Background: an optimization exercise with open tools, aiming at small area. Do not read the settings as production practice. The RTL was checked by simulation tests, not by an equivalence proof against the original design. The series may have gaps, and a smaller design here may also do less where the tests do not look.

==> flow/flow/run.sh <==
#!/bin/bash
set -euo pipefail
export BUFFER_PORTS_ARGS="-buffer_cell sky130_fd_sc_hd__buf_1"
bash standard.sh > standard_flow.log 2>&1
==> flow/standard.sh <==
#!/bin/bash
# synth_recipe.tcl (not shown) runs the flow's synth.tcl, then flattens the netlist and writes it again
# the make line also repeats each setting of config.mk as NAME=value (left out here)
make -C /OpenROAD-flow-scripts/flow DESIGN_CONFIG=/design/flow/config.mk WORK_HOME=/design/flow/orfs CLKGATE_MAP_FILE= SYNTH_SCRIPT=/design/flow/synth_recipe.tcl "${@:-finish}"
==> flow/config.mk <==
export PLATFORM = sky130hd
export DESIGN_NAME = gaussian_blur
export DESIGN_NICKNAME = gaussian_blur
export VERILOG_FILES = /design/flow/design.v
export SDC_FILE = /design/flow/constraint.sdc
export NUM_CORES = 4
export LEC_CHECK = 0
export CAP_MARGIN = 20
export CORE_MARGIN = 2
export CORE_UTILIZATION = 40
export CTS_BUF_LIST = sky130_fd_sc_hd__clkbuf_2
export SLEW_MARGIN = 20
export SYNTH_HIERARCHICAL = 1
export SYNTH_MINIMUM_KEEP_SIZE = 0
==> flow/constraint.sdc <==
create_clock -name core_clock -period 16.0 [get_ports {clk}]
set_input_delay 3.2000 -clock core_clock [delete_from_list [all_inputs] [get_ports {clk}]]
set_output_delay 3.2000 -clock core_clock [all_outputs]
set_load 0.01 [all_outputs]
==> flow/design.v <==
module gb_fa (input a, input b, input c, output s, output co);
assign s = a ^ b ^ c;
assign co = (a & b) | (a & c) | (b & c);
endmodule
module gb_ha (input a, input b, output s, output co);
assign s = a ^ b;
assign co = a & b;
endmodule
module gb_maj (input a, input b, input c, output y);
assign y = (a & b) | (a & c) | (b & c);
endmodule
module gb_xor (input a, input b, output y);
assign y = a ^ b;
endmodule
module gb_nor (input a, input b, output y);
assign y = ~(a | b);
endmodule
module gb_and (input a, input b, output y);
assign y = a & b;
endmodule
module gb_inv (input a, output y);
assign y = ~a;
endmodule
module gaussian_blur #(
   parameter PIXEL_DEPTH = 8,
   parameter KERNEL_SIZE = 7,
   parameter PPC = 1
) (
   input bit clk,
   input bit rst_n,
   input logic [KERNEL_SIZE*(KERNEL_SIZE+PPC-1)*PIXEL_DEPTH-1:0] in_data,
   output logic [PIXEL_DEPTH-1:0] out_pixel
);
wire w1;
wire w2;
wire w3;
wire w4;
wire w5;
wire w6;
wire w7;
wire w8;
wire w9;
wire w10;
wire w11;
wire w12;
wire w13;
wire w14;
wire w15;
wire w16;
wire w17;
wire w18;
wire w19;
wire w20;
wire w21;
wire w22;
wire w23;
wire w24;
wire w25;
wire w26;
wire w27;
wire w28;
wire w29;
wire w30;
wire w31;
wire w32;
wire w33;
wire w34;
wire w35;
wire w36;
wire w37;
wire w38;
wire w39;
wire w40;
wire w41;
wire w42;
wire w43;
wire w44;
wire w45;
wire w46;
wire w47;
wire w48;
wire w49;
wire w50;
wire w51;
wire w52;
wire w53;
wire w54;
wire w55;
wire w56;
wire w57;
wire w58;
wire w59;
wire w60;
wire w61;
wire w62;
wire w63;
wire w64;
wire w65;
wire w66;
wire w67;
wire w68;
wire w69;
wire w70;
wire w71;
wire w72;
wire w73;
wire w74;
wire w75;
wire w76;
wire w77;
wire w78;
wire w79;
wire w80;
wire w81;
wire w82;
wire w83;
wire w84;
wire w85;
wire w86;
wire w87;
wire w88;
wire w89;
wire w90;
wire w91;
wire w92;
wire w93;
wire w94;
wire w95;
wire w96;
wire w97;
wire w98;
wire w99;
wire w100;
wire w101;
wire w102;
wire w103;
wire w104;
wire w105;
wire w106;
wire w107;
wire w108;
wire w109;
wire w110;
wire w111;
wire w112;
wire w113;
wire w114;
wire w115;
wire w116;
wire w117;
wire w118;
wire w119;
wire w120;
wire w121;
wire w122;
wire w123;
wire w124;
wire w125;
wire w126;
wire w127;
wire w128;
wire w129;
wire w130;
wire w131;
wire w132;
wire w133;
wire w134;
wire w135;
wire w136;
wire w137;
wire w138;
wire w139;
wire w140;
wire w141;
wire w142;
wire w143;
wire w144;
wire w145;
wire w146;
wire w147;
wire w148;
wire w149;
wire w150;
wire w151;
wire w152;
wire w153;
wire w154;
wire w155;
wire w156;
wire w157;
wire w158;
wire w159;
wire w160;
wire w161;
wire w162;
wire w163;
wire w164;
wire w165;
wire w166;
wire w167;
wire w168;
wire w169;
wire w170;
wire w171;
wire w172;
wire w173;
wire w174;
wire w175;
wire w176;
wire w177;
wire w178;
wire w179;
wire w180;
wire w181;
wire w182;
wire w183;
wire w184;
wire w185;
wire w186;
wire w187;
wire w188;
wire w189;
wire w190;
wire w191;
wire w192;
wire w193;
wire w194;
wire w195;
wire w196;
wire w197;
wire w198;
wire w199;
wire w200;
wire w201;
wire w202;
wire w203;
wire w204;
wire w205;
wire w206;
wire w207;
wire w208;
wire w209;
wire w210;
wire w211;
wire w212;
wire w213;
wire w214;
wire w215;
wire w216;
wire w217;
wire w218;
wire w219;
wire w220;
wire w221;
wire w222;
wire w223;
wire w224;
wire w225;
wire w226;
wire w227;
wire w228;
wire w229;
wire w230;
wire w231;
wire w232;
wire w233;
wire w234;
wire w235;
wire w236;
wire w237;
wire w238;
wire w239;
wire w240;
wire w241;
wire w242;
wire w243;
wire w244;
wire w245;
wire w246;
wire w247;
wire w248;
wire w249;
wire w250;
wire w251;
wire w252;
wire w253;
wire w254;
wire w255;
wire w256;
wire w257;
wire w258;
wire w259;
wire w260;
wire w261;
wire w262;
wire w263;
wire w264;
wire w265;
wire w266;
wire w267;
wire w268;
wire w269;
wire w270;
wire w271;
wire w272;
wire w273;
wire w274;
wire w275;
wire w276;
wire w277;
wire w278;
wire w279;
wire w280;
wire w281;
wire w282;
wire w283;
wire w284;
wire w285;
wire w286;
wire w287;
wire w288;
wire w289;
wire w290;
wire w291;
wire w292;
wire w293;
wire w294;
wire w295;
wire w296;
wire w297;
wire w298;
wire w299;
wire w300;
wire w301;
wire w302;
wire w303;
wire w304;
wire w305;
wire w306;
wire w307;
wire w308;
wire w309;
wire w310;
wire w311;
wire w312;
wire w313;
wire w314;
wire w315;
wire w316;
wire w317;
wire w318;
wire w319;
wire w320;
wire w321;
wire w322;
wire w323;
wire w324;
wire w325;
wire w326;
wire w327;
wire w328;
wire w329;
wire w330;
wire w331;
wire w332;
wire w333;
wire w334;
wire w335;
wire w336;
wire w337;
wire w338;
wire w339;
wire w340;
wire w341;
wire w342;
wire w343;
wire w344;
wire w345;
wire w346;
wire w347;
wire w348;
wire w349;
wire w350;
wire w351;
wire w352;
wire w353;
wire w354;
wire w355;
wire w356;
wire w357;
wire w358;
wire w359;
wire w360;
wire w361;
wire w362;
wire w363;
wire w364;
wire w365;
wire w366;
wire w367;
wire w368;
wire w369;
wire w370;
wire w371;
wire w372;
wire w373;
wire w374;
wire w375;
wire w376;
wire w377;
wire w378;
wire w379;
wire w380;
wire w381;
wire w382;
wire w383;
wire w384;
wire w385;
wire w386;
wire w387;
wire w388;
wire w389;
wire w390;
wire w391;
wire w392;
wire w393;
wire w394;
wire w395;
wire w396;
wire w397;
wire w398;
wire w399;
wire w400;
wire w401;
wire w402;
wire w403;
wire w404;
wire w405;
wire w406;
wire w407;
wire w408;
wire w409;
wire w410;
wire w411;
wire w412;
wire w413;
wire w414;
wire w415;
wire w416;
wire w417;
wire w418;
wire w419;
wire w420;
wire w421;
wire w422;
wire w423;
wire w424;
wire w425;
wire w426;
wire w427;
wire w428;
wire w429;
wire w430;
wire w431;
wire w432;
wire w433;
wire w434;
wire w435;
wire w436;
wire w437;
wire w438;
wire w439;
wire w440;
wire w441;
wire w442;
wire w443;
wire w444;
wire w445;
wire w446;
wire w447;
wire w448;
wire w449;
wire w450;
wire w451;
wire w452;
wire w453;
wire w454;
wire w455;
wire w456;
wire w457;
wire w458;
wire w459;
wire w460;
wire w461;
wire w462;
wire w463;
wire w464;
wire w465;
wire w466;
wire w467;
wire w468;
wire w469;
wire w470;
wire w471;
wire w472;
wire w473;
wire w474;
wire w475;
wire w476;
wire w477;
wire w478;
wire w479;
wire w480;
wire w481;
wire w482;
wire w483;
wire w484;
wire w485;
wire w486;
wire w487;
wire w488;
wire w489;
wire w490;
wire w491;
wire w492;
wire w493;
wire w494;
wire w495;
wire w496;
wire w497;
wire w498;
wire w499;
wire w500;
wire w501;
wire w502;
wire w503;
wire w504;
wire w505;
wire w506;
wire w507;
wire w508;
wire w509;
wire w510;
wire w511;
wire w512;
wire w513;
wire w514;
wire w515;
wire w516;
wire w517;
wire w518;
wire w519;
wire w520;
wire w521;
wire w522;
wire w523;
wire w524;
wire w525;
wire w526;
wire w527;
wire w528;
wire w529;
wire w530;
wire w531;
wire w532;
wire w533;
wire w534;
wire w535;
wire w536;
wire w537;
wire w538;
wire w539;
wire w540;
wire w541;
wire w542;
wire w543;
wire w544;
wire w545;
wire w546;
wire w547;
wire w548;
wire w549;
wire w550;
wire w551;
wire w552;
wire w553;
wire w554;
wire w555;
wire w556;
wire w557;
wire w558;
wire w559;
wire w560;
wire w561;
wire w562;
wire w563;
wire w564;
wire w565;
wire w566;
wire w567;
wire w568;
wire w569;
wire w570;
wire w571;
wire w572;
wire w573;
wire w574;
wire w575;
wire w576;
wire w577;
wire w578;
wire w579;
wire w580;
wire w581;
wire w582;
wire w583;
wire w584;
wire w585;
wire w586;
wire w587;
wire w588;
wire w589;
wire w590;
wire w591;
wire w592;
wire w593;
wire w594;
wire w595;
wire w596;
wire w597;
wire w598;
wire w599;
wire w600;
wire w601;
wire w602;
wire w603;
wire w604;
wire w605;
wire w606;
wire w607;
wire w608;
wire w609;
wire w610;
wire w611;
wire w612;
wire w613;
wire w614;
wire w615;
wire w616;
wire w617;
wire w618;
wire w619;
wire w620;
wire w621;
wire w622;
wire w623;
wire w624;
wire w625;
wire w626;
wire w627;
wire w628;
wire w629;
wire w630;
wire w631;
wire w632;
wire w633;
wire w634;
wire w635;
wire w636;
wire w637;
wire w638;
wire w639;
wire w640;
wire w641;
wire w642;
wire w643;
wire w644;
wire w645;
wire w646;
wire w647;
wire w648;
wire w649;
wire w650;
wire w651;
wire w652;
wire w653;
wire w654;
wire w655;
wire w656;
wire w657;
wire w658;
wire w659;
wire w660;
wire w661;
wire w662;
wire w663;
wire w664;
wire w665;
wire w666;
wire w667;
wire w668;
wire w669;
wire w670;
wire w671;
wire w672;
wire w673;
wire w674;
wire w675;
wire w676;
wire w677;
wire w678;
wire w679;
wire w680;
wire w681;
wire w682;
wire w683;
wire w684;
wire w685;
wire w686;
wire w687;
wire w688;
wire w689;
wire w690;
wire w691;
wire w692;
wire w693;
wire w694;
wire w695;
wire w696;
wire w697;
wire w698;
wire w699;
wire w700;
wire w701;
wire w702;
wire w703;
wire w704;
wire w705;
wire w706;
wire w707;
wire w708;
wire w709;
wire w710;
wire w711;
wire w712;
wire w713;
wire w714;
wire w715;
wire w716;
wire w717;
wire w718;
wire w719;
wire w720;
wire w721;
wire w722;
wire w723;
wire w724;
wire w725;
wire w726;
wire w727;
wire w728;
wire w729;
wire w730;
wire w731;
wire w732;
wire w733;
wire w734;
wire w735;
wire w736;
wire w737;
wire w738;
wire w739;
wire w740;
wire w741;
wire w742;
wire w743;
wire w744;
wire w745;
wire w746;
wire w747;
wire w748;
wire w749;
wire w750;
wire w751;
wire w752;
wire w753;
wire w754;
wire w755;
wire w756;
wire w757;
wire w758;
wire w759;
wire w760;
wire w761;
wire w763;
wire w764;
wire w765;
wire w766;
wire w767;
wire w768;
wire w769;
wire w770;
wire w771;
wire w772;
wire w773;
wire w774;
wire w775;
wire w776;
wire w777;
wire w778;
wire w779;
wire w780;
wire w781;
wire w782;
wire w783;
wire w784;
wire w785;
wire w786;
wire w787;
wire w788;
wire w789;
wire w791;
wire w792;
wire w793;
wire w794;
wire w795;
wire w796;
wire w797;
wire w798;
wire w799;
wire w800;
wire w801;
wire w803;
wire w804;
wire w805;
wire w806;
wire w807;
wire w808;
wire w809;
wire w810;
wire w811;
wire w812;
wire w813;
wire w814;
wire w815;
wire w817;
wire w818;
wire w819;
wire w820;
wire w821;
wire w822;
wire w823;
wire w824;
wire w825;
wire w826;
wire w827;
wire w828;
wire w829;
wire w830;
wire w831;
wire w832;
wire w833;
wire w834;
wire w835;
wire w836;
wire w837;
wire w838;
wire w839;
wire w840;
wire w841;
wire w842;
wire w843;
wire w844;
wire w845;
wire w846;
wire w847;
wire w848;
wire w849;
wire w850;
wire w851;
wire w852;
wire w853;
wire w855;
wire w856;
wire w857;
wire w858;
wire w859;
wire w860;
wire w861;
wire w862;
wire w863;
wire w864;
wire w865;
wire w866;
wire w867;
wire w868;
wire w869;
wire w870;
wire w871;
wire w872;
wire w873;
wire w874;
wire w875;
wire w876;
wire w877;
wire w878;
wire w879;
wire w880;
wire w881;
wire w882;
wire w883;
wire w884;
wire w885;
wire w886;
wire w887;
wire w888;
wire w889;
wire w890;
wire w891;
wire w892;
wire w893;
wire w894;
wire w895;
wire w896;
wire w898;
wire w899;
wire w900;
wire w901;
wire w902;
wire w903;
wire w904;
wire w905;
wire w906;
wire w907;
wire w908;
wire w909;
wire w910;
wire w911;
wire w912;
wire w913;
wire w914;
wire w916;
wire w917;
wire w918;
wire w919;
wire w920;
wire w921;
wire w922;
wire w923;
wire w924;
wire w925;
wire w926;
wire w927;
wire w928;
wire w929;
wire w930;
wire w932;
wire w933;
wire w934;
wire w935;
wire w936;
wire w937;
wire w938;
wire w939;
wire w940;
wire w941;
wire w942;
wire w943;
wire w944;
wire w945;
wire w946;
wire w947;
wire w948;
wire w949;
wire w950;
wire w951;
wire w952;
wire w953;
wire w954;
wire w955;
wire w956;
wire w957;
wire w958;
wire w959;
wire w960;
wire w961;
wire w962;
wire w963;
wire w964;
wire w965;
wire w966;
wire w967;
wire w968;
wire w969;
wire w970;
wire w971;
wire w972;
wire w973;
wire w974;
wire w975;
wire w976;
wire w977;
wire w978;
wire w979;
wire w980;
wire w981;
wire w982;
wire w983;
wire w984;
wire w985;
wire w986;
wire w987;
wire w988;
wire w989;
wire w990;
wire w991;
wire w992;
wire w993;
wire w994;
wire w995;
wire w996;
wire w997;
wire w998;
wire w999;
wire w1000;
wire w1001;
wire w1002;
wire w1003;
wire w1004;
wire w1005;
wire w1006;
wire w1007;
wire w1008;
wire w1009;
wire w1010;
wire w1011;
wire w1012;
wire w1013;
wire w1014;
wire w1015;
wire w1016;
wire w1017;
wire w1018;
wire w1019;
wire w1020;
wire w1021;
wire w1022;
wire w1023;
wire w1024;
wire w1025x;
wire w1025;
wire [7:0] res;
gb_fa u_w1 (.a(in_data[8]), .b(in_data[40]), .c(in_data[56]), .s(w1), .co(w2));
gb_fa u_w3 (.a(in_data[104]), .b(in_data[280]), .c(in_data[328]), .s(w3), .co(w4));
gb_fa u_w5 (.a(in_data[344]), .b(in_data[376]), .c(w1), .s(w5), .co(w6));
gb_ha u_w7 (.a(w3), .b(w5), .s(w7), .co(w8));
gb_fa u_w9 (.a(in_data[9]), .b(in_data[41]), .c(in_data[57]), .s(w9), .co(w10));
gb_fa u_w11 (.a(in_data[105]), .b(in_data[281]), .c(in_data[329]), .s(w11), .co(w12));
gb_fa u_w13 (.a(in_data[345]), .b(in_data[377]), .c(w2), .s(w13), .co(w14));
gb_fa u_w15 (.a(w4), .b(w9), .c(w11), .s(w15), .co(w16));
gb_fa u_w17 (.a(w6), .b(w13), .c(w15), .s(w17), .co(w18));
gb_ha u_w19 (.a(w8), .b(w17), .s(w19), .co(w20));
gb_fa u_w21 (.a(in_data[10]), .b(in_data[42]), .c(in_data[58]), .s(w21), .co(w22));
gb_fa u_w23 (.a(in_data[106]), .b(in_data[282]), .c(in_data[330]), .s(w23), .co(w24));
gb_fa u_w25 (.a(in_data[346]), .b(in_data[378]), .c(w10), .s(w25), .co(w26));
gb_fa u_w27 (.a(w12), .b(w21), .c(w23), .s(w27), .co(w28));
gb_fa u_w29 (.a(w14), .b(w16), .c(w25), .s(w29), .co(w30));
gb_fa u_w31 (.a(w27), .b(w18), .c(w29), .s(w31), .co(w32));
gb_ha u_w33 (.a(w20), .b(w31), .s(w33), .co(w34));
gb_fa u_w35 (.a(in_data[11]), .b(in_data[43]), .c(in_data[59]), .s(w35), .co(w36));
gb_fa u_w37 (.a(in_data[107]), .b(in_data[283]), .c(in_data[331]), .s(w37), .co(w38));
gb_fa u_w39 (.a(in_data[347]), .b(in_data[379]), .c(w22), .s(w39), .co(w40));
gb_fa u_w41 (.a(w24), .b(w35), .c(w37), .s(w41), .co(w42));
gb_fa u_w43 (.a(w26), .b(w28), .c(w39), .s(w43), .co(w44));
gb_fa u_w45 (.a(w41), .b(w30), .c(w43), .s(w45), .co(w46));
gb_fa u_w47 (.a(w32), .b(w45), .c(w34), .s(w47), .co(w48));
gb_fa u_w49 (.a(in_data[12]), .b(in_data[44]), .c(in_data[60]), .s(w49), .co(w50));
gb_fa u_w51 (.a(in_data[108]), .b(in_data[284]), .c(in_data[332]), .s(w51), .co(w52));
gb_fa u_w53 (.a(in_data[348]), .b(in_data[380]), .c(w36), .s(w53), .co(w54));
gb_fa u_w55 (.a(w38), .b(w49), .c(w51), .s(w55), .co(w56));
gb_fa u_w57 (.a(w40), .b(w42), .c(w53), .s(w57), .co(w58));
gb_fa u_w59 (.a(w55), .b(w44), .c(w57), .s(w59), .co(w60));
gb_fa u_w61 (.a(w46), .b(w59), .c(w48), .s(w61), .co(w62));
gb_fa u_w63 (.a(in_data[13]), .b(in_data[45]), .c(in_data[61]), .s(w63), .co(w64));
gb_fa u_w65 (.a(in_data[109]), .b(in_data[285]), .c(in_data[333]), .s(w65), .co(w66));
gb_fa u_w67 (.a(in_data[349]), .b(in_data[381]), .c(w50), .s(w67), .co(w68));
gb_fa u_w69 (.a(w52), .b(w63), .c(w65), .s(w69), .co(w70));
gb_fa u_w71 (.a(w54), .b(w56), .c(w67), .s(w71), .co(w72));
gb_fa u_w73 (.a(w69), .b(w58), .c(w71), .s(w73), .co(w74));
gb_fa u_w75 (.a(w60), .b(w73), .c(w62), .s(w75), .co(w76));
gb_fa u_w77 (.a(in_data[14]), .b(in_data[46]), .c(in_data[62]), .s(w77), .co(w78));
gb_fa u_w79 (.a(in_data[110]), .b(in_data[286]), .c(in_data[334]), .s(w79), .co(w80));
gb_fa u_w81 (.a(in_data[350]), .b(in_data[382]), .c(w64), .s(w81), .co(w82));
gb_fa u_w83 (.a(w66), .b(w77), .c(w79), .s(w83), .co(w84));
gb_fa u_w85 (.a(w68), .b(w70), .c(w81), .s(w85), .co(w86));
gb_fa u_w87 (.a(w83), .b(w72), .c(w85), .s(w87), .co(w88));
gb_fa u_w89 (.a(w74), .b(w87), .c(w76), .s(w89), .co(w90));
gb_fa u_w91 (.a(in_data[15]), .b(in_data[47]), .c(in_data[63]), .s(w91), .co(w92));
gb_fa u_w93 (.a(in_data[111]), .b(in_data[287]), .c(in_data[335]), .s(w93), .co(w94));
gb_fa u_w95 (.a(in_data[351]), .b(in_data[383]), .c(w78), .s(w95), .co(w96));
gb_fa u_w97 (.a(w80), .b(w91), .c(w93), .s(w97), .co(w98));
gb_fa u_w99 (.a(w82), .b(w84), .c(w95), .s(w99), .co(w100));
gb_fa u_w101 (.a(w97), .b(w86), .c(w99), .s(w101), .co(w102));
gb_fa u_w103 (.a(w88), .b(w101), .c(w90), .s(w103), .co(w104));
gb_fa u_w105 (.a(w92), .b(w94), .c(w96), .s(w105), .co(w106));
gb_fa u_w107 (.a(w98), .b(w100), .c(w105), .s(w107), .co(w108));
gb_fa u_w109 (.a(w107), .b(w102), .c(w104), .s(w109), .co(w110));
gb_fa u_w111 (.a(w106), .b(w108), .c(w110), .s(w111), .co(w112));
gb_fa u_w113 (.a(in_data[64]), .b(in_data[96]), .c(in_data[288]), .s(w113), .co(w114));
gb_ha u_w115 (.a(in_data[320]), .b(w113), .s(w115), .co(w116));
gb_fa u_w117 (.a(in_data[65]), .b(in_data[97]), .c(in_data[289]), .s(w117), .co(w118));
gb_fa u_w119 (.a(in_data[321]), .b(w114), .c(w117), .s(w119), .co(w120));
gb_ha u_w121 (.a(w116), .b(w119), .s(w121), .co(w122));
gb_fa u_w123 (.a(in_data[66]), .b(in_data[98]), .c(in_data[290]), .s(w123), .co(w124));
gb_fa u_w125 (.a(in_data[322]), .b(w118), .c(w123), .s(w125), .co(w126));
gb_fa u_w127 (.a(w120), .b(w125), .c(w122), .s(w127), .co(w128));
gb_fa u_w129 (.a(in_data[67]), .b(in_data[99]), .c(in_data[291]), .s(w129), .co(w130));
gb_fa u_w131 (.a(in_data[323]), .b(w124), .c(w129), .s(w131), .co(w132));
gb_fa u_w133 (.a(w126), .b(w131), .c(w128), .s(w133), .co(w134));
gb_fa u_w135 (.a(in_data[68]), .b(in_data[100]), .c(in_data[292]), .s(w135), .co(w136));
gb_fa u_w137 (.a(in_data[324]), .b(w130), .c(w135), .s(w137), .co(w138));
gb_fa u_w139 (.a(w132), .b(w137), .c(w134), .s(w139), .co(w140));
gb_fa u_w141 (.a(in_data[69]), .b(in_data[101]), .c(in_data[293]), .s(w141), .co(w142));
gb_fa u_w143 (.a(in_data[325]), .b(w136), .c(w141), .s(w143), .co(w144));
gb_fa u_w145 (.a(w138), .b(w143), .c(w140), .s(w145), .co(w146));
gb_fa u_w147 (.a(in_data[70]), .b(in_data[102]), .c(in_data[294]), .s(w147), .co(w148));
gb_fa u_w149 (.a(in_data[326]), .b(w142), .c(w147), .s(w149), .co(w150));
gb_fa u_w151 (.a(w144), .b(w149), .c(w146), .s(w151), .co(w152));
gb_fa u_w153 (.a(in_data[71]), .b(in_data[103]), .c(in_data[295]), .s(w153), .co(w154));
gb_fa u_w155 (.a(in_data[327]), .b(w148), .c(w153), .s(w155), .co(w156));
gb_fa u_w157 (.a(w150), .b(w155), .c(w152), .s(w157), .co(w158));
gb_fa u_w159 (.a(w154), .b(w156), .c(w158), .s(w159), .co(w160));
gb_fa u_w161 (.a(in_data[24]), .b(in_data[168]), .c(in_data[216]), .s(w161), .co(w162));
gb_ha u_w163 (.a(in_data[360]), .b(w161), .s(w163), .co(w164));
gb_fa u_w165 (.a(in_data[25]), .b(in_data[169]), .c(in_data[217]), .s(w165), .co(w166));
gb_fa u_w167 (.a(in_data[361]), .b(w162), .c(w165), .s(w167), .co(w168));
gb_ha u_w169 (.a(w164), .b(w167), .s(w169), .co(w170));
gb_fa u_w171 (.a(in_data[26]), .b(in_data[170]), .c(in_data[218]), .s(w171), .co(w172));
gb_fa u_w173 (.a(in_data[362]), .b(in_data[192]), .c(w166), .s(w173), .co(w174));
gb_fa u_w175 (.a(w171), .b(w168), .c(w173), .s(w175), .co(w176));
gb_ha u_w177 (.a(w170), .b(w175), .s(w177), .co(w178));
gb_fa u_w179 (.a(in_data[27]), .b(in_data[171]), .c(in_data[219]), .s(w179), .co(w180));
gb_fa u_w181 (.a(in_data[363]), .b(in_data[193]), .c(w172), .s(w181), .co(w182));
gb_fa u_w183 (.a(w179), .b(w174), .c(w181), .s(w183), .co(w184));
gb_fa u_w185 (.a(w176), .b(w183), .c(w178), .s(w185), .co(w186));
gb_fa u_w187 (.a(in_data[28]), .b(in_data[172]), .c(in_data[220]), .s(w187), .co(w188));
gb_fa u_w189 (.a(in_data[364]), .b(in_data[194]), .c(in_data[192]), .s(w189), .co(w190));
gb_fa u_w191 (.a(w180), .b(w187), .c(w189), .s(w191), .co(w192));
gb_fa u_w193 (.a(w182), .b(w191), .c(w184), .s(w193), .co(w194));
gb_ha u_w195 (.a(w193), .b(w186), .s(w195), .co(w196));
gb_fa u_w197 (.a(in_data[29]), .b(in_data[173]), .c(in_data[221]), .s(w197), .co(w198));
gb_fa u_w199 (.a(in_data[365]), .b(in_data[195]), .c(in_data[193]), .s(w199), .co(w200));
gb_fa u_w201 (.a(w188), .b(w190), .c(w197), .s(w201), .co(w202));
gb_fa u_w203 (.a(w199), .b(w192), .c(w201), .s(w203), .co(w204));
gb_fa u_w205 (.a(w203), .b(w194), .c(w196), .s(w205), .co(w206));
gb_fa u_w207 (.a(in_data[30]), .b(in_data[174]), .c(in_data[222]), .s(w207), .co(w208));
gb_fa u_w209 (.a(in_data[366]), .b(in_data[196]), .c(in_data[194]), .s(w209), .co(w210));
gb_fa u_w211 (.a(w198), .b(w200), .c(w207), .s(w211), .co(w212));
gb_fa u_w213 (.a(w209), .b(w202), .c(w211), .s(w213), .co(w214));
gb_fa u_w215 (.a(w204), .b(w213), .c(w206), .s(w215), .co(w216));
gb_fa u_w217 (.a(in_data[31]), .b(in_data[175]), .c(in_data[223]), .s(w217), .co(w218));
gb_fa u_w219 (.a(in_data[367]), .b(in_data[197]), .c(in_data[195]), .s(w219), .co(w220));
gb_fa u_w221 (.a(w208), .b(w210), .c(w217), .s(w221), .co(w222));
gb_fa u_w223 (.a(w219), .b(w212), .c(w221), .s(w223), .co(w224));
gb_fa u_w225 (.a(w214), .b(w223), .c(w216), .s(w225), .co(w226));
gb_fa u_w227 (.a(in_data[198]), .b(in_data[196]), .c(w218), .s(w227), .co(w228));
gb_fa u_w229 (.a(w220), .b(w222), .c(w227), .s(w229), .co(w230));
gb_fa u_w231 (.a(w224), .b(w229), .c(w226), .s(w231), .co(w232));
gb_fa u_w233 (.a(in_data[199]), .b(in_data[197]), .c(w228), .s(w233), .co(w234));
gb_fa u_w235 (.a(w230), .b(w233), .c(w232), .s(w235), .co(w236));
gb_fa u_w237 (.a(in_data[198]), .b(w234), .c(w236), .s(w237), .co(w238));
gb_ha u_w239 (.a(in_data[199]), .b(w238), .s(w239), .co(w240));
gb_fa u_w241 (.a(in_data[72]), .b(in_data[88]), .c(in_data[120]), .s(w241), .co(w242));
gb_fa u_w243 (.a(in_data[152]), .b(in_data[232]), .c(in_data[264]), .s(w243), .co(w244));
gb_fa u_w245 (.a(in_data[296]), .b(in_data[312]), .c(w241), .s(w245), .co(w246));
gb_ha u_w247 (.a(w243), .b(w245), .s(w247), .co(w248));
gb_fa u_w249 (.a(in_data[73]), .b(in_data[89]), .c(in_data[121]), .s(w249), .co(w250));
gb_fa u_w251 (.a(in_data[153]), .b(in_data[233]), .c(in_data[265]), .s(w251), .co(w252));
gb_fa u_w253 (.a(in_data[297]), .b(in_data[313]), .c(w242), .s(w253), .co(w254));
gb_fa u_w255 (.a(w244), .b(w249), .c(w251), .s(w255), .co(w256));
gb_fa u_w257 (.a(w246), .b(w253), .c(w255), .s(w257), .co(w258));
gb_ha u_w259 (.a(w248), .b(w257), .s(w259), .co(w260));
gb_fa u_w261 (.a(in_data[74]), .b(in_data[90]), .c(in_data[122]), .s(w261), .co(w262));
gb_fa u_w263 (.a(in_data[154]), .b(in_data[234]), .c(in_data[266]), .s(w263), .co(w264));
gb_fa u_w265 (.a(in_data[298]), .b(in_data[314]), .c(w250), .s(w265), .co(w266));
gb_fa u_w267 (.a(w252), .b(w261), .c(w263), .s(w267), .co(w268));
gb_fa u_w269 (.a(w254), .b(w256), .c(w265), .s(w269), .co(w270));
gb_fa u_w271 (.a(w267), .b(w258), .c(w269), .s(w271), .co(w272));
gb_ha u_w273 (.a(w260), .b(w271), .s(w273), .co(w274));
gb_fa u_w275 (.a(in_data[75]), .b(in_data[91]), .c(in_data[123]), .s(w275), .co(w276));
gb_fa u_w277 (.a(in_data[155]), .b(in_data[235]), .c(in_data[267]), .s(w277), .co(w278));
gb_fa u_w279 (.a(in_data[299]), .b(in_data[315]), .c(w262), .s(w279), .co(w280));
gb_fa u_w281 (.a(w264), .b(w275), .c(w277), .s(w281), .co(w282));
gb_fa u_w283 (.a(w266), .b(w268), .c(w279), .s(w283), .co(w284));
gb_fa u_w285 (.a(w281), .b(w270), .c(w283), .s(w285), .co(w286));
gb_fa u_w287 (.a(w272), .b(w285), .c(w274), .s(w287), .co(w288));
gb_fa u_w289 (.a(in_data[76]), .b(in_data[92]), .c(in_data[124]), .s(w289), .co(w290));
gb_fa u_w291 (.a(in_data[156]), .b(in_data[236]), .c(in_data[268]), .s(w291), .co(w292));
gb_fa u_w293 (.a(in_data[300]), .b(in_data[316]), .c(w276), .s(w293), .co(w294));
gb_fa u_w295 (.a(w278), .b(w289), .c(w291), .s(w295), .co(w296));
gb_fa u_w297 (.a(w280), .b(w282), .c(w293), .s(w297), .co(w298));
gb_fa u_w299 (.a(w295), .b(w284), .c(w297), .s(w299), .co(w300));
gb_fa u_w301 (.a(w286), .b(w299), .c(w288), .s(w301), .co(w302));
gb_fa u_w303 (.a(in_data[77]), .b(in_data[93]), .c(in_data[125]), .s(w303), .co(w304));
gb_fa u_w305 (.a(in_data[157]), .b(in_data[237]), .c(in_data[269]), .s(w305), .co(w306));
gb_fa u_w307 (.a(in_data[301]), .b(in_data[317]), .c(w290), .s(w307), .co(w308));
gb_fa u_w309 (.a(w292), .b(w303), .c(w305), .s(w309), .co(w310));
gb_fa u_w311 (.a(w294), .b(w296), .c(w307), .s(w311), .co(w312));
gb_fa u_w313 (.a(w309), .b(w298), .c(w311), .s(w313), .co(w314));
gb_fa u_w315 (.a(w300), .b(w313), .c(w302), .s(w315), .co(w316));
gb_fa u_w317 (.a(in_data[78]), .b(in_data[94]), .c(in_data[126]), .s(w317), .co(w318));
gb_fa u_w319 (.a(in_data[158]), .b(in_data[238]), .c(in_data[270]), .s(w319), .co(w320));
gb_fa u_w321 (.a(in_data[302]), .b(in_data[318]), .c(w304), .s(w321), .co(w322));
gb_fa u_w323 (.a(w306), .b(w317), .c(w319), .s(w323), .co(w324));
gb_fa u_w325 (.a(w308), .b(w310), .c(w321), .s(w325), .co(w326));
gb_fa u_w327 (.a(w323), .b(w312), .c(w325), .s(w327), .co(w328));
gb_fa u_w329 (.a(w314), .b(w327), .c(w316), .s(w329), .co(w330));
gb_fa u_w331 (.a(in_data[79]), .b(in_data[95]), .c(in_data[127]), .s(w331), .co(w332));
gb_fa u_w333 (.a(in_data[159]), .b(in_data[239]), .c(in_data[271]), .s(w333), .co(w334));
gb_fa u_w335 (.a(in_data[303]), .b(in_data[319]), .c(w318), .s(w335), .co(w336));
gb_fa u_w337 (.a(w320), .b(w331), .c(w333), .s(w337), .co(w338));
gb_fa u_w339 (.a(w322), .b(w324), .c(w335), .s(w339), .co(w340));
gb_fa u_w341 (.a(w337), .b(w326), .c(w339), .s(w341), .co(w342));
gb_fa u_w343 (.a(w328), .b(w341), .c(w330), .s(w343), .co(w344));
gb_fa u_w345 (.a(w332), .b(w334), .c(w336), .s(w345), .co(w346));
gb_fa u_w347 (.a(w338), .b(w340), .c(w345), .s(w347), .co(w348));
gb_fa u_w349 (.a(w347), .b(w342), .c(w344), .s(w349), .co(w350));
gb_fa u_w351 (.a(w346), .b(w348), .c(w350), .s(w351), .co(w352));
gb_fa u_w353 (.a(in_data[136]), .b(in_data[184]), .c(in_data[200]), .s(w353), .co(w354));
gb_ha u_w355 (.a(in_data[248]), .b(w353), .s(w355), .co(w356));
gb_fa u_w357 (.a(in_data[137]), .b(in_data[185]), .c(in_data[201]), .s(w357), .co(w358));
gb_fa u_w359 (.a(in_data[249]), .b(w354), .c(w357), .s(w359), .co(w360));
gb_ha u_w361 (.a(w356), .b(w359), .s(w361), .co(w362));
gb_fa u_w363 (.a(in_data[138]), .b(in_data[186]), .c(in_data[202]), .s(w363), .co(w364));
gb_fa u_w365 (.a(in_data[250]), .b(w358), .c(w363), .s(w365), .co(w366));
gb_fa u_w367 (.a(w360), .b(w365), .c(w362), .s(w367), .co(w368));
gb_fa u_w369 (.a(in_data[139]), .b(in_data[187]), .c(in_data[203]), .s(w369), .co(w370));
gb_fa u_w371 (.a(in_data[251]), .b(w364), .c(w369), .s(w371), .co(w372));
gb_fa u_w373 (.a(w366), .b(w371), .c(w368), .s(w373), .co(w374));
gb_fa u_w375 (.a(in_data[140]), .b(in_data[188]), .c(in_data[204]), .s(w375), .co(w376));
gb_fa u_w377 (.a(in_data[252]), .b(w370), .c(w375), .s(w377), .co(w378));
gb_fa u_w379 (.a(w372), .b(w377), .c(w374), .s(w379), .co(w380));
gb_fa u_w381 (.a(in_data[141]), .b(in_data[189]), .c(in_data[205]), .s(w381), .co(w382));
gb_fa u_w383 (.a(in_data[253]), .b(w376), .c(w381), .s(w383), .co(w384));
gb_fa u_w385 (.a(w378), .b(w383), .c(w380), .s(w385), .co(w386));
gb_fa u_w387 (.a(in_data[142]), .b(in_data[190]), .c(in_data[206]), .s(w387), .co(w388));
gb_fa u_w389 (.a(in_data[254]), .b(w382), .c(w387), .s(w389), .co(w390));
gb_fa u_w391 (.a(w384), .b(w389), .c(w386), .s(w391), .co(w392));
gb_fa u_w393 (.a(in_data[143]), .b(in_data[191]), .c(in_data[207]), .s(w393), .co(w394));
gb_fa u_w395 (.a(in_data[255]), .b(w388), .c(w393), .s(w395), .co(w396));
gb_fa u_w397 (.a(w390), .b(w395), .c(w392), .s(w397), .co(w398));
gb_fa u_w399 (.a(w394), .b(w396), .c(w398), .s(w399), .co(w400));
gb_fa u_w401 (.a(in_data[128]), .b(in_data[144]), .c(in_data[240]), .s(w401), .co(w402));
gb_ha u_w403 (.a(in_data[256]), .b(w401), .s(w403), .co(w404));
gb_fa u_w405 (.a(in_data[129]), .b(in_data[145]), .c(in_data[241]), .s(w405), .co(w406));
gb_fa u_w407 (.a(in_data[257]), .b(w402), .c(w405), .s(w407), .co(w408));
gb_ha u_w409 (.a(w404), .b(w407), .s(w409), .co(w410));
gb_fa u_w411 (.a(in_data[130]), .b(in_data[146]), .c(in_data[242]), .s(w411), .co(w412));
gb_fa u_w413 (.a(in_data[258]), .b(w406), .c(w411), .s(w413), .co(w414));
gb_fa u_w415 (.a(w408), .b(w413), .c(w410), .s(w415), .co(w416));
gb_fa u_w417 (.a(in_data[131]), .b(in_data[147]), .c(in_data[243]), .s(w417), .co(w418));
gb_fa u_w419 (.a(in_data[259]), .b(w412), .c(w417), .s(w419), .co(w420));
gb_fa u_w421 (.a(w414), .b(w419), .c(w416), .s(w421), .co(w422));
gb_fa u_w423 (.a(in_data[132]), .b(in_data[148]), .c(in_data[244]), .s(w423), .co(w424));
gb_fa u_w425 (.a(in_data[260]), .b(w418), .c(w423), .s(w425), .co(w426));
gb_fa u_w427 (.a(w420), .b(w425), .c(w422), .s(w427), .co(w428));
gb_fa u_w429 (.a(in_data[133]), .b(in_data[149]), .c(in_data[245]), .s(w429), .co(w430));
gb_fa u_w431 (.a(in_data[261]), .b(w424), .c(w429), .s(w431), .co(w432));
gb_fa u_w433 (.a(w426), .b(w431), .c(w428), .s(w433), .co(w434));
gb_fa u_w435 (.a(in_data[134]), .b(in_data[150]), .c(in_data[246]), .s(w435), .co(w436));
gb_fa u_w437 (.a(in_data[262]), .b(w430), .c(w435), .s(w437), .co(w438));
gb_fa u_w439 (.a(w432), .b(w437), .c(w434), .s(w439), .co(w440));
gb_fa u_w441 (.a(in_data[135]), .b(in_data[151]), .c(in_data[247]), .s(w441), .co(w442));
gb_fa u_w443 (.a(in_data[263]), .b(w436), .c(w441), .s(w443), .co(w444));
gb_fa u_w445 (.a(w438), .b(w443), .c(w440), .s(w445), .co(w446));
gb_fa u_w447 (.a(w442), .b(w444), .c(w446), .s(w447), .co(w448));
gb_inv u_w449 (.a(w403), .y(w449));
gb_inv u_w450 (.a(w409), .y(w450));
gb_inv u_w451 (.a(w415), .y(w451));
gb_inv u_w452 (.a(w421), .y(w452));
gb_inv u_w453 (.a(w427), .y(w453));
gb_inv u_w454 (.a(w433), .y(w454));
gb_inv u_w455 (.a(w439), .y(w455));
gb_inv u_w456 (.a(w445), .y(w456));
gb_inv u_w457 (.a(w447), .y(w457));
gb_inv u_w458 (.a(w448), .y(w458));
gb_fa u_w459 (.a(in_data[16]), .b(in_data[32]), .c(in_data[112]), .s(w459), .co(w460));
gb_fa u_w461 (.a(in_data[160]), .b(in_data[224]), .c(in_data[272]), .s(w461), .co(w462));
gb_fa u_w463 (.a(in_data[352]), .b(in_data[368]), .c(w459), .s(w463), .co(w464));
gb_fa u_w465 (.a(w461), .b(w449), .c(w463), .s(w465), .co(w466));
gb_fa u_w467 (.a(in_data[17]), .b(in_data[33]), .c(in_data[113]), .s(w467), .co(w468));
gb_fa u_w469 (.a(in_data[161]), .b(in_data[225]), .c(in_data[273]), .s(w469), .co(w470));
gb_fa u_w471 (.a(in_data[353]), .b(in_data[369]), .c(w460), .s(w471), .co(w472));
gb_fa u_w473 (.a(w462), .b(w467), .c(w469), .s(w473), .co(w474));
gb_fa u_w475 (.a(w464), .b(w471), .c(w473), .s(w475), .co(w476));
gb_fa u_w477 (.a(w247), .b(w450), .c(w466), .s(w477), .co(w478));
gb_fa u_w479 (.a(w465), .b(w475), .c(w477), .s(w479), .co(w480));
gb_fa u_w481 (.a(in_data[18]), .b(in_data[34]), .c(in_data[114]), .s(w481), .co(w482));
gb_fa u_w483 (.a(in_data[162]), .b(in_data[226]), .c(in_data[274]), .s(w483), .co(w484));
gb_fa u_w485 (.a(in_data[354]), .b(in_data[370]), .c(w468), .s(w485), .co(w486));
gb_fa u_w487 (.a(w470), .b(w481), .c(w483), .s(w487), .co(w488));
gb_fa u_w489 (.a(w355), .b(w472), .c(w474), .s(w489), .co(w490));
gb_fa u_w491 (.a(w485), .b(w487), .c(w247), .s(w491), .co(w492));
gb_fa u_w493 (.a(w476), .b(w489), .c(w491), .s(w493), .co(w494));
gb_fa u_w495 (.a(w259), .b(w451), .c(w478), .s(w495), .co(w496));
gb_fa u_w497 (.a(w493), .b(w480), .c(w495), .s(w497), .co(w498));
gb_fa u_w499 (.a(in_data[19]), .b(in_data[35]), .c(in_data[115]), .s(w499), .co(w500));
gb_fa u_w501 (.a(in_data[163]), .b(in_data[227]), .c(in_data[275]), .s(w501), .co(w502));
gb_fa u_w503 (.a(in_data[355]), .b(in_data[371]), .c(in_data[80]), .s(w503), .co(w504));
gb_fa u_w505 (.a(in_data[176]), .b(in_data[208]), .c(in_data[304]), .s(w505), .co(w506));
gb_fa u_w507 (.a(w482), .b(w484), .c(w499), .s(w507), .co(w508));
gb_fa u_w509 (.a(w501), .b(w503), .c(w505), .s(w509), .co(w510));
gb_fa u_w511 (.a(w486), .b(w488), .c(w507), .s(w511), .co(w512));
gb_fa u_w513 (.a(w509), .b(w361), .c(w490), .s(w513), .co(w514));
gb_fa u_w515 (.a(w511), .b(w492), .c(w259), .s(w515), .co(w516));
gb_fa u_w517 (.a(w513), .b(w273), .c(w494), .s(w517), .co(w518));
gb_fa u_w519 (.a(w452), .b(w515), .c(w496), .s(w519), .co(w520));
gb_fa u_w521 (.a(w517), .b(w498), .c(w519), .s(w521), .co(w522));
gb_fa u_w523 (.a(in_data[20]), .b(in_data[36]), .c(in_data[116]), .s(w523), .co(w524));
gb_fa u_w525 (.a(in_data[164]), .b(in_data[228]), .c(in_data[276]), .s(w525), .co(w526));
gb_fa u_w527 (.a(in_data[356]), .b(in_data[372]), .c(in_data[81]), .s(w527), .co(w528));
gb_fa u_w529 (.a(in_data[177]), .b(in_data[209]), .c(in_data[305]), .s(w529), .co(w530));
gb_fa u_w531 (.a(w500), .b(w502), .c(w504), .s(w531), .co(w532));
gb_fa u_w533 (.a(w506), .b(w523), .c(w525), .s(w533), .co(w534));
gb_fa u_w535 (.a(w527), .b(w529), .c(w355), .s(w535), .co(w536));
gb_fa u_w537 (.a(w403), .b(w508), .c(w510), .s(w537), .co(w538));
gb_fa u_w539 (.a(w531), .b(w533), .c(w535), .s(w539), .co(w540));
gb_fa u_w541 (.a(w512), .b(w537), .c(w367), .s(w541), .co(w542));
gb_fa u_w543 (.a(w539), .b(w514), .c(w273), .s(w543), .co(w544));
gb_fa u_w545 (.a(w516), .b(w541), .c(w287), .s(w545), .co(w546));
gb_fa u_w547 (.a(w518), .b(w453), .c(w543), .s(w547), .co(w548));
gb_fa u_w549 (.a(w520), .b(w545), .c(w547), .s(w549), .co(w550));
gb_ha u_w551 (.a(w522), .b(w549), .s(w551), .co(w552));
gb_fa u_w553 (.a(in_data[21]), .b(in_data[37]), .c(in_data[117]), .s(w553), .co(w554));
gb_fa u_w555 (.a(in_data[165]), .b(in_data[229]), .c(in_data[277]), .s(w555), .co(w556));
gb_fa u_w557 (.a(in_data[357]), .b(in_data[373]), .c(in_data[82]), .s(w557), .co(w558));
gb_fa u_w559 (.a(in_data[178]), .b(in_data[210]), .c(in_data[306]), .s(w559), .co(w560));
gb_fa u_w561 (.a(w524), .b(w526), .c(w528), .s(w561), .co(w562));
gb_fa u_w563 (.a(w530), .b(w553), .c(w555), .s(w563), .co(w564));
gb_fa u_w565 (.a(w557), .b(w559), .c(w532), .s(w565), .co(w566));
gb_fa u_w567 (.a(w534), .b(w561), .c(w563), .s(w567), .co(w568));
gb_fa u_w569 (.a(w536), .b(w361), .c(w409), .s(w569), .co(w570));
gb_fa u_w571 (.a(w538), .b(w565), .c(w567), .s(w571), .co(w572));
gb_fa u_w573 (.a(w540), .b(w569), .c(w571), .s(w573), .co(w574));
gb_fa u_w575 (.a(w373), .b(w542), .c(w573), .s(w575), .co(w576));
gb_fa u_w577 (.a(w287), .b(w544), .c(w575), .s(w577), .co(w578));
gb_fa u_w579 (.a(w546), .b(w301), .c(w454), .s(w579), .co(w580));
gb_fa u_w581 (.a(w548), .b(w577), .c(w579), .s(w581), .co(w582));
gb_fa u_w583 (.a(w550), .b(w552), .c(w581), .s(w583), .co(w584));
gb_fa u_w585 (.a(in_data[22]), .b(in_data[38]), .c(in_data[118]), .s(w585), .co(w586));
gb_fa u_w587 (.a(in_data[166]), .b(in_data[230]), .c(in_data[278]), .s(w587), .co(w588));
gb_fa u_w589 (.a(in_data[358]), .b(in_data[374]), .c(in_data[83]), .s(w589), .co(w590));
gb_fa u_w591 (.a(in_data[179]), .b(in_data[211]), .c(in_data[307]), .s(w591), .co(w592));
gb_fa u_w593 (.a(w554), .b(w556), .c(w558), .s(w593), .co(w594));
gb_fa u_w595 (.a(w560), .b(w585), .c(w587), .s(w595), .co(w596));
gb_fa u_w597 (.a(w589), .b(w591), .c(w562), .s(w597), .co(w598));
gb_fa u_w599 (.a(w564), .b(w593), .c(w595), .s(w599), .co(w600));
gb_fa u_w601 (.a(w566), .b(w597), .c(w568), .s(w601), .co(w602));
gb_fa u_w603 (.a(w599), .b(w570), .c(w367), .s(w603), .co(w604));
gb_fa u_w605 (.a(w415), .b(w572), .c(w601), .s(w605), .co(w606));
gb_fa u_w607 (.a(w603), .b(w574), .c(w605), .s(w607), .co(w608));
gb_fa u_w609 (.a(w379), .b(w576), .c(w607), .s(w609), .co(w610));
gb_fa u_w611 (.a(w301), .b(w578), .c(w609), .s(w611), .co(w612));
gb_fa u_w613 (.a(w315), .b(w455), .c(w580), .s(w613), .co(w614));
gb_fa u_w615 (.a(w611), .b(w582), .c(w613), .s(w615), .co(w616));
gb_ha u_w617 (.a(w615), .b(w584), .s(w617), .co(w618));
gb_fa u_w619 (.a(in_data[23]), .b(in_data[39]), .c(in_data[119]), .s(w619), .co(w620));
gb_fa u_w621 (.a(in_data[167]), .b(in_data[231]), .c(in_data[279]), .s(w621), .co(w622));
gb_fa u_w623 (.a(in_data[359]), .b(in_data[375]), .c(in_data[84]), .s(w623), .co(w624));
gb_fa u_w625 (.a(in_data[180]), .b(in_data[212]), .c(in_data[308]), .s(w625), .co(w626));
gb_fa u_w627 (.a(w586), .b(w588), .c(w590), .s(w627), .co(w628));
gb_fa u_w629 (.a(w592), .b(w619), .c(w621), .s(w629), .co(w630));
gb_fa u_w631 (.a(w623), .b(w625), .c(w594), .s(w631), .co(w632));
gb_fa u_w633 (.a(w596), .b(w627), .c(w629), .s(w633), .co(w634));
gb_fa u_w635 (.a(w598), .b(w631), .c(w600), .s(w635), .co(w636));
gb_fa u_w637 (.a(w633), .b(w602), .c(w635), .s(w637), .co(w638));
gb_fa u_w639 (.a(w373), .b(w421), .c(w604), .s(w639), .co(w640));
gb_fa u_w641 (.a(w606), .b(w637), .c(w639), .s(w641), .co(w642));
gb_fa u_w643 (.a(w608), .b(w385), .c(w641), .s(w643), .co(w644));
gb_fa u_w645 (.a(w610), .b(w315), .c(w643), .s(w645), .co(w646));
gb_fa u_w647 (.a(w612), .b(w329), .c(w456), .s(w647), .co(w648));
gb_fa u_w649 (.a(w614), .b(w645), .c(w616), .s(w649), .co(w650));
gb_fa u_w651 (.a(w647), .b(w618), .c(w649), .s(w651), .co(w652));
gb_fa u_w653 (.a(in_data[85]), .b(in_data[181]), .c(in_data[213]), .s(w653), .co(w654));
gb_fa u_w655 (.a(in_data[309]), .b(w620), .c(w622), .s(w655), .co(w656));
gb_fa u_w657 (.a(w624), .b(w626), .c(w653), .s(w657), .co(w658));
gb_fa u_w659 (.a(w628), .b(w630), .c(w655), .s(w659), .co(w660));
gb_fa u_w661 (.a(w657), .b(w632), .c(w634), .s(w661), .co(w662));
gb_fa u_w663 (.a(w659), .b(w636), .c(w661), .s(w663), .co(w664));
gb_fa u_w665 (.a(w638), .b(w663), .c(w379), .s(w665), .co(w666));
gb_fa u_w667 (.a(w427), .b(w640), .c(w642), .s(w667), .co(w668));
gb_fa u_w669 (.a(w665), .b(w391), .c(w644), .s(w669), .co(w670));
gb_fa u_w671 (.a(w667), .b(w329), .c(w646), .s(w671), .co(w672));
gb_fa u_w673 (.a(w669), .b(w343), .c(w457), .s(w673), .co(w674));
gb_fa u_w675 (.a(w648), .b(w671), .c(w673), .s(w675), .co(w676));
gb_fa u_w677 (.a(w650), .b(w675), .c(w652), .s(w677), .co(w678));
gb_fa u_w679 (.a(in_data[86]), .b(in_data[182]), .c(in_data[214]), .s(w679), .co(w680));
gb_fa u_w681 (.a(in_data[310]), .b(w654), .c(w679), .s(w681), .co(w682));
gb_fa u_w683 (.a(w656), .b(w658), .c(w681), .s(w683), .co(w684));
gb_fa u_w685 (.a(w660), .b(w683), .c(w662), .s(w685), .co(w686));
gb_fa u_w687 (.a(w664), .b(w685), .c(w385), .s(w687), .co(w688));
gb_fa u_w689 (.a(w433), .b(w666), .c(w668), .s(w689), .co(w690));
gb_fa u_w691 (.a(w687), .b(w397), .c(w670), .s(w691), .co(w692));
gb_fa u_w693 (.a(w689), .b(w458), .c(w343), .s(w693), .co(w694));
gb_fa u_w695 (.a(w672), .b(w691), .c(w349), .s(w695), .co(w696));
gb_fa u_w697 (.a(w674), .b(w693), .c(w695), .s(w697), .co(w698));
gb_fa u_w699 (.a(w676), .b(w697), .c(w678), .s(w699), .co(w700));
gb_xor u_w701 (.a(in_data[87]), .b(in_data[183]), .y(w701));
gb_nor u_w702 (.a(in_data[87]), .b(in_data[183]), .y(w702));
gb_fa u_w703 (.a(in_data[215]), .b(in_data[311]), .c(w680), .s(w703), .co(w704));
gb_fa u_w705 (.a(w682), .b(w703), .c(w684), .s(w705), .co(w706));
gb_fa u_w707 (.a(w705), .b(w686), .c(w391), .s(w707), .co(w708));
gb_fa u_w709 (.a(w439), .b(w688), .c(w690), .s(w709), .co(w710));
gb_fa u_w711 (.a(w707), .b(w399), .c(w709), .s(w711), .co(w712));
gb_fa u_w713 (.a(w692), .b(w349), .c(w694), .s(w713), .co(w714));
gb_fa u_w715 (.a(w711), .b(w351), .c(w696), .s(w715), .co(w716));
gb_fa u_w717 (.a(w713), .b(w698), .c(w715), .s(w717), .co(w718));
gb_inv u_w719 (.a(w701), .y(w719));
gb_fa u_w720 (.a(w719), .b(w717), .c(w700), .s(w720), .co(w721));
gb_fa u_w722 (.a(w704), .b(w706), .c(w397), .s(w722), .co(w723));
gb_fa u_w724 (.a(w445), .b(w708), .c(w400), .s(w724), .co(w725));
gb_fa u_w726 (.a(w710), .b(w722), .c(w724), .s(w726), .co(w727));
gb_fa u_w728 (.a(w712), .b(w352), .c(w351), .s(w728), .co(w729));
gb_fa u_w730 (.a(w726), .b(w714), .c(w716), .s(w730), .co(w731));
gb_fa u_w732 (.a(w728), .b(w718), .c(w730), .s(w732), .co(w733));
gb_inv u_w734 (.a(w702), .y(w734));
gb_fa u_w735 (.a(w734), .b(w732), .c(w721), .s(w735), .co(w736));
gb_fa u_w737 (.a(w399), .b(w447), .c(w723), .s(w737), .co(w738));
gb_fa u_w739 (.a(w725), .b(w737), .c(w352), .s(w739), .co(w740));
gb_fa u_w741 (.a(w727), .b(w729), .c(w739), .s(w741), .co(w742));
gb_fa u_w743 (.a(w731), .b(w741), .c(w733), .s(w743), .co(w744));
gb_fa u_w745 (.a(w743), .b(w736), .c(w735), .s(w745), .co(w746));
gb_xor u_w747 (.a(w400), .b(w448), .y(w747));
gb_nor u_w748 (.a(w400), .b(w448), .y(w748));
gb_fa u_w749 (.a(w738), .b(w740), .c(w742), .s(w749), .co(w750));
gb_fa u_w751 (.a(w749), .b(w744), .c(w746), .s(w751), .co(w752));
gb_inv u_w753 (.a(w747), .y(w753));
gb_fa u_w754 (.a(w753), .b(w745), .c(w751), .s(w754), .co(w755));
gb_xor u_w756 (.a(w750), .b(w752), .y(w756));
gb_nor u_w757 (.a(w750), .b(w752), .y(w757));
gb_inv u_w758 (.a(w755), .y(w758));
gb_fa u_w759 (.a(w748), .b(w756), .c(w758), .s(w759), .co(w760));
gb_xor u_w761 (.a(w757), .b(w760), .y(w761));
gb_inv u_w763 (.a(w465), .y(w763));
gb_inv u_w764 (.a(w479), .y(w764));
gb_inv u_w765 (.a(w497), .y(w765));
gb_inv u_w766 (.a(w521), .y(w766));
gb_inv u_w767 (.a(w551), .y(w767));
gb_inv u_w768 (.a(w583), .y(w768));
gb_inv u_w769 (.a(w617), .y(w769));
gb_inv u_w770 (.a(w651), .y(w770));
gb_inv u_w771 (.a(w677), .y(w771));
gb_inv u_w772 (.a(w699), .y(w772));
gb_inv u_w773 (.a(w720), .y(w773));
gb_inv u_w774 (.a(w735), .y(w774));
gb_inv u_w775 (.a(w745), .y(w775));
gb_inv u_w776 (.a(w754), .y(w776));
gb_inv u_w777 (.a(w759), .y(w777));
gb_inv u_w778 (.a(w761), .y(w778));
gb_fa u_w779 (.a(in_data[0]), .b(in_data[48]), .c(in_data[336]), .s(w779), .co(w780));
gb_inv u_w781 (.a(w763), .y(w781));
gb_fa u_w782 (.a(in_data[384]), .b(w779), .c(w781), .s(w782), .co(w783));
gb_fa u_w784 (.a(in_data[1]), .b(in_data[49]), .c(in_data[337]), .s(w784), .co(w785));
gb_fa u_w786 (.a(in_data[385]), .b(w780), .c(w784), .s(w786), .co(w787));
gb_fa u_w788 (.a(w786), .b(w7), .c(w783), .s(w788), .co(w789));
gb_maj u_w791 (.a(w782), .b(w764), .c(w788), .y(w791));
gb_fa u_w792 (.a(in_data[2]), .b(in_data[50]), .c(in_data[338]), .s(w792), .co(w793));
gb_fa u_w794 (.a(in_data[386]), .b(w785), .c(w792), .s(w794), .co(w795));
gb_fa u_w796 (.a(w115), .b(w163), .c(w787), .s(w796), .co(w797));
gb_fa u_w798 (.a(w794), .b(w7), .c(w796), .s(w798), .co(w799));
gb_fa u_w800 (.a(w19), .b(w798), .c(w789), .s(w800), .co(w801));
gb_maj u_w803 (.a(w765), .b(w791), .c(w800), .y(w803));
gb_fa u_w804 (.a(in_data[3]), .b(in_data[51]), .c(in_data[339]), .s(w804), .co(w805));
gb_fa u_w806 (.a(in_data[387]), .b(w793), .c(w804), .s(w806), .co(w807));
gb_fa u_w808 (.a(w795), .b(w806), .c(w121), .s(w808), .co(w809));
gb_fa u_w810 (.a(w169), .b(w797), .c(w808), .s(w810), .co(w811));
gb_fa u_w812 (.a(w19), .b(w799), .c(w33), .s(w812), .co(w813));
gb_fa u_w814 (.a(w810), .b(w812), .c(w801), .s(w814), .co(w815));
gb_maj u_w817 (.a(w766), .b(w803), .c(w814), .y(w817));
gb_fa u_w818 (.a(in_data[4]), .b(in_data[52]), .c(in_data[340]), .s(w818), .co(w819));
gb_fa u_w820 (.a(in_data[388]), .b(w805), .c(w818), .s(w820), .co(w821));
gb_fa u_w822 (.a(w163), .b(w807), .c(w820), .s(w822), .co(w823));
gb_fa u_w824 (.a(w822), .b(w809), .c(w127), .s(w824), .co(w825));
gb_fa u_w826 (.a(w177), .b(w33), .c(w811), .s(w826), .co(w827));
gb_fa u_w828 (.a(w824), .b(w47), .c(w813), .s(w828), .co(w829));
gb_fa u_w830 (.a(w826), .b(w828), .c(w815), .s(w830), .co(w831));
gb_fa u_w832 (.a(w817), .b(w830), .c(w767), .s(w832), .co(w833));
gb_inv u_w834 (.a(w465), .y(w834));
gb_and u_w835 (.a(w834), .b(w832), .y(w835));
gb_fa u_w836 (.a(in_data[5]), .b(in_data[53]), .c(in_data[341]), .s(w836), .co(w837));
gb_fa u_w838 (.a(in_data[389]), .b(w819), .c(w836), .s(w838), .co(w839));
gb_fa u_w840 (.a(w115), .b(w821), .c(w838), .s(w840), .co(w841));
gb_fa u_w842 (.a(w169), .b(w823), .c(w840), .s(w842), .co(w843));
gb_fa u_w844 (.a(w842), .b(w133), .c(w185), .s(w844), .co(w845));
gb_fa u_w846 (.a(w825), .b(w479), .c(w47), .s(w846), .co(w847));
gb_fa u_w848 (.a(w827), .b(w844), .c(w829), .s(w848), .co(w849));
gb_fa u_w850 (.a(w61), .b(w846), .c(w848), .s(w850), .co(w851));
gb_fa u_w852 (.a(w831), .b(w850), .c(w833), .s(w852), .co(w853));
gb_maj u_w855 (.a(w768), .b(w835), .c(w852), .y(w855));
gb_fa u_w856 (.a(in_data[6]), .b(in_data[54]), .c(in_data[342]), .s(w856), .co(w857));
gb_fa u_w858 (.a(in_data[390]), .b(w837), .c(w856), .s(w858), .co(w859));
gb_fa u_w860 (.a(w839), .b(w858), .c(w121), .s(w860), .co(w861));
gb_fa u_w862 (.a(w841), .b(w177), .c(w860), .s(w862), .co(w863));
gb_fa u_w864 (.a(w843), .b(w862), .c(w195), .s(w864), .co(w865));
gb_fa u_w866 (.a(w139), .b(w845), .c(w864), .s(w866), .co(w867));
gb_fa u_w868 (.a(w497), .b(w847), .c(w61), .s(w868), .co(w869));
gb_fa u_w870 (.a(w866), .b(w849), .c(w75), .s(w870), .co(w871));
gb_fa u_w872 (.a(w868), .b(w851), .c(w870), .s(w872), .co(w873));
gb_fa u_w874 (.a(w872), .b(w769), .c(w853), .s(w874), .co(w875));
gb_and u_w876 (.a(w855), .b(w874), .y(w876));
gb_fa u_w877 (.a(in_data[7]), .b(in_data[55]), .c(in_data[343]), .s(w877), .co(w878));
gb_fa u_w879 (.a(in_data[391]), .b(w857), .c(w877), .s(w879), .co(w880));
gb_fa u_w881 (.a(w859), .b(w879), .c(w861), .s(w881), .co(w882));
gb_fa u_w883 (.a(w127), .b(w185), .c(w881), .s(w883), .co(w884));
gb_fa u_w885 (.a(w863), .b(w883), .c(w865), .s(w885), .co(w886));
gb_fa u_w887 (.a(w205), .b(w145), .c(w867), .s(w887), .co(w888));
gb_fa u_w889 (.a(w885), .b(w521), .c(w75), .s(w889), .co(w890));
gb_fa u_w891 (.a(w869), .b(w887), .c(w89), .s(w891), .co(w892));
gb_fa u_w893 (.a(w871), .b(w889), .c(w891), .s(w893), .co(w894));
gb_fa u_w895 (.a(w873), .b(w893), .c(w875), .s(w895), .co(w896));
gb_maj u_w898 (.a(w770), .b(w876), .c(w895), .y(w898));
gb_fa u_w899 (.a(w878), .b(w880), .c(w882), .s(w899), .co(w900));
gb_fa u_w901 (.a(w133), .b(w195), .c(w884), .s(w901), .co(w902));
gb_fa u_w903 (.a(w899), .b(w901), .c(w886), .s(w903), .co(w904));
gb_fa u_w905 (.a(w215), .b(w151), .c(w888), .s(w905), .co(w906));
gb_fa u_w907 (.a(w903), .b(w89), .c(w890), .s(w907), .co(w908));
gb_fa u_w909 (.a(w551), .b(w905), .c(w103), .s(w909), .co(w910));
gb_fa u_w911 (.a(w892), .b(w907), .c(w894), .s(w911), .co(w912));
gb_fa u_w913 (.a(w909), .b(w911), .c(w896), .s(w913), .co(w914));
gb_maj u_w916 (.a(w771), .b(w898), .c(w913), .y(w916));
gb_fa u_w917 (.a(w900), .b(w139), .c(w205), .s(w917), .co(w918));
gb_fa u_w919 (.a(w902), .b(w917), .c(w904), .s(w919), .co(w920));
gb_fa u_w921 (.a(w225), .b(w157), .c(w906), .s(w921), .co(w922));
gb_fa u_w923 (.a(w919), .b(w103), .c(w908), .s(w923), .co(w924));
gb_fa u_w925 (.a(w583), .b(w921), .c(w109), .s(w925), .co(w926));
gb_fa u_w927 (.a(w910), .b(w923), .c(w925), .s(w927), .co(w928));
gb_fa u_w929 (.a(w912), .b(w927), .c(w914), .s(w929), .co(w930));
gb_maj u_w932 (.a(w772), .b(w916), .c(w929), .y(w932));
gb_fa u_w933 (.a(w145), .b(w215), .c(w918), .s(w933), .co(w934));
gb_fa u_w935 (.a(w933), .b(w920), .c(w231), .s(w935), .co(w936));
gb_fa u_w937 (.a(w159), .b(w922), .c(w935), .s(w937), .co(w938));
gb_fa u_w939 (.a(w617), .b(w109), .c(w924), .s(w939), .co(w940));
gb_fa u_w941 (.a(w937), .b(w111), .c(w926), .s(w941), .co(w942));
gb_fa u_w943 (.a(w939), .b(w928), .c(w941), .s(w943), .co(w944));
gb_fa u_w945 (.a(w943), .b(w930), .c(w773), .s(w945), .co(w946));
gb_and u_w947 (.a(w932), .b(w945), .y(w947));
gb_fa u_w948 (.a(w151), .b(w225), .c(w934), .s(w948), .co(w949));
gb_fa u_w950 (.a(w948), .b(w160), .c(w235), .s(w950), .co(w951));
gb_fa u_w952 (.a(w936), .b(w950), .c(w938), .s(w952), .co(w953));
gb_fa u_w954 (.a(w112), .b(w111), .c(w940), .s(w954), .co(w955));
gb_fa u_w956 (.a(w651), .b(w952), .c(w942), .s(w956), .co(w957));
gb_fa u_w958 (.a(w954), .b(w944), .c(w956), .s(w958), .co(w959));
gb_fa u_w960 (.a(w958), .b(w946), .c(w947), .s(w960), .co(w961));
gb_inv u_w962 (.a(w774), .y(w962));
gb_and u_w963 (.a(w962), .b(w960), .y(w963));
gb_fa u_w964 (.a(w157), .b(w231), .c(w949), .s(w964), .co(w965));
gb_fa u_w966 (.a(w964), .b(w237), .c(w951), .s(w966), .co(w967));
gb_fa u_w968 (.a(w112), .b(w966), .c(w953), .s(w968), .co(w969));
gb_fa u_w970 (.a(w955), .b(w677), .c(w968), .s(w970), .co(w971));
gb_fa u_w972 (.a(w957), .b(w970), .c(w959), .s(w972), .co(w973));
gb_fa u_w974 (.a(w972), .b(w961), .c(w963), .s(w974), .co(w975));
gb_inv u_w976 (.a(w775), .y(w976));
gb_ha u_w977 (.a(w976), .b(w974), .s(w977), .co(w978));
gb_fa u_w979 (.a(w159), .b(w235), .c(w965), .s(w979), .co(w980));
gb_fa u_w981 (.a(w979), .b(w239), .c(w967), .s(w981), .co(w982));
gb_fa u_w983 (.a(w981), .b(w969), .c(w699), .s(w983), .co(w984));
gb_fa u_w985 (.a(w971), .b(w983), .c(w973), .s(w985), .co(w986));
gb_fa u_w987 (.a(w985), .b(w975), .c(w776), .s(w987), .co(w988));
gb_ha u_w989 (.a(w978), .b(w987), .s(w989), .co(w990));
gb_fa u_w991 (.a(w160), .b(w237), .c(w980), .s(w991), .co(w992));
gb_fa u_w993 (.a(w240), .b(w991), .c(w982), .s(w993), .co(w994));
gb_fa u_w995 (.a(w993), .b(w720), .c(w984), .s(w995), .co(w996));
gb_fa u_w997 (.a(w995), .b(w986), .c(w988), .s(w997), .co(w998));
gb_inv u_w999 (.a(w777), .y(w999));
gb_fa u_w1000 (.a(w999), .b(w990), .c(w997), .s(w1000), .co(w1001));
gb_fa u_w1002 (.a(w239), .b(w992), .c(w994), .s(w1002), .co(w1003));
gb_fa u_w1004 (.a(w1002), .b(w996), .c(w998), .s(w1004), .co(w1005));
gb_inv u_w1006 (.a(w735), .y(w1006));
gb_fa u_w1007 (.a(w1006), .b(w1001), .c(w1004), .s(w1007), .co(w1008));
gb_inv u_w1009 (.a(w778), .y(w1009));
gb_ha u_w1010 (.a(w1009), .b(w1007), .s(w1010), .co(w1011));
gb_xor u_w1012 (.a(w240), .b(w1003), .y(w1012));
gb_nor u_w1013 (.a(w240), .b(w1003), .y(w1013));
gb_fa u_w1014 (.a(w1005), .b(w1008), .c(w1011), .s(w1014), .co(w1015));
gb_inv u_w1016 (.a(w1014), .y(w1016));
gb_fa u_w1017 (.a(w1012), .b(w745), .c(w1016), .s(w1017), .co(w1018));
gb_xor u_w1019 (.a(w754), .b(w1015), .y(w1019));
gb_nor u_w1020 (.a(w754), .b(w1015), .y(w1020));
gb_fa u_w1021 (.a(w1013), .b(w1019), .c(w1018), .s(w1021), .co(w1022));
gb_fa u_w1023 (.a(w759), .b(w1020), .c(w1022), .s(w1023), .co(w1024));
gb_xor u_w1025x (.a(w761), .b(w1024), .y(w1025x));
gb_xor u_w1025 (.a(w1025x), .b(w1023), .y(w1025));
assign res[0] = w977;
assign res[1] = w989;
assign res[2] = w1000;
assign res[3] = w1010;
assign res[4] = ~w1017;
assign res[5] = ~w1021;
assign res[6] = w1023;
assign res[7] = w1025;
always_ff @(posedge clk) begin
   if (~rst_n) out_pixel <= 8'd0;
   else out_pixel <= res;
end
endmodule
**Run 1: wiring heat map**

32 x 32 tiles, from black (low) to pale yellow (high), scaled to the fullest tile. Values are wire area over tile area, all layers added.
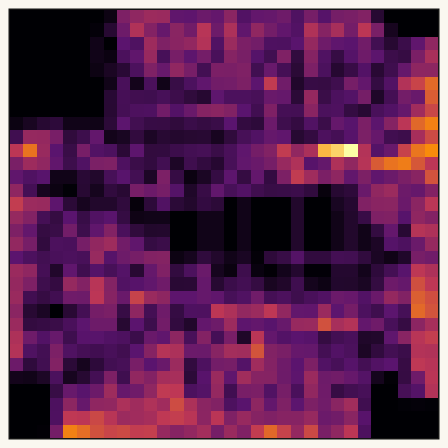
mean over tiles: 0.14
emptiest ninth of the die: upper left
fullest tile: 0.58
nearly empty tiles: 13%
densest ninth of the die: bottom center
WL/cell: 17.8 um
final WL: 22.9 mm
vias: 5758
All-Layer GR Usage: 19.3%

**Run 1: the metal 3 layer**

Bar = 50 um. Cells faint in the background.
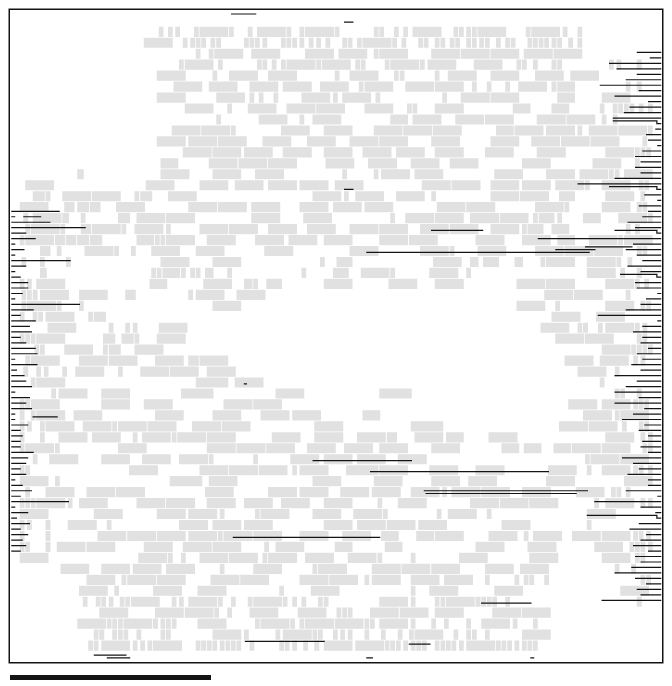
nets with wire on the layer: 181
main direction: horizontal
met3 usage: 1.79%

==> flow_metrics.tcl, run 1 <==
set metrics [dict create \
    final_cells 1287 \
    cts_root_buffer "clkbuf_2" \
    yosysWarnings 7 \
    outcome "no timing/DRC/antenna violations" \
    hold_path_class "in2reg" \
    slew_headroom_pct 83.6 \
    num-nets-final 1837 \
    fin_crit_ns 15.55 \
    netlist_instances 556 \
    tightest_slew_ns 0.245 \
    syn_area_mm2 0.00996 \
    ys_ff_latch 8 \
    synthAdderAreaFrac_pct 95.2 \
    fin_crit_sh_pct 97.2 \
    initial_utilization_pct 40.8 \
    cts_sinks 8 \
    fill_cells 2223 \
    core_region_area_mm2 0.0244 \
    start_kind "primary input" \
    synth_compound_area_share_pct 0 \
    setup_slack_ns 0.452 \
    final_cell_mix "fa_1, buf_1, inv_1" \
    synth_cell_types 10 \
    gp_congestion 0.828 \
    hpwl_mm 23.7 \
    drc 0 \
    ys_seq_area_share_pct 1.61 \
    overflow 0 \
    ant_nets 0 \
    end_kind "flop" \
    synth_simple_gate_area_share_pct 1.07 \
    synth_top_family_by_area "adder cells" \
    die_x_um 162 \
    required_ns 16.13 \
    synth_xor_area_share_pct 0.703 \
    grt_first_pass_wirelength_mm 38.8 \
    slowest_stage "fa_1" \
    largest_reg_flops 8 \
    antenna_cells 0 \
    place_ws_ns -0.0574 \
    startpoint "in_data[153]" \
    clkTransAtPathRegs_ns 0.08 \
    dp_cells 1283 \
    stdcell_area_mm2 0.0119 \
    critical_path_class "in2reg" \
    top_regs "out_pixel x8" \
    clk_path_buf_depth 2 \
    worstPathMaxFanout 2 \
    setup_viol 0 \
    die_h_um 162 \
    cts_made_buffers 3 \
    hold_viol_final 0 \
    maxCapViolCount 0 \
    grt_pass1_vias 7505 \
    placed_cell_area_mm2 0.0119 \
    timing.fmax_mhz 64.3 \
    drive_gt1_share_pct 2.80 \
    synth_nets 1428 \
]
**Run 1: routing view**

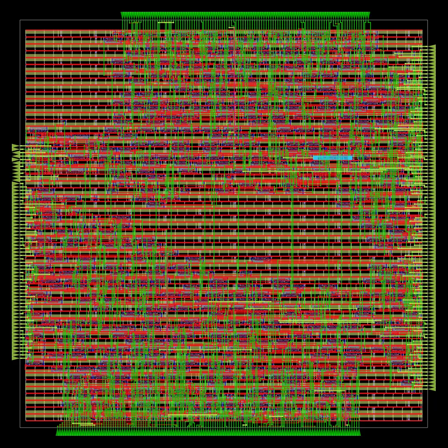
met3 routed WL: 1.29 mm
met1 WL: 8.87 mm
WL met2: 12.5 mm
uppermost routed layer: met5

**Run 1: wiring by layer**

Bar = 50 um. Only two layers are drawn.
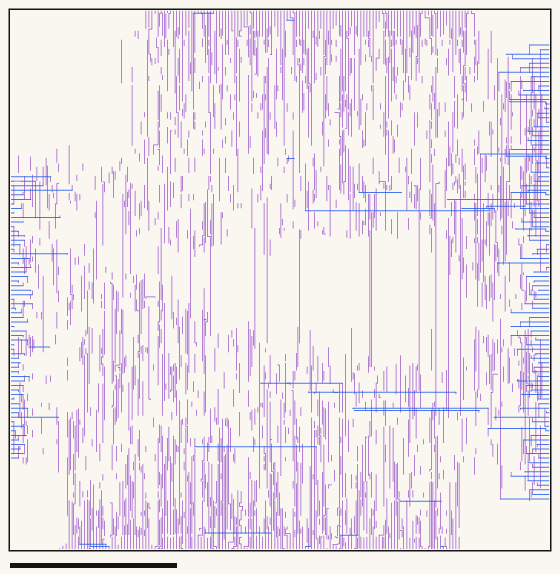
legend:
  metal 3:
    color: blue
    wire_length: 1290 um
  metal 2:
    color: purple
    wire_length: 12500 um

-- run 1: Yosys stat by module (local to each module, per instance) --
module,copies in the design,cells inside,flip-flops and latches
gaussian_blur,1,16,8
gb_and,4,1,0
gb_xor,8,1,0
gb_inv,38,1,0
gb_nor,5,1,0
gb_maj,7,1,0
gb_fa,456,1,0
gb_ha,22,1,0
-- run 1: through the flow --
step | hold WS, ns | util (%)
floorplan | 3.34 | -
global placement | 3.59 | 48.7
detailed placement | 3.59 | 48.7
CTS | 3.32 | 48.8
global route | 3.34 | 48.9
finish | 3.34 | 48.9
-- run 1: Yosys cell counts --
cell / number / area [um^2]
dfxtp_1: 8 / 160
nor2_1: 5 / 18.8
and2_2: 6 / 45.0
ha_1: 22 / 275
inv_1: 38 / 143
fa_1: 456 / 9130
maj3_2: 7 / 78.8
and2_1: 4 / 25.0
xor2_1: 8 / 70.1
and2b_2: 2 / 17.5
-- run 1: per-layer routing --
metal  share of wire, %  GRT usage [%]  routed length (um)  vias to the layer above
met5              0.057              0                  13                        -
met4               0.53           1.33                 121                        2
met3                5.7           1.79                1290                        8
met2                 55           34.7               12500                      200
met1                 39           26.9                8870                     3073
li1                   -              -                   -                     2475
-- run 1: final timing paths --
| check | endpoint | slack (ns) | cells after the start |
|---|---|---|---|
| max | out_pixel[7] | 0.45 | 34 |
| min | out_pixel[3] | 3.34 | 2 |
-- run 1: critical path: cells and delay by family --
kind                       cells  cell delay (ns)
xor gates and xnor gates       2             0.33
and+or+nand+nor                1             0.19
adders and majority gates     28            11.80
buffers and inverters          3             0.20
-- run 1: layout make-up --
class / count / area [um^2] / area share, %
clock buffers: 3 / 15.0 / 0.126
inverters: 38 / 143 / 1.20
multi-input cells: 510 / 9670 / 81.1
flip-flops and latches: 8 / 160 / 1.34
well taps: 324 / 405 / 3.40
repair buffers: 404 / 1530 / 12.8
-- run 1: timing repair --
action	in CTS	in global routing
hold endpoints to repair	0	0
buffers inserted	0	1
setup endpoints to repair	0	1
hold buffers	0	0
gates resized for setup	0	6
**Run 1: the metal 1 layer**

Bar = 50 um.
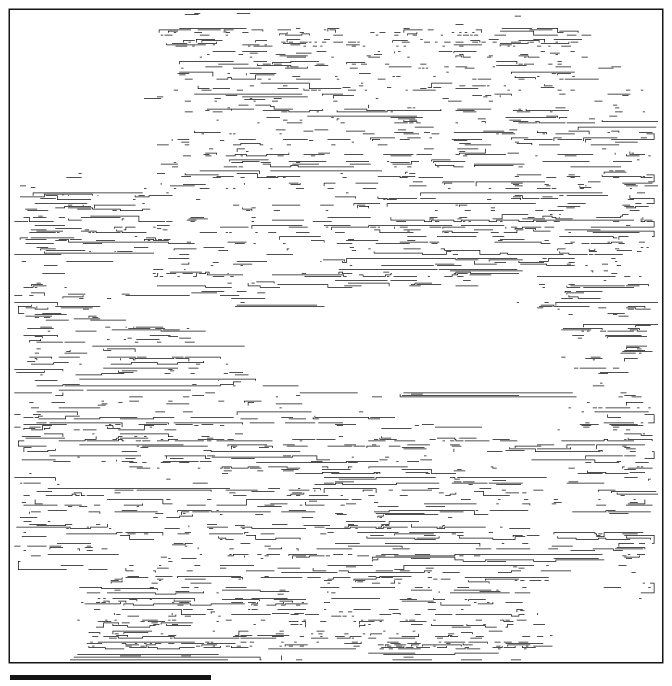

--- run 2: outline of the changes from run 1 ---
flow/design.v: 1605 -> 1585 lines; modules unchanged: 7
  gaussian_blur: edited, 1582 -> 1562 lines
**Run 2: the metal 1 layer**

Bar = 50 um.
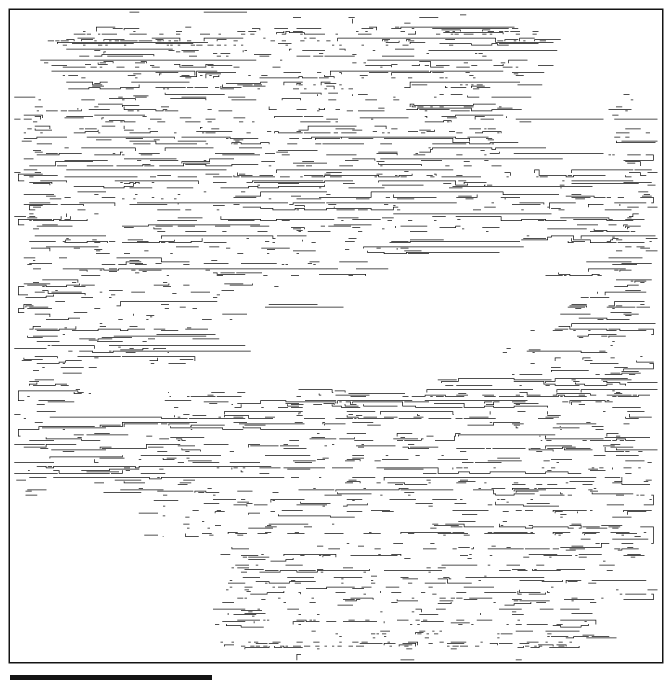
nets with wire on the layer: 1530
longest straight run: 54.3 um

**Run 2: routing view**

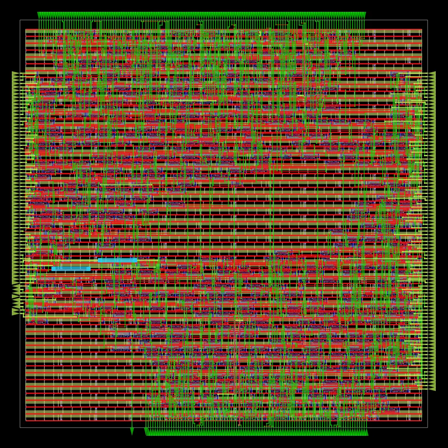
final WL: 22.5 mm
WL met2: 12.5 mm
met1 WL: 8.91 mm
WL/cell: 17.7 um
met3 routed WL: 1.02 mm

**Run 2: cell placement**

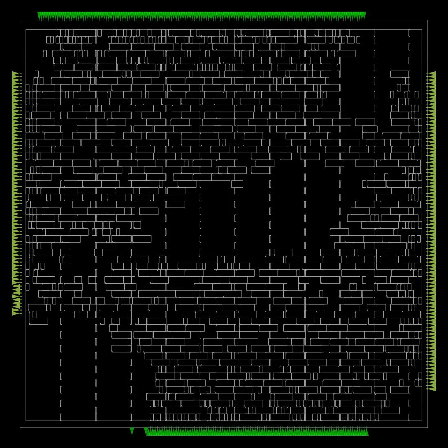
Core Rows: 57
core area: 0.0243 mm^2
num tapcells: 324

==> run 2 against run 1 <==
Sequential cell count stayed put; worst setup slack worse by 0.013 ns; area after synthesis is 0.38% lower; utilization is 0.13 points lower; first-iteration DRC count is 7.5% lower; synthesized cell count is 1.8% lower; non-clock buffer count is 2 lower.
==> flow_metrics.tcl, run 2 <==
set metrics [dict create \
    track_usage_pct 18.6 \
    drive_gt1_share_pct 2.00 \
    hold_path_class "in2reg" \
    synth_most_common_cell "fa_1" \
    fin_crit_sh_pct 97.3 \
    top_regs "out_pixel x8" \
    outcome "no timing/DRC/antenna violations" \
    tightest_slew_ns 0.331 \
    ant_nets 0 \
    largest_reg_flops 8 \
    initial_utilization_pct 40.8 \
    ys_ff_latch 8 \
    slowest_stage "fa_1" \
    die_h_um 162 \
    netlist_top_cells_area "fa_1, ha_1, dfxtp_1, inv_1, maj3_2" \
    drc 0 \
    worstPathMaxFanout 2 \
    start_kind "primary input" \
    num_vias 5744 \
    clkTransAtPathRegs_ns 0.08 \
    yosysTopAreaCellShare_pct 92.0 \
    hpwl_mm 23.5 \
    fin_crit_ns 15.56 \
    slew_headroom_pct 77.9 \
    netlist_instances 546 \
    synthTopCellsByCount "fa_1, inv_1, ha_1, dfxtp_1, xor2_1" \
    synthFlopType "dfxtp_1" \
    synth_cell_types 10 \
    async_flop_share_pct 0 \
    maxCapViolCount 0 \
    clk_path_buf_depth 2 \
    ys_seq_area_share_pct 1.61 \
    whs_path_depth 2 \
    die_x_um 162 \
    num-nets-final 1825 \
    cts_root_buffer "clkbuf_2" \
    startpoint "in_data[73]" \
    final_cell_mix "fa_1, buf_1, inv_1" \
    post-synth-top-area-cell "fa_1" \
    timing.fmax_mhz 64.3 \
    hold_viol_final 0 \
    synth_edf_count 0 \
    grt_pass1_vias 7320 \
    antenna_cells 0 \
    cts_hold_buf 0 \
    required_ns 16.13 \
    overflow 0 \
    grt_first_pass_wirelength_mm 37.4 \
    gp_congestion 0.845 \
    syn_area_mm2 0.00992 \
]
## run 2: changes by cell type after synthesis, sizes merged
cell | previous run | this run
inv | 38 | 28
## run 2: layout make-up
cell class                      count  area (um^2)
Clock buffer                        3         15.0
Fill cell                        2207        12500
Inverter                           28          105
Multi-Input combinational cell    510         9660
Sequential cell                     8          160
Tap cell                          324          405
Timing Repair Buffer              402         1510
## run 2: metal layers
layer	GRT usage, %	vias up	wire, um
met5	0	-	27
met4	0.812	4	92
met3	1.59	10	1020
met2	33.5	178	12500
met1	26.4	3099	8910
li1	-	2453	-
## run 2: logic make-up after synthesis
kind of cell  synth area share [%]
simple gates                  1.07
xor+xnor                     0.706
flops                         1.61
fa+ha+maj                     95.5
buf+inv                       1.06
## run 2: per-module statistics from Yosys, one instance, submodules excluded
module	cells inside	flip-flops and latches	copies in the design
gb_and	1	0	4
gaussian_blur	16	8	1
gb_xor	1	0	8
gb_nor	1	0	5
gb_ha	1	0	22
gb_maj	1	0	7
gb_inv	1	0	28
gb_fa	1	0	456
## run 2: worst max-delay path: cells and delay by family
family        cells  cell delay, ns
fa+ha+maj        28           11.74
simple gates      1            0.19
xor+xnor          2            0.33
buf+inv           3            0.22
## run 2: how the worst min path moves through the flow
| stage | startpoint | endpoint | slack (ns) |
|---|---|---|---|
| 2_1_floorplan | rst_n | out_pixel[6] | 3.34 |
| 4_1_cts | rst_n | out_pixel[6] | 3.35 |
| 6_report | rst_n | out_pixel[7] | 3.37 |
| 3_3_place_gp | out_pixel[2] | out_pixel[2] | 3.59 |
| 3_5_place_dp | out_pixel[0] | out_pixel[0] | 3.60 |
| 5_1_grt | rst_n | out_pixel[6] | 3.36 |
## run 2: through the flow
step / cells / area [um^2] / hold slack, ns / util [%] / worst slack [ns]
after global placement: 1272 / 11800 / 3.59 / 48.7 / 0.214
after CTS: 1275 / 11900 / 3.35 / 48.8 / 0.349
after floorplan: 546 / 9920 / 3.34 / - / 0.597
after global routing: 1275 / 11900 / 3.36 / 48.8 / 0.0414
after detailed placement: 1272 / 11800 / 3.60 / 48.7 / 0.0712
final: 1275 / 11900 / 3.37 / 48.8 / 0.439
**Run 2: wiring heat map**

32 x 32 tiles, from black (low) to pale yellow (high), scaled to the fullest tile. Values are wire area over tile area, all layers added.
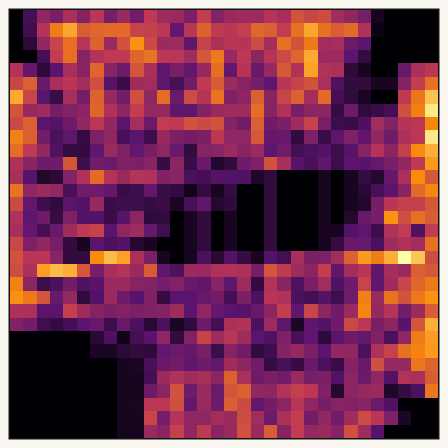

==> run 3, diff against run 2 <==
--- a/flow/config.mk
+++ b/flow/config.mk
@@ -7,7 +7,7 @@
 export LEC_CHECK = 0
 export CAP_MARGIN = 20
 export CORE_MARGIN = 2
-export CORE_UTILIZATION = 40
+export CORE_UTILIZATION = 65
 export CTS_BUF_LIST = sky130_fd_sc_hd__clkbuf_2
 export SLEW_MARGIN = 20
 export SYNTH_HIERARCHICAL = 1
**Run 3: wiring heat map**

26 x 26 tiles, from black (low) to pale yellow (high), scaled to the fullest tile. Values are wire area over tile area, all layers added.
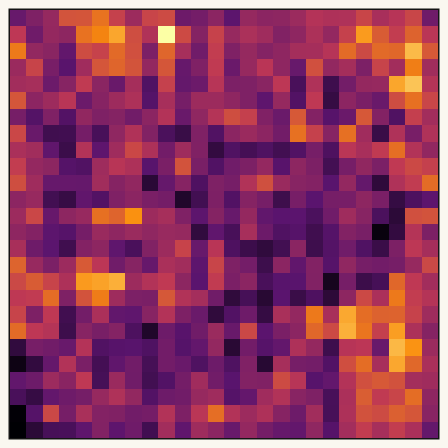
nearly empty tiles: 0.30%
fullest tile: 0.55
mean over tiles: 0.21
tiles over half the peak: 21%

**Run 3: the metal 1 layer**

Bar = 50 um.
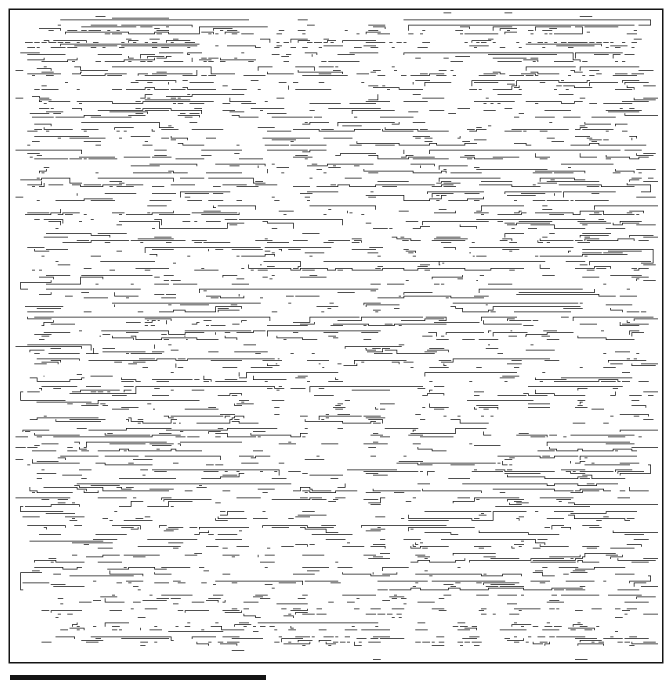
share of all routed wire: 37%
longest straight run: 48.3 um
routing usage on met1: 43.1%
vias: 5956
final WL: 21.7 mm

**Run 3: wiring by layer**

Bar = 50 um. Only two layers are drawn.
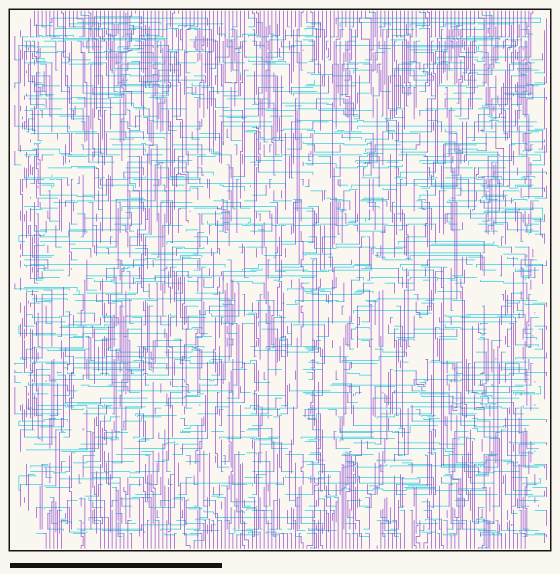
legend:
  metal 1:
    color: cyan
    wire_length: 7930 um
  metal 2:
    color: purple
    wire_length: 12000 um
WL/cell: 19.0 um
All-Layer GR Usage: 30.1%

==> run 3 against run 2 <==
Area after synthesis unchanged; synthesized cell count unchanged; utilization up 29 points; critical path type unchanged.
==> flow_metrics.tcl, run 3 <==
set metrics [dict create \
    outcome "no timing/DRC/antenna violations" \
    slew_headroom_pct 79.4 \
    row_count 45 \
    die_h_um 128 \
    final_common_cell "fa_1" \
    placed_cell_area_mm2 0.0117 \
    grt_pass1_vias 7738 \
    path_buf_inv 3 \
    antenna_cells 0 \
    fin_crit_sh_pct 98.0 \
    post-synth-top-area-cell "fa_1" \
    place_ws_ns -0.133 \
    syn_area_mm2 0.00992 \
    synth_edf_count 0 \
    yosysWarnings 7 \
    cts_made_buffers 3 \
    critical_path_class "in2reg" \
    end_kind "flop" \
    hold_viol_final 0 \
    fin_crit_ns 15.68 \
    cpPeakStageDelay_ns 0.57 \
    maxCapViolCount 0 \
    min_from "rst_n" \
    final_cells 1142 \
    hold_path_class "in2reg" \
    initial_utilization_pct 66.0 \
    tightest_slew_ns 0.309 \
    synthTopCellsByCount "fa_1, inv_1, ha_1, dfxtp_1, xor2_1" \
    synth_cell_types 10 \
    vias_per_cell 5.22 \
    ys_ff_latch 8 \
    required_ns 16.12 \
    cts_sinks 8 \
    largest_reg_flops 8 \
    first_pass_iters 4 \
    overflow 0 \
    cpMostUsedCell "fa_1" \
    crit_family "adder cells" \
    portBuffers 401 \
    cts_hold_buf 0 \
    drive_gt1_share_pct 3.25 \
    avgSynthCellArea_um2 18.2 \
    netlist_top_cells_area "fa_1, ha_1, dfxtp_1, inv_1, maj3_2" \
    clk_path_buf_depth 2 \
    cts_root_buffer "clkbuf_2" \
    timing.fmax_mhz 63.8 \
    drtIter0Drc 129 \
    netlist_instances 546 \
    final.setup.tns_ns 0 \
    setup_viol 0 \
    ys_seq_area_share_pct 1.61 \
    die_x_um 128 \
    top_regs "out_pixel x8" \
    synthFlopType "dfxtp_1" \
    arrival_ns 15.80 \
    stdcell_area_mm2 0.0117 \
    async_flop_share_pct 0 \
    core_region_area_mm2 0.0150 \
    regMostFlops "out_pixel" \
    synth_nets 1418 \
    drc 0 \
    ant_nets 0 \
    ioPinCount 402 \
    setup_slack_ns 0.324 \
    dp_cells 1135 \
    hpwl_mm 22.4 \
    grt_max_degree 9 \
    post-route-util_pct 78.0 \
    syn2layout_area_growth_pct 18.2 \
    final_cell_mix "fa_1, buf_1, inv_1" \
    grt_first_pass_wirelength_mm 37.0 \
    gp_congestion 0.902 \
    worstPathMaxFanout 3 \
    start_kind "primary input" \
    tritoncts "done" \
    clkTransAtPathRegs_ns 0.07 \
    num-nets-final 1828 \
    die-area_mm2 0.0163 \
    h-tree-depth 1 \
    startpoint "in_data[73]" \
    slowest_stage "fa_2" \
    rsz0062_at_grt "false" \
    yosysTopAreaCellShare_pct 92.0 \
    synth_most_common_cell "fa_1" \
]
==> run 3: cell counts after synthesis <==
Identical to the previous run, type by type.
==> run 3: what timing repair did <==
item                                    in CTS  in global routing
buffers inserted                             0                  4
resized for setup                            0                  9
endpoints found under the setup margin       0                  2
==> run 3: cells by family after synthesis <==
| logic type | Yosys count | synth area share [%] |
|---|---|---|
| adders and majority gates | 485 | 95.5 |
| buffers and inverters | 28 | 1.06 |
| and+or+nand+nor | 17 | 1.07 |
| xor gates and xnor gates | 8 | 0.706 |
| DFF | 8 | 1.61 |
==> run 3: through the flow <==
step                      hold slack (ns)
after floorplan                      3.34
after global placement               3.59
after detailed placement             3.59
after CTS                            3.35
after global routing                 3.36
final                                3.35
==> run 3: Yosys stat by module (local to each module, per instance) <==
module / times used / flip-flops and latches / cells
gb_and: 4 / 0 / 1
gaussian_blur: 1 / 8 / 16
gb_ha: 22 / 0 / 1
gb_xor: 8 / 0 / 1
gb_fa: 456 / 0 / 1
gb_nor: 5 / 0 / 1
gb_maj: 7 / 0 / 1
gb_inv: 28 / 0 / 1
==> run 3: worst paths after layout <==
kind,to,slack [ns],depth (start not counted)
min,out_pixel[7],3.35,2
max,out_pixel[7],0.32,34
==> run 3: cell type report <==
cell class	count	area (um^2)
fillers	952	3300
clock buffers	3	15.0
repair buffers	405	1540
inverters	28	105
flip-flops and latches	8	160
well taps	188	235
multi-input cells	510	9680
==> run 3: layer usage <==
layer,vias to the layer above,global-route usage [%],share of wire [%]
met1,3208,43.1,37
met5,-,0,0
met3,34,3.06,6.0
met4,0,4.98,1.9
met2,255,52.8,55
li1,2459,-,-
**Run 3: the metal 3 layer**

Bar = 50 um. Cells faint in the background.
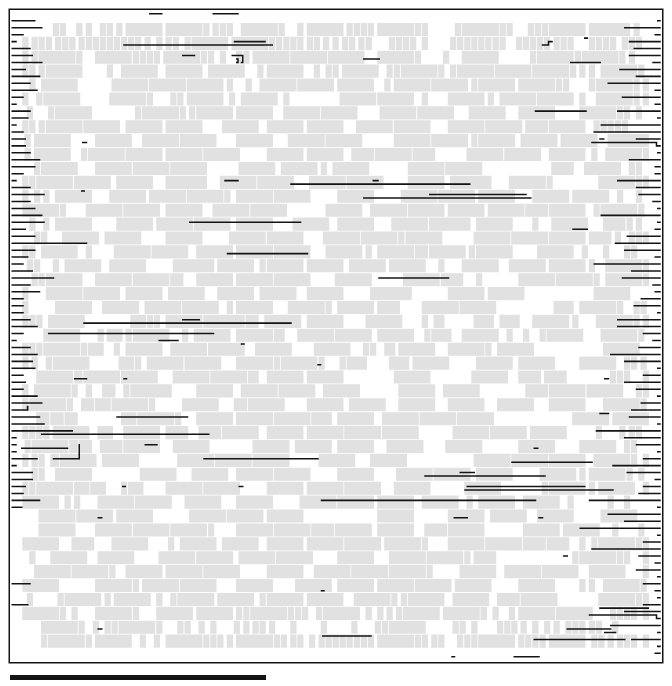

==> run 4, diff against run 3 <==
==> flow/flow/run.sh (replaced) <==
#!/bin/bash
# The standard layout, with two changes: the port buffers use the smallest buffer cell,
# and after placement resizing every logic cell goes back to drive strength 1.
set -euo pipefail
export BUFFER_PORTS_ARGS="-buffer_cell sky130_fd_sc_hd__buf_1"
export POST_RESIZE_TCL="$(pwd)/flow/downsize.tcl"
bash standard.sh > standard_flow.log 2>&1
==> flow/flow/downsize.tcl (new file) <==
# After placement resizing: put every logic cell back to its smallest drive strength.
# Later timing repair (after CTS and global routing) sizes up whatever needs it.
set db [ord::get_db]
set n 0
foreach inst [[ord::get_db_block] getInsts] {
  set m [[$inst getMaster] getName]
  if { [regexp {^(sky130_fd_sc_hd__[a-z0-9]+)_([0-9]+)$} $m -> base drv] && $drv > 1
       && ![string match "*clk*" $base] && ![string match "*tap*" $base]
       && ![string match "*dly*" $base] } {
    if { [$db findMaster ${base}_1] ne "NULL" } {
      replace_cell [$inst getName] ${base}_1
      incr n
    }
  }
}
puts "downsize: $n cells set to drive strength 1"
--- a/flow/config.mk
+++ b/flow/config.mk
@@ -7,8 +7,9 @@
 export LEC_CHECK = 0
 export CAP_MARGIN = 20
 export CORE_MARGIN = 2
-export CORE_UTILIZATION = 65
+export CORE_UTILIZATION = 40
 export CTS_BUF_LIST = sky130_fd_sc_hd__clkbuf_2
+export CTS_CLUSTER_SIZE = 16
 export SLEW_MARGIN = 20
 export SYNTH_HIERARCHICAL = 1
 export SYNTH_MINIMUM_KEEP_SIZE = 0
**Run 4: the metal 3 layer**

Bar = 50 um. Cells faint in the background.
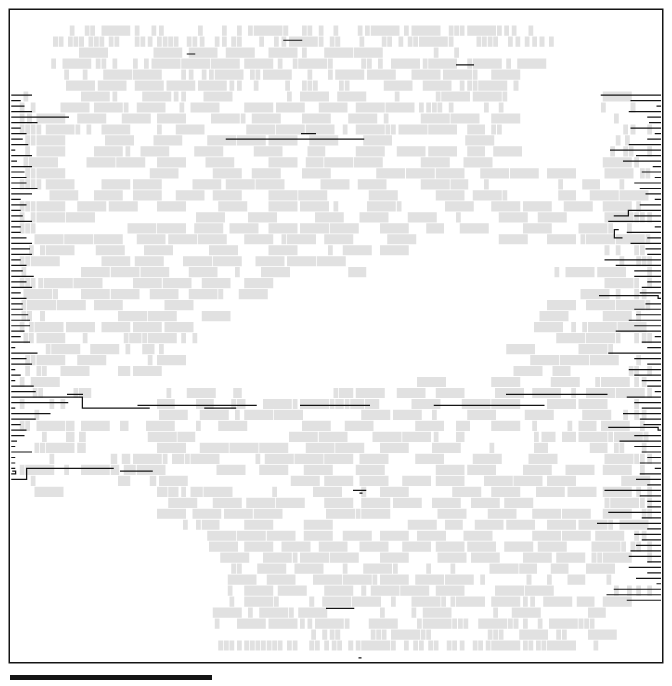
wire length on this layer: 1070 um
longest straight run: 34.0 um

**Run 4: routing view**

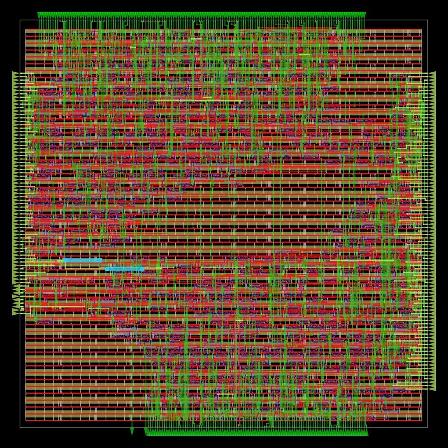
met1 WL: 8.85 mm
final WL: 22.6 mm

==> run 4 against run 3 <==
Worst setup slack better by 0.15 ns; wire length is 4.2% higher; highest routed layer is now met5; sequential cell count stayed put; still clean; clock-buffer cell count unchanged; global-route usage decreased by 11 points; synthesized cell count stayed put; worst hold slack lost 0.023 ns; sequential share of layout area hardly changed; area after synthesis did not move; maximum frequency rose by 0.98%.
==> flow_metrics.tcl, run 4 <==
set metrics [dict create \
    syn_area_mm2 0.00992 \
    top_regs "out_pixel x8" \
    end_kind "flop" \
    drtIter0Drc 110 \
    min_from "rst_n" \
    slew_headroom_pct 75.7 \
    fin_crit_sh_pct 97.0 \
    cts_hold_buf 0 \
    grt_pass1_vias 7288 \
    post-synth-top-area-cell "fa_1" \
    synth_most_common_cell "fa_1" \
    drc 0 \
    ant_nets 0 \
    multi_input_comb_area_mm2 0.00964 \
    synth_cell_types 10 \
    synth_edf_count 0 \
    startpoint "in_data[73]" \
    critical_path_class "in2reg" \
    hold_path_class "in2reg" \
    yosysTopAreaCellShare_pct 92.0 \
    synth_nets 1418 \
    ys_seq_area_share_pct 1.61 \
    die_x_um 162 \
    setup_viol 0 \
    netlist_top_cells_area "fa_1, ha_1, dfxtp_1, inv_1, maj3_2" \
    die-area_mm2 0.0261 \
    start_kind "primary input" \
    cts_setup_buffers 0 \
    hold_viol_final 0 \
    whs_path_depth 2 \
    first_pass_iters 4 \
    synthTopCellsByCount "fa_1, inv_1, ha_1, dfxtp_1, xor2_1" \
    grt_max_degree 9 \
    antenna_cells 0 \
    cts_made_buffers 3 \
    grt_first_pass_wirelength_mm 37.3 \
    netlist_instances 546 \
    rsz0062_at_grt "false" \
    worstPathMaxFanout 2 \
    final_common_cell "fa_1" \
    outcome "no timing/DRC/antenna violations" \
    core_region_area_mm2 0.0243 \
    cts_sinks 8 \
    largest_reg_flops 8 \
    yosysWarnings 7 \
    ys_ff_latch 8 \
    num-nets-final 1825 \
    initial_utilization_pct 40.8 \
    row_count 57 \
    min_to "out_pixel[7]" \
    post_cts_resized 0 \
    h-tree-depth 1 \
    hpwl_mm 23.5 \
    portBuffers 401 \
]
**Run 4: cell placement**

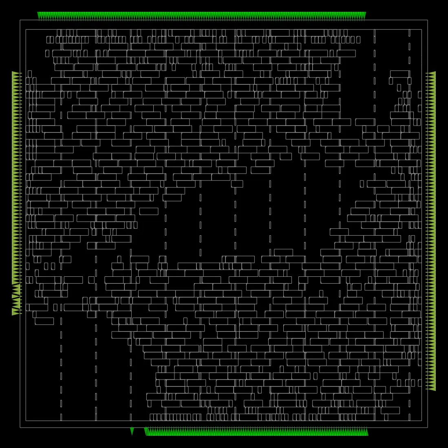
Filler Cell Count: 2208
Finished Core Util: 48.7%

run 4: changes by cell type in the layout (fill, tap and decap cells not counted), sizes merged:
cell	before	now
buf	405	402
run 4: kinds of logic after synthesis:
logic type | share of synthesized area, %
flops | 1.61
simple gates | 1.07
buf+inv | 1.06
fa+ha+maj | 95.5
xor+xnor | 0.706
run 4: worst max-delay path, delay by kind of cell:
family        cells  cell delay [ns]
fa+ha+maj        28            11.75
xor+xnor          2             0.34
buf+inv           3             0.21
simple gates      1             0.15
run 4: routing by layer:
metal / routed length [um] / part of all wire, % / vias to the layer above / global-route usage (%)
met3: 1070 / 4.7 / 12 / 1.59
met5: 27 / 0.12 / - / 0
met4: 97 / 0.43 / 4 / 0.974
met2: 12500 / 55 / 186 / 33.4
met1: 8850 / 39 / 3115 / 26.4
li1: - / - / 2450 / -
run 4: worst max path at each step:
stage               cells past startpoint           end  slack, ns
finish                                 34  out_pixel[7]       0.48
global placement                       35  out_pixel[7]       0.21
detailed placement                     35  out_pixel[7]       0.11
floorplan                              33  out_pixel[7]       0.60
global route                           35  out_pixel[7]       0.11
CTS                                    35  out_pixel[7]       0.40
run 4: stage by stage:
stage / util [%] / setup slack (ns) / cell area (um^2) / cells
CTS: 48.7 / 0.404 / 11800 / 1275
floorplan: - / 0.597 / 9920 / 546
global placement: 48.7 / 0.214 / 11800 / 1272
detailed placement: 48.6 / 0.115 / 11800 / 1272
global route: 48.7 / 0.110 / 11800 / 1275
finish: 48.7 / 0.475 / 11800 / 1275
run 4: per-module statistics from Yosys (local to each module, per instance), a selection:
module | area [um^2] | times used | cells inside | flip-flops and latches
gaussian_blur | 223 | 1 | 16 | 8
gb_fa | 20.0 | 456 | 1 | 0
gb_ha | 12.5 | 22 | 1 | 0
gb_maj | 11.3 | 7 | 1 | 0
gb_xor | 8.76 | 8 | 1 | 0
gb_and | 6.26 | 4 | 1 | 0
gb_inv | 3.75 | 28 | 1 | 0
run 4: area by class of cell:
cell class	count	area share, %
well taps	324	3.43
repair buffers	402	12.7
multi-input cells	510	81.5
clock buffers	3	0.127
inverters	28	0.888
flip-flops and latches	8	1.35
**Run 4: wiring by layer**

Bar = 50 um. Only two layers are drawn.
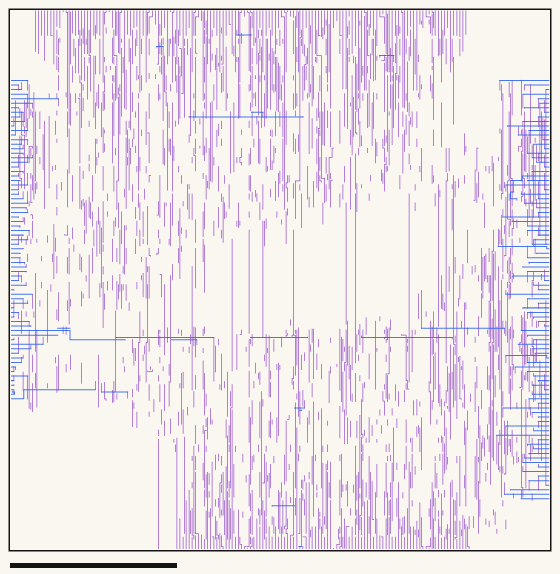

--- run 5: outline of the changes from run 4 ---
flow/design.v: 1585 -> 1585 lines; modules unchanged: 7
  gaussian_blur: edited, 1562 -> 1562 lines
==> flow/flow/run.sh (replaced) <==
#!/bin/bash
set -euo pipefail
export BUFFER_PORTS_ARGS="-buffer_cell sky130_fd_sc_hd__buf_1"
bash standard.sh > standard_flow.log 2>&1
--- a/flow/config.mk
+++ b/flow/config.mk
@@ -10,5 +10,4 @@
 export CORE_UTILIZATION = 40
 export CTS_BUF_LIST = sky130_fd_sc_hd__clkbuf_2
-export CTS_CLUSTER_SIZE = 16
 export SLEW_MARGIN = 20
 export SYNTH_HIERARCHICAL = 1
removed: flow/flow/downsize.tcl
**Run 5: wiring by layer**

Bar = 50 um. Only two layers are drawn.
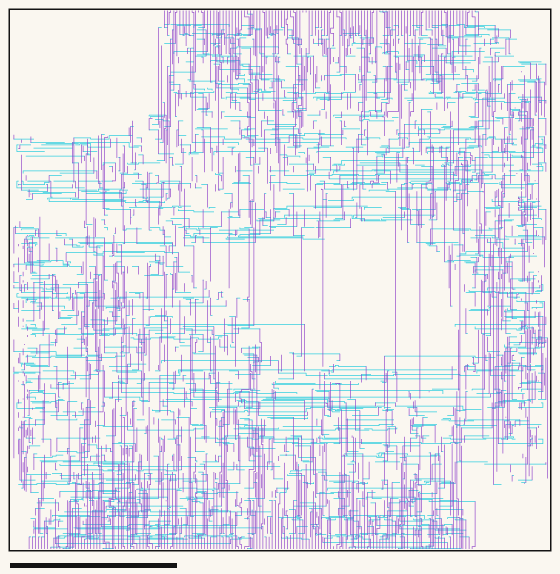
legend:
  metal 1:
    color: cyan
    wire_length: 8960 um
  metal 2:
    color: purple
    wire_length: 12700 um

**Run 5: routing view**

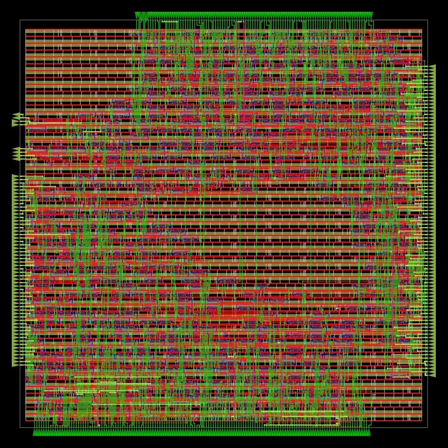
uppermost routed layer: met4
vias: 5860
All-Layer GR Usage: 19.3%

==> run 5 against run 4 <==
Sequential share of layout area about the same; global-route usage up 0.71 points; via count up 1.6%; sequential cell count unchanged; die area unchanged; wire length up 2.3%; largest cell class unchanged.
==> flow_metrics.tcl, run 5 <==
set metrics [dict create \
    row_count 57 \
    min_from "rst_n" \
    synth_cell_types 10 \
    path_buf_inv 3 \
    synth_nets 1418 \
    min_to "out_pixel[1]" \
    required_ns 16.13 \
    crit_family "adder cells" \
    synthTopCellsByCount "fa_1, inv_1, ha_1, dfxtp_1, xor2_1" \
    cts_hold_buf 0 \
    whs_path_depth 2 \
    tritoncts "done" \
    wire_per_inst_um 17.8 \
    core_region_area_mm2 0.0243 \
    slew_headroom_pct 75.5 \
    synthFlopType "dfxtp_1" \
    cts_root_buffer "clkbuf_2" \
    grt_first_pass_wirelength_mm 38.6 \
    die-area_mm2 0.0261 \
    critical_path_class "in2reg" \
    vias_per_cell 4.53 \
    top_regs "out_pixel x8" \
    final_cell_mix "fa_1, buf_1, inv_1" \
    fill_cells 2176 \
    hpwl_mm 23.8 \
    fin_crit_sh_pct 99.4 \
    multi_input_comb_area_mm2 0.00974 \
    ant_nets 0 \
    ioPinCount 402 \
    clkTransAtPathRegs_ns 0.08 \
    first_pass_iters 4 \
    drc 0 \
    cpMostUsedCell "fa_1" \
    final_cells 1293 \
    syn_area_mm2 0.00992 \
    finalMaxSlewViolations 0 \
    ys_seq_area_share_pct 1.61 \
    rsz0062_at_grt "true" \
    slowest_stage "fa_1" \
    setup_slack_ns 0.0939 \
    initial_utilization_pct 40.8 \
    regMostFlops "out_pixel" \
    post-route-util_pct 49.6 \
    maxCapViolCount 0 \
    final.setup.tns_ns 0 \
    drtIter0Drc 88 \
    seqCellArea_um2 160 \
    cpPeakStageDelay_ns 0.58 \
    hold_path_class "in2reg" \
    outcome "no timing/DRC/antenna violations" \
    async_flop_share_pct 0 \
    overflow 0 \
    place_ws_ns -0.451 \
    die_h_um 162 \
    hold_viol_final 0 \
    ys_ff_latch 8 \
    cts_sinks 8 \
    drive_gt1_share_pct 6.30 \
    largest_reg_flops 8 \
    post-synth-top-area-cell "fa_1" \
    cts_made_buffers 3 \
    netlist_instances 546 \
    final_common_cell "fa_1" \
    yosysWarnings 7 \
    synth_most_common_cell "fa_1" \
    netlist_top_cells_area "fa_1, ha_1, dfxtp_1, inv_1, maj3_2" \
    synth_edf_count 0 \
    h-tree-depth 1 \
    avgSynthCellArea_um2 18.2 \
    end_kind "flop" \
    dp_cells 1289 \
    clk_path_buf_depth 2 \
    yosysTopAreaCellShare_pct 92.0 \
    start_kind "primary input" \
    grt_antenna_before_repair 0 \
    arrival_ns 16.04 \
    portBuffers 401 \
    die_x_um 162 \
    syn2layout_area_growth_pct 21.6 \
    grt_max_degree 9 \
    stdcell_area_mm2 0.0121 \
    num-nets-final 1843 \
    placed_cell_area_mm2 0.0120 \
    worstPathMaxFanout 2 \
    tightest_slew_ns 0.366 \
    whs_ns 3.37 \
    antenna_cells 0 \
    fin_crit_ns 15.91 \
    gp_congestion 0.944 \
    setup_viol 0 \
    timing.fmax_mhz 62.9 \
    grt_pass1_vias 7566 \
]
**Run 5: the metal 3 layer**

Bar = 50 um. Cells faint in the background.
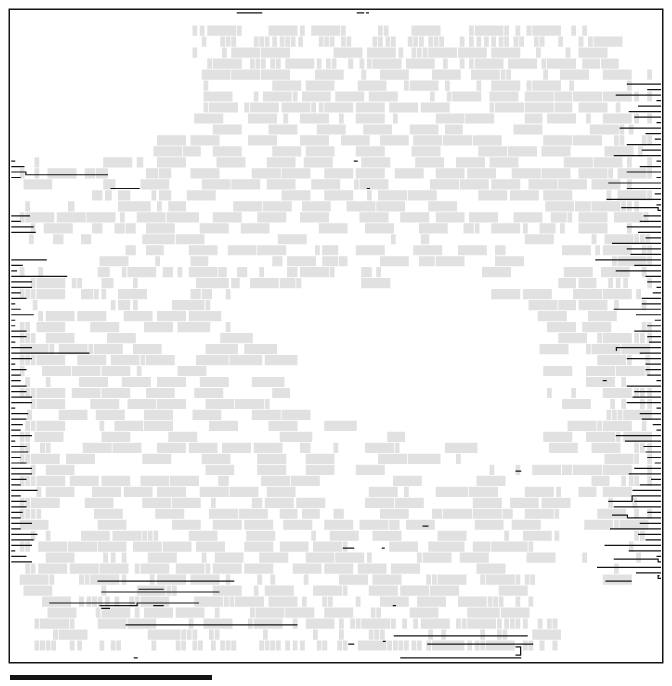
main direction: horizontal
share of all routed wire: 4.7%
met3 usage: 1.72%
final WL: 23.1 mm

[run 5: layout make-up]
class,instances,share of cell area [%]
tap,324,3.36
multi-input combinational,510,80.7
clock buffer,3,0.124
inverter,28,0.871
sequential,8,1.33
timing repair buffer,420,13.6
[run 5: repair_timing]
item,CTS,global route
resized for setup,9,2
buffers inserted,1,0
setup endpoints to repair,1,2
pin swaps,8,10
[run 5: cells by family (layout without fill, tap and decap cells)]
kind of cell | count (synthesis) | in the layout | synth area share (%)
xor gates and xnor gates | 8 | 8 | 0.706
adders and majority gates | 485 | 485 | 95.5
buffers and inverters | 28 | 451 | 1.06
DFF | 8 | 8 | 1.61
and+or+nand+nor | 17 | 17 | 1.07
[run 5: worst max path at each step]
| stage | start | to | slack, ns | cells after the start |
|---|---|---|---|---|
| 2_1_floorplan | in_data[73] | out_pixel[7] | 0.0001 | 34 |
| 3_3_place_gp | in_data[20] | out_pixel[7] | -0.32 | 34 |
| 3_5_place_dp | in_data[73] | out_pixel[7] | -0.45 | 35 |
| 4_1_cts | in_data[277] | out_pixel[7] | 0.01 | 35 |
| 5_1_grt | in_data[73] | out_pixel[7] | -0.16 | 36 |
| 6_report | in_data[277] | out_pixel[7] | 0.09 | 35 |
[run 5: metal layers]
layer | up-vias | share of wire, % | GRT usage [%]
met1 | 3162 | 39 | 26.7
met3 | 18 | 4.7 | 1.72
met2 | 193 | 55 | 34.8
met5 | - | 0 | 0
met4 | 0 | 1.2 | 1.91
li1 | 2487 | - | -
[run 5: Yosys stat by module, one instance, submodules excluded]
module / cells inside / area [um^2] / copies in the design / flip-flops and latches
gb_xor: 1 / 8.76 / 8 / 0
gb_fa: 1 / 20.0 / 456 / 0
gaussian_blur: 16 / 223 / 1 / 8
gb_inv: 1 / 3.75 / 28 / 0
gb_nor: 1 / 3.75 / 5 / 0
gb_and: 1 / 6.26 / 4 / 0
gb_maj: 1 / 11.3 / 7 / 0
gb_ha: 1 / 12.5 / 22 / 0

==> notes/layouts.md <==
Pictures saved along the way, in no particular order.

Cell placement.
picture 1
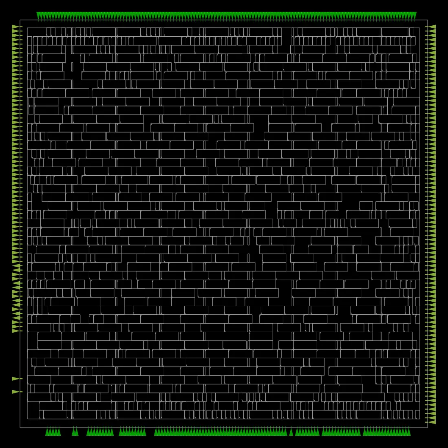
picture 2
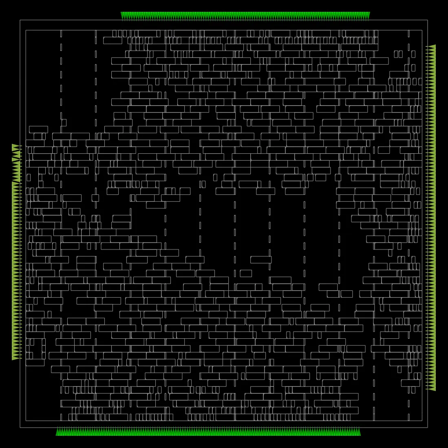
The one with the highest utilization is picture 1.
run 3 -> picture 1
run 1 -> picture 2

## separate check: timing with driven ports
How much do the figures lean on ideal ports? The routed layouts below were timed once more, with nothing changed but the port constraints.
Step 1 assumes that a clkbuf_16 drives the clock port and a buf_2 every other input.
Step 2 adds t to the input delays and takes it off the output delays; t is the mean of the earliest and latest rising clock arrival at the registers after step 1. Input paths then give back, and output paths get back, about the clock's delay inside the block.
Three values: no drivers, after step 1, after step 2; two values: the first two.
| run | t, ns | setup WS [ns] | worst hold slack (ns) |
|---|---|---|---|
| run 1 | 0.246 | 0.452 / 0.447 / 0.201 | 3.341 / 3.346 / 3.592 |
| run 2 | 0.245 | 0.439 / 0.435 / 0.190 | 3.365 / 3.368 / 3.613 |
| run 3 | 0.240 | 0.324 / 0.319 / 0.079 | 3.355 / 3.356 / 3.596 |
| run 4 | 0.248 | 0.475 / 0.463 / 0.215 | 3.331 / 3.332 / 3.580 |
| run 5 | 0.248 | 0.094 / 0.084 / -0.164 | 3.365 / 3.368 / 3.616 |
Met with ideal ports but missed after step 2: setup timing in run 5. The setup slack of run 4, which loses most, moves by -0.012 ns with the drivers and by -0.260 ns with both steps.
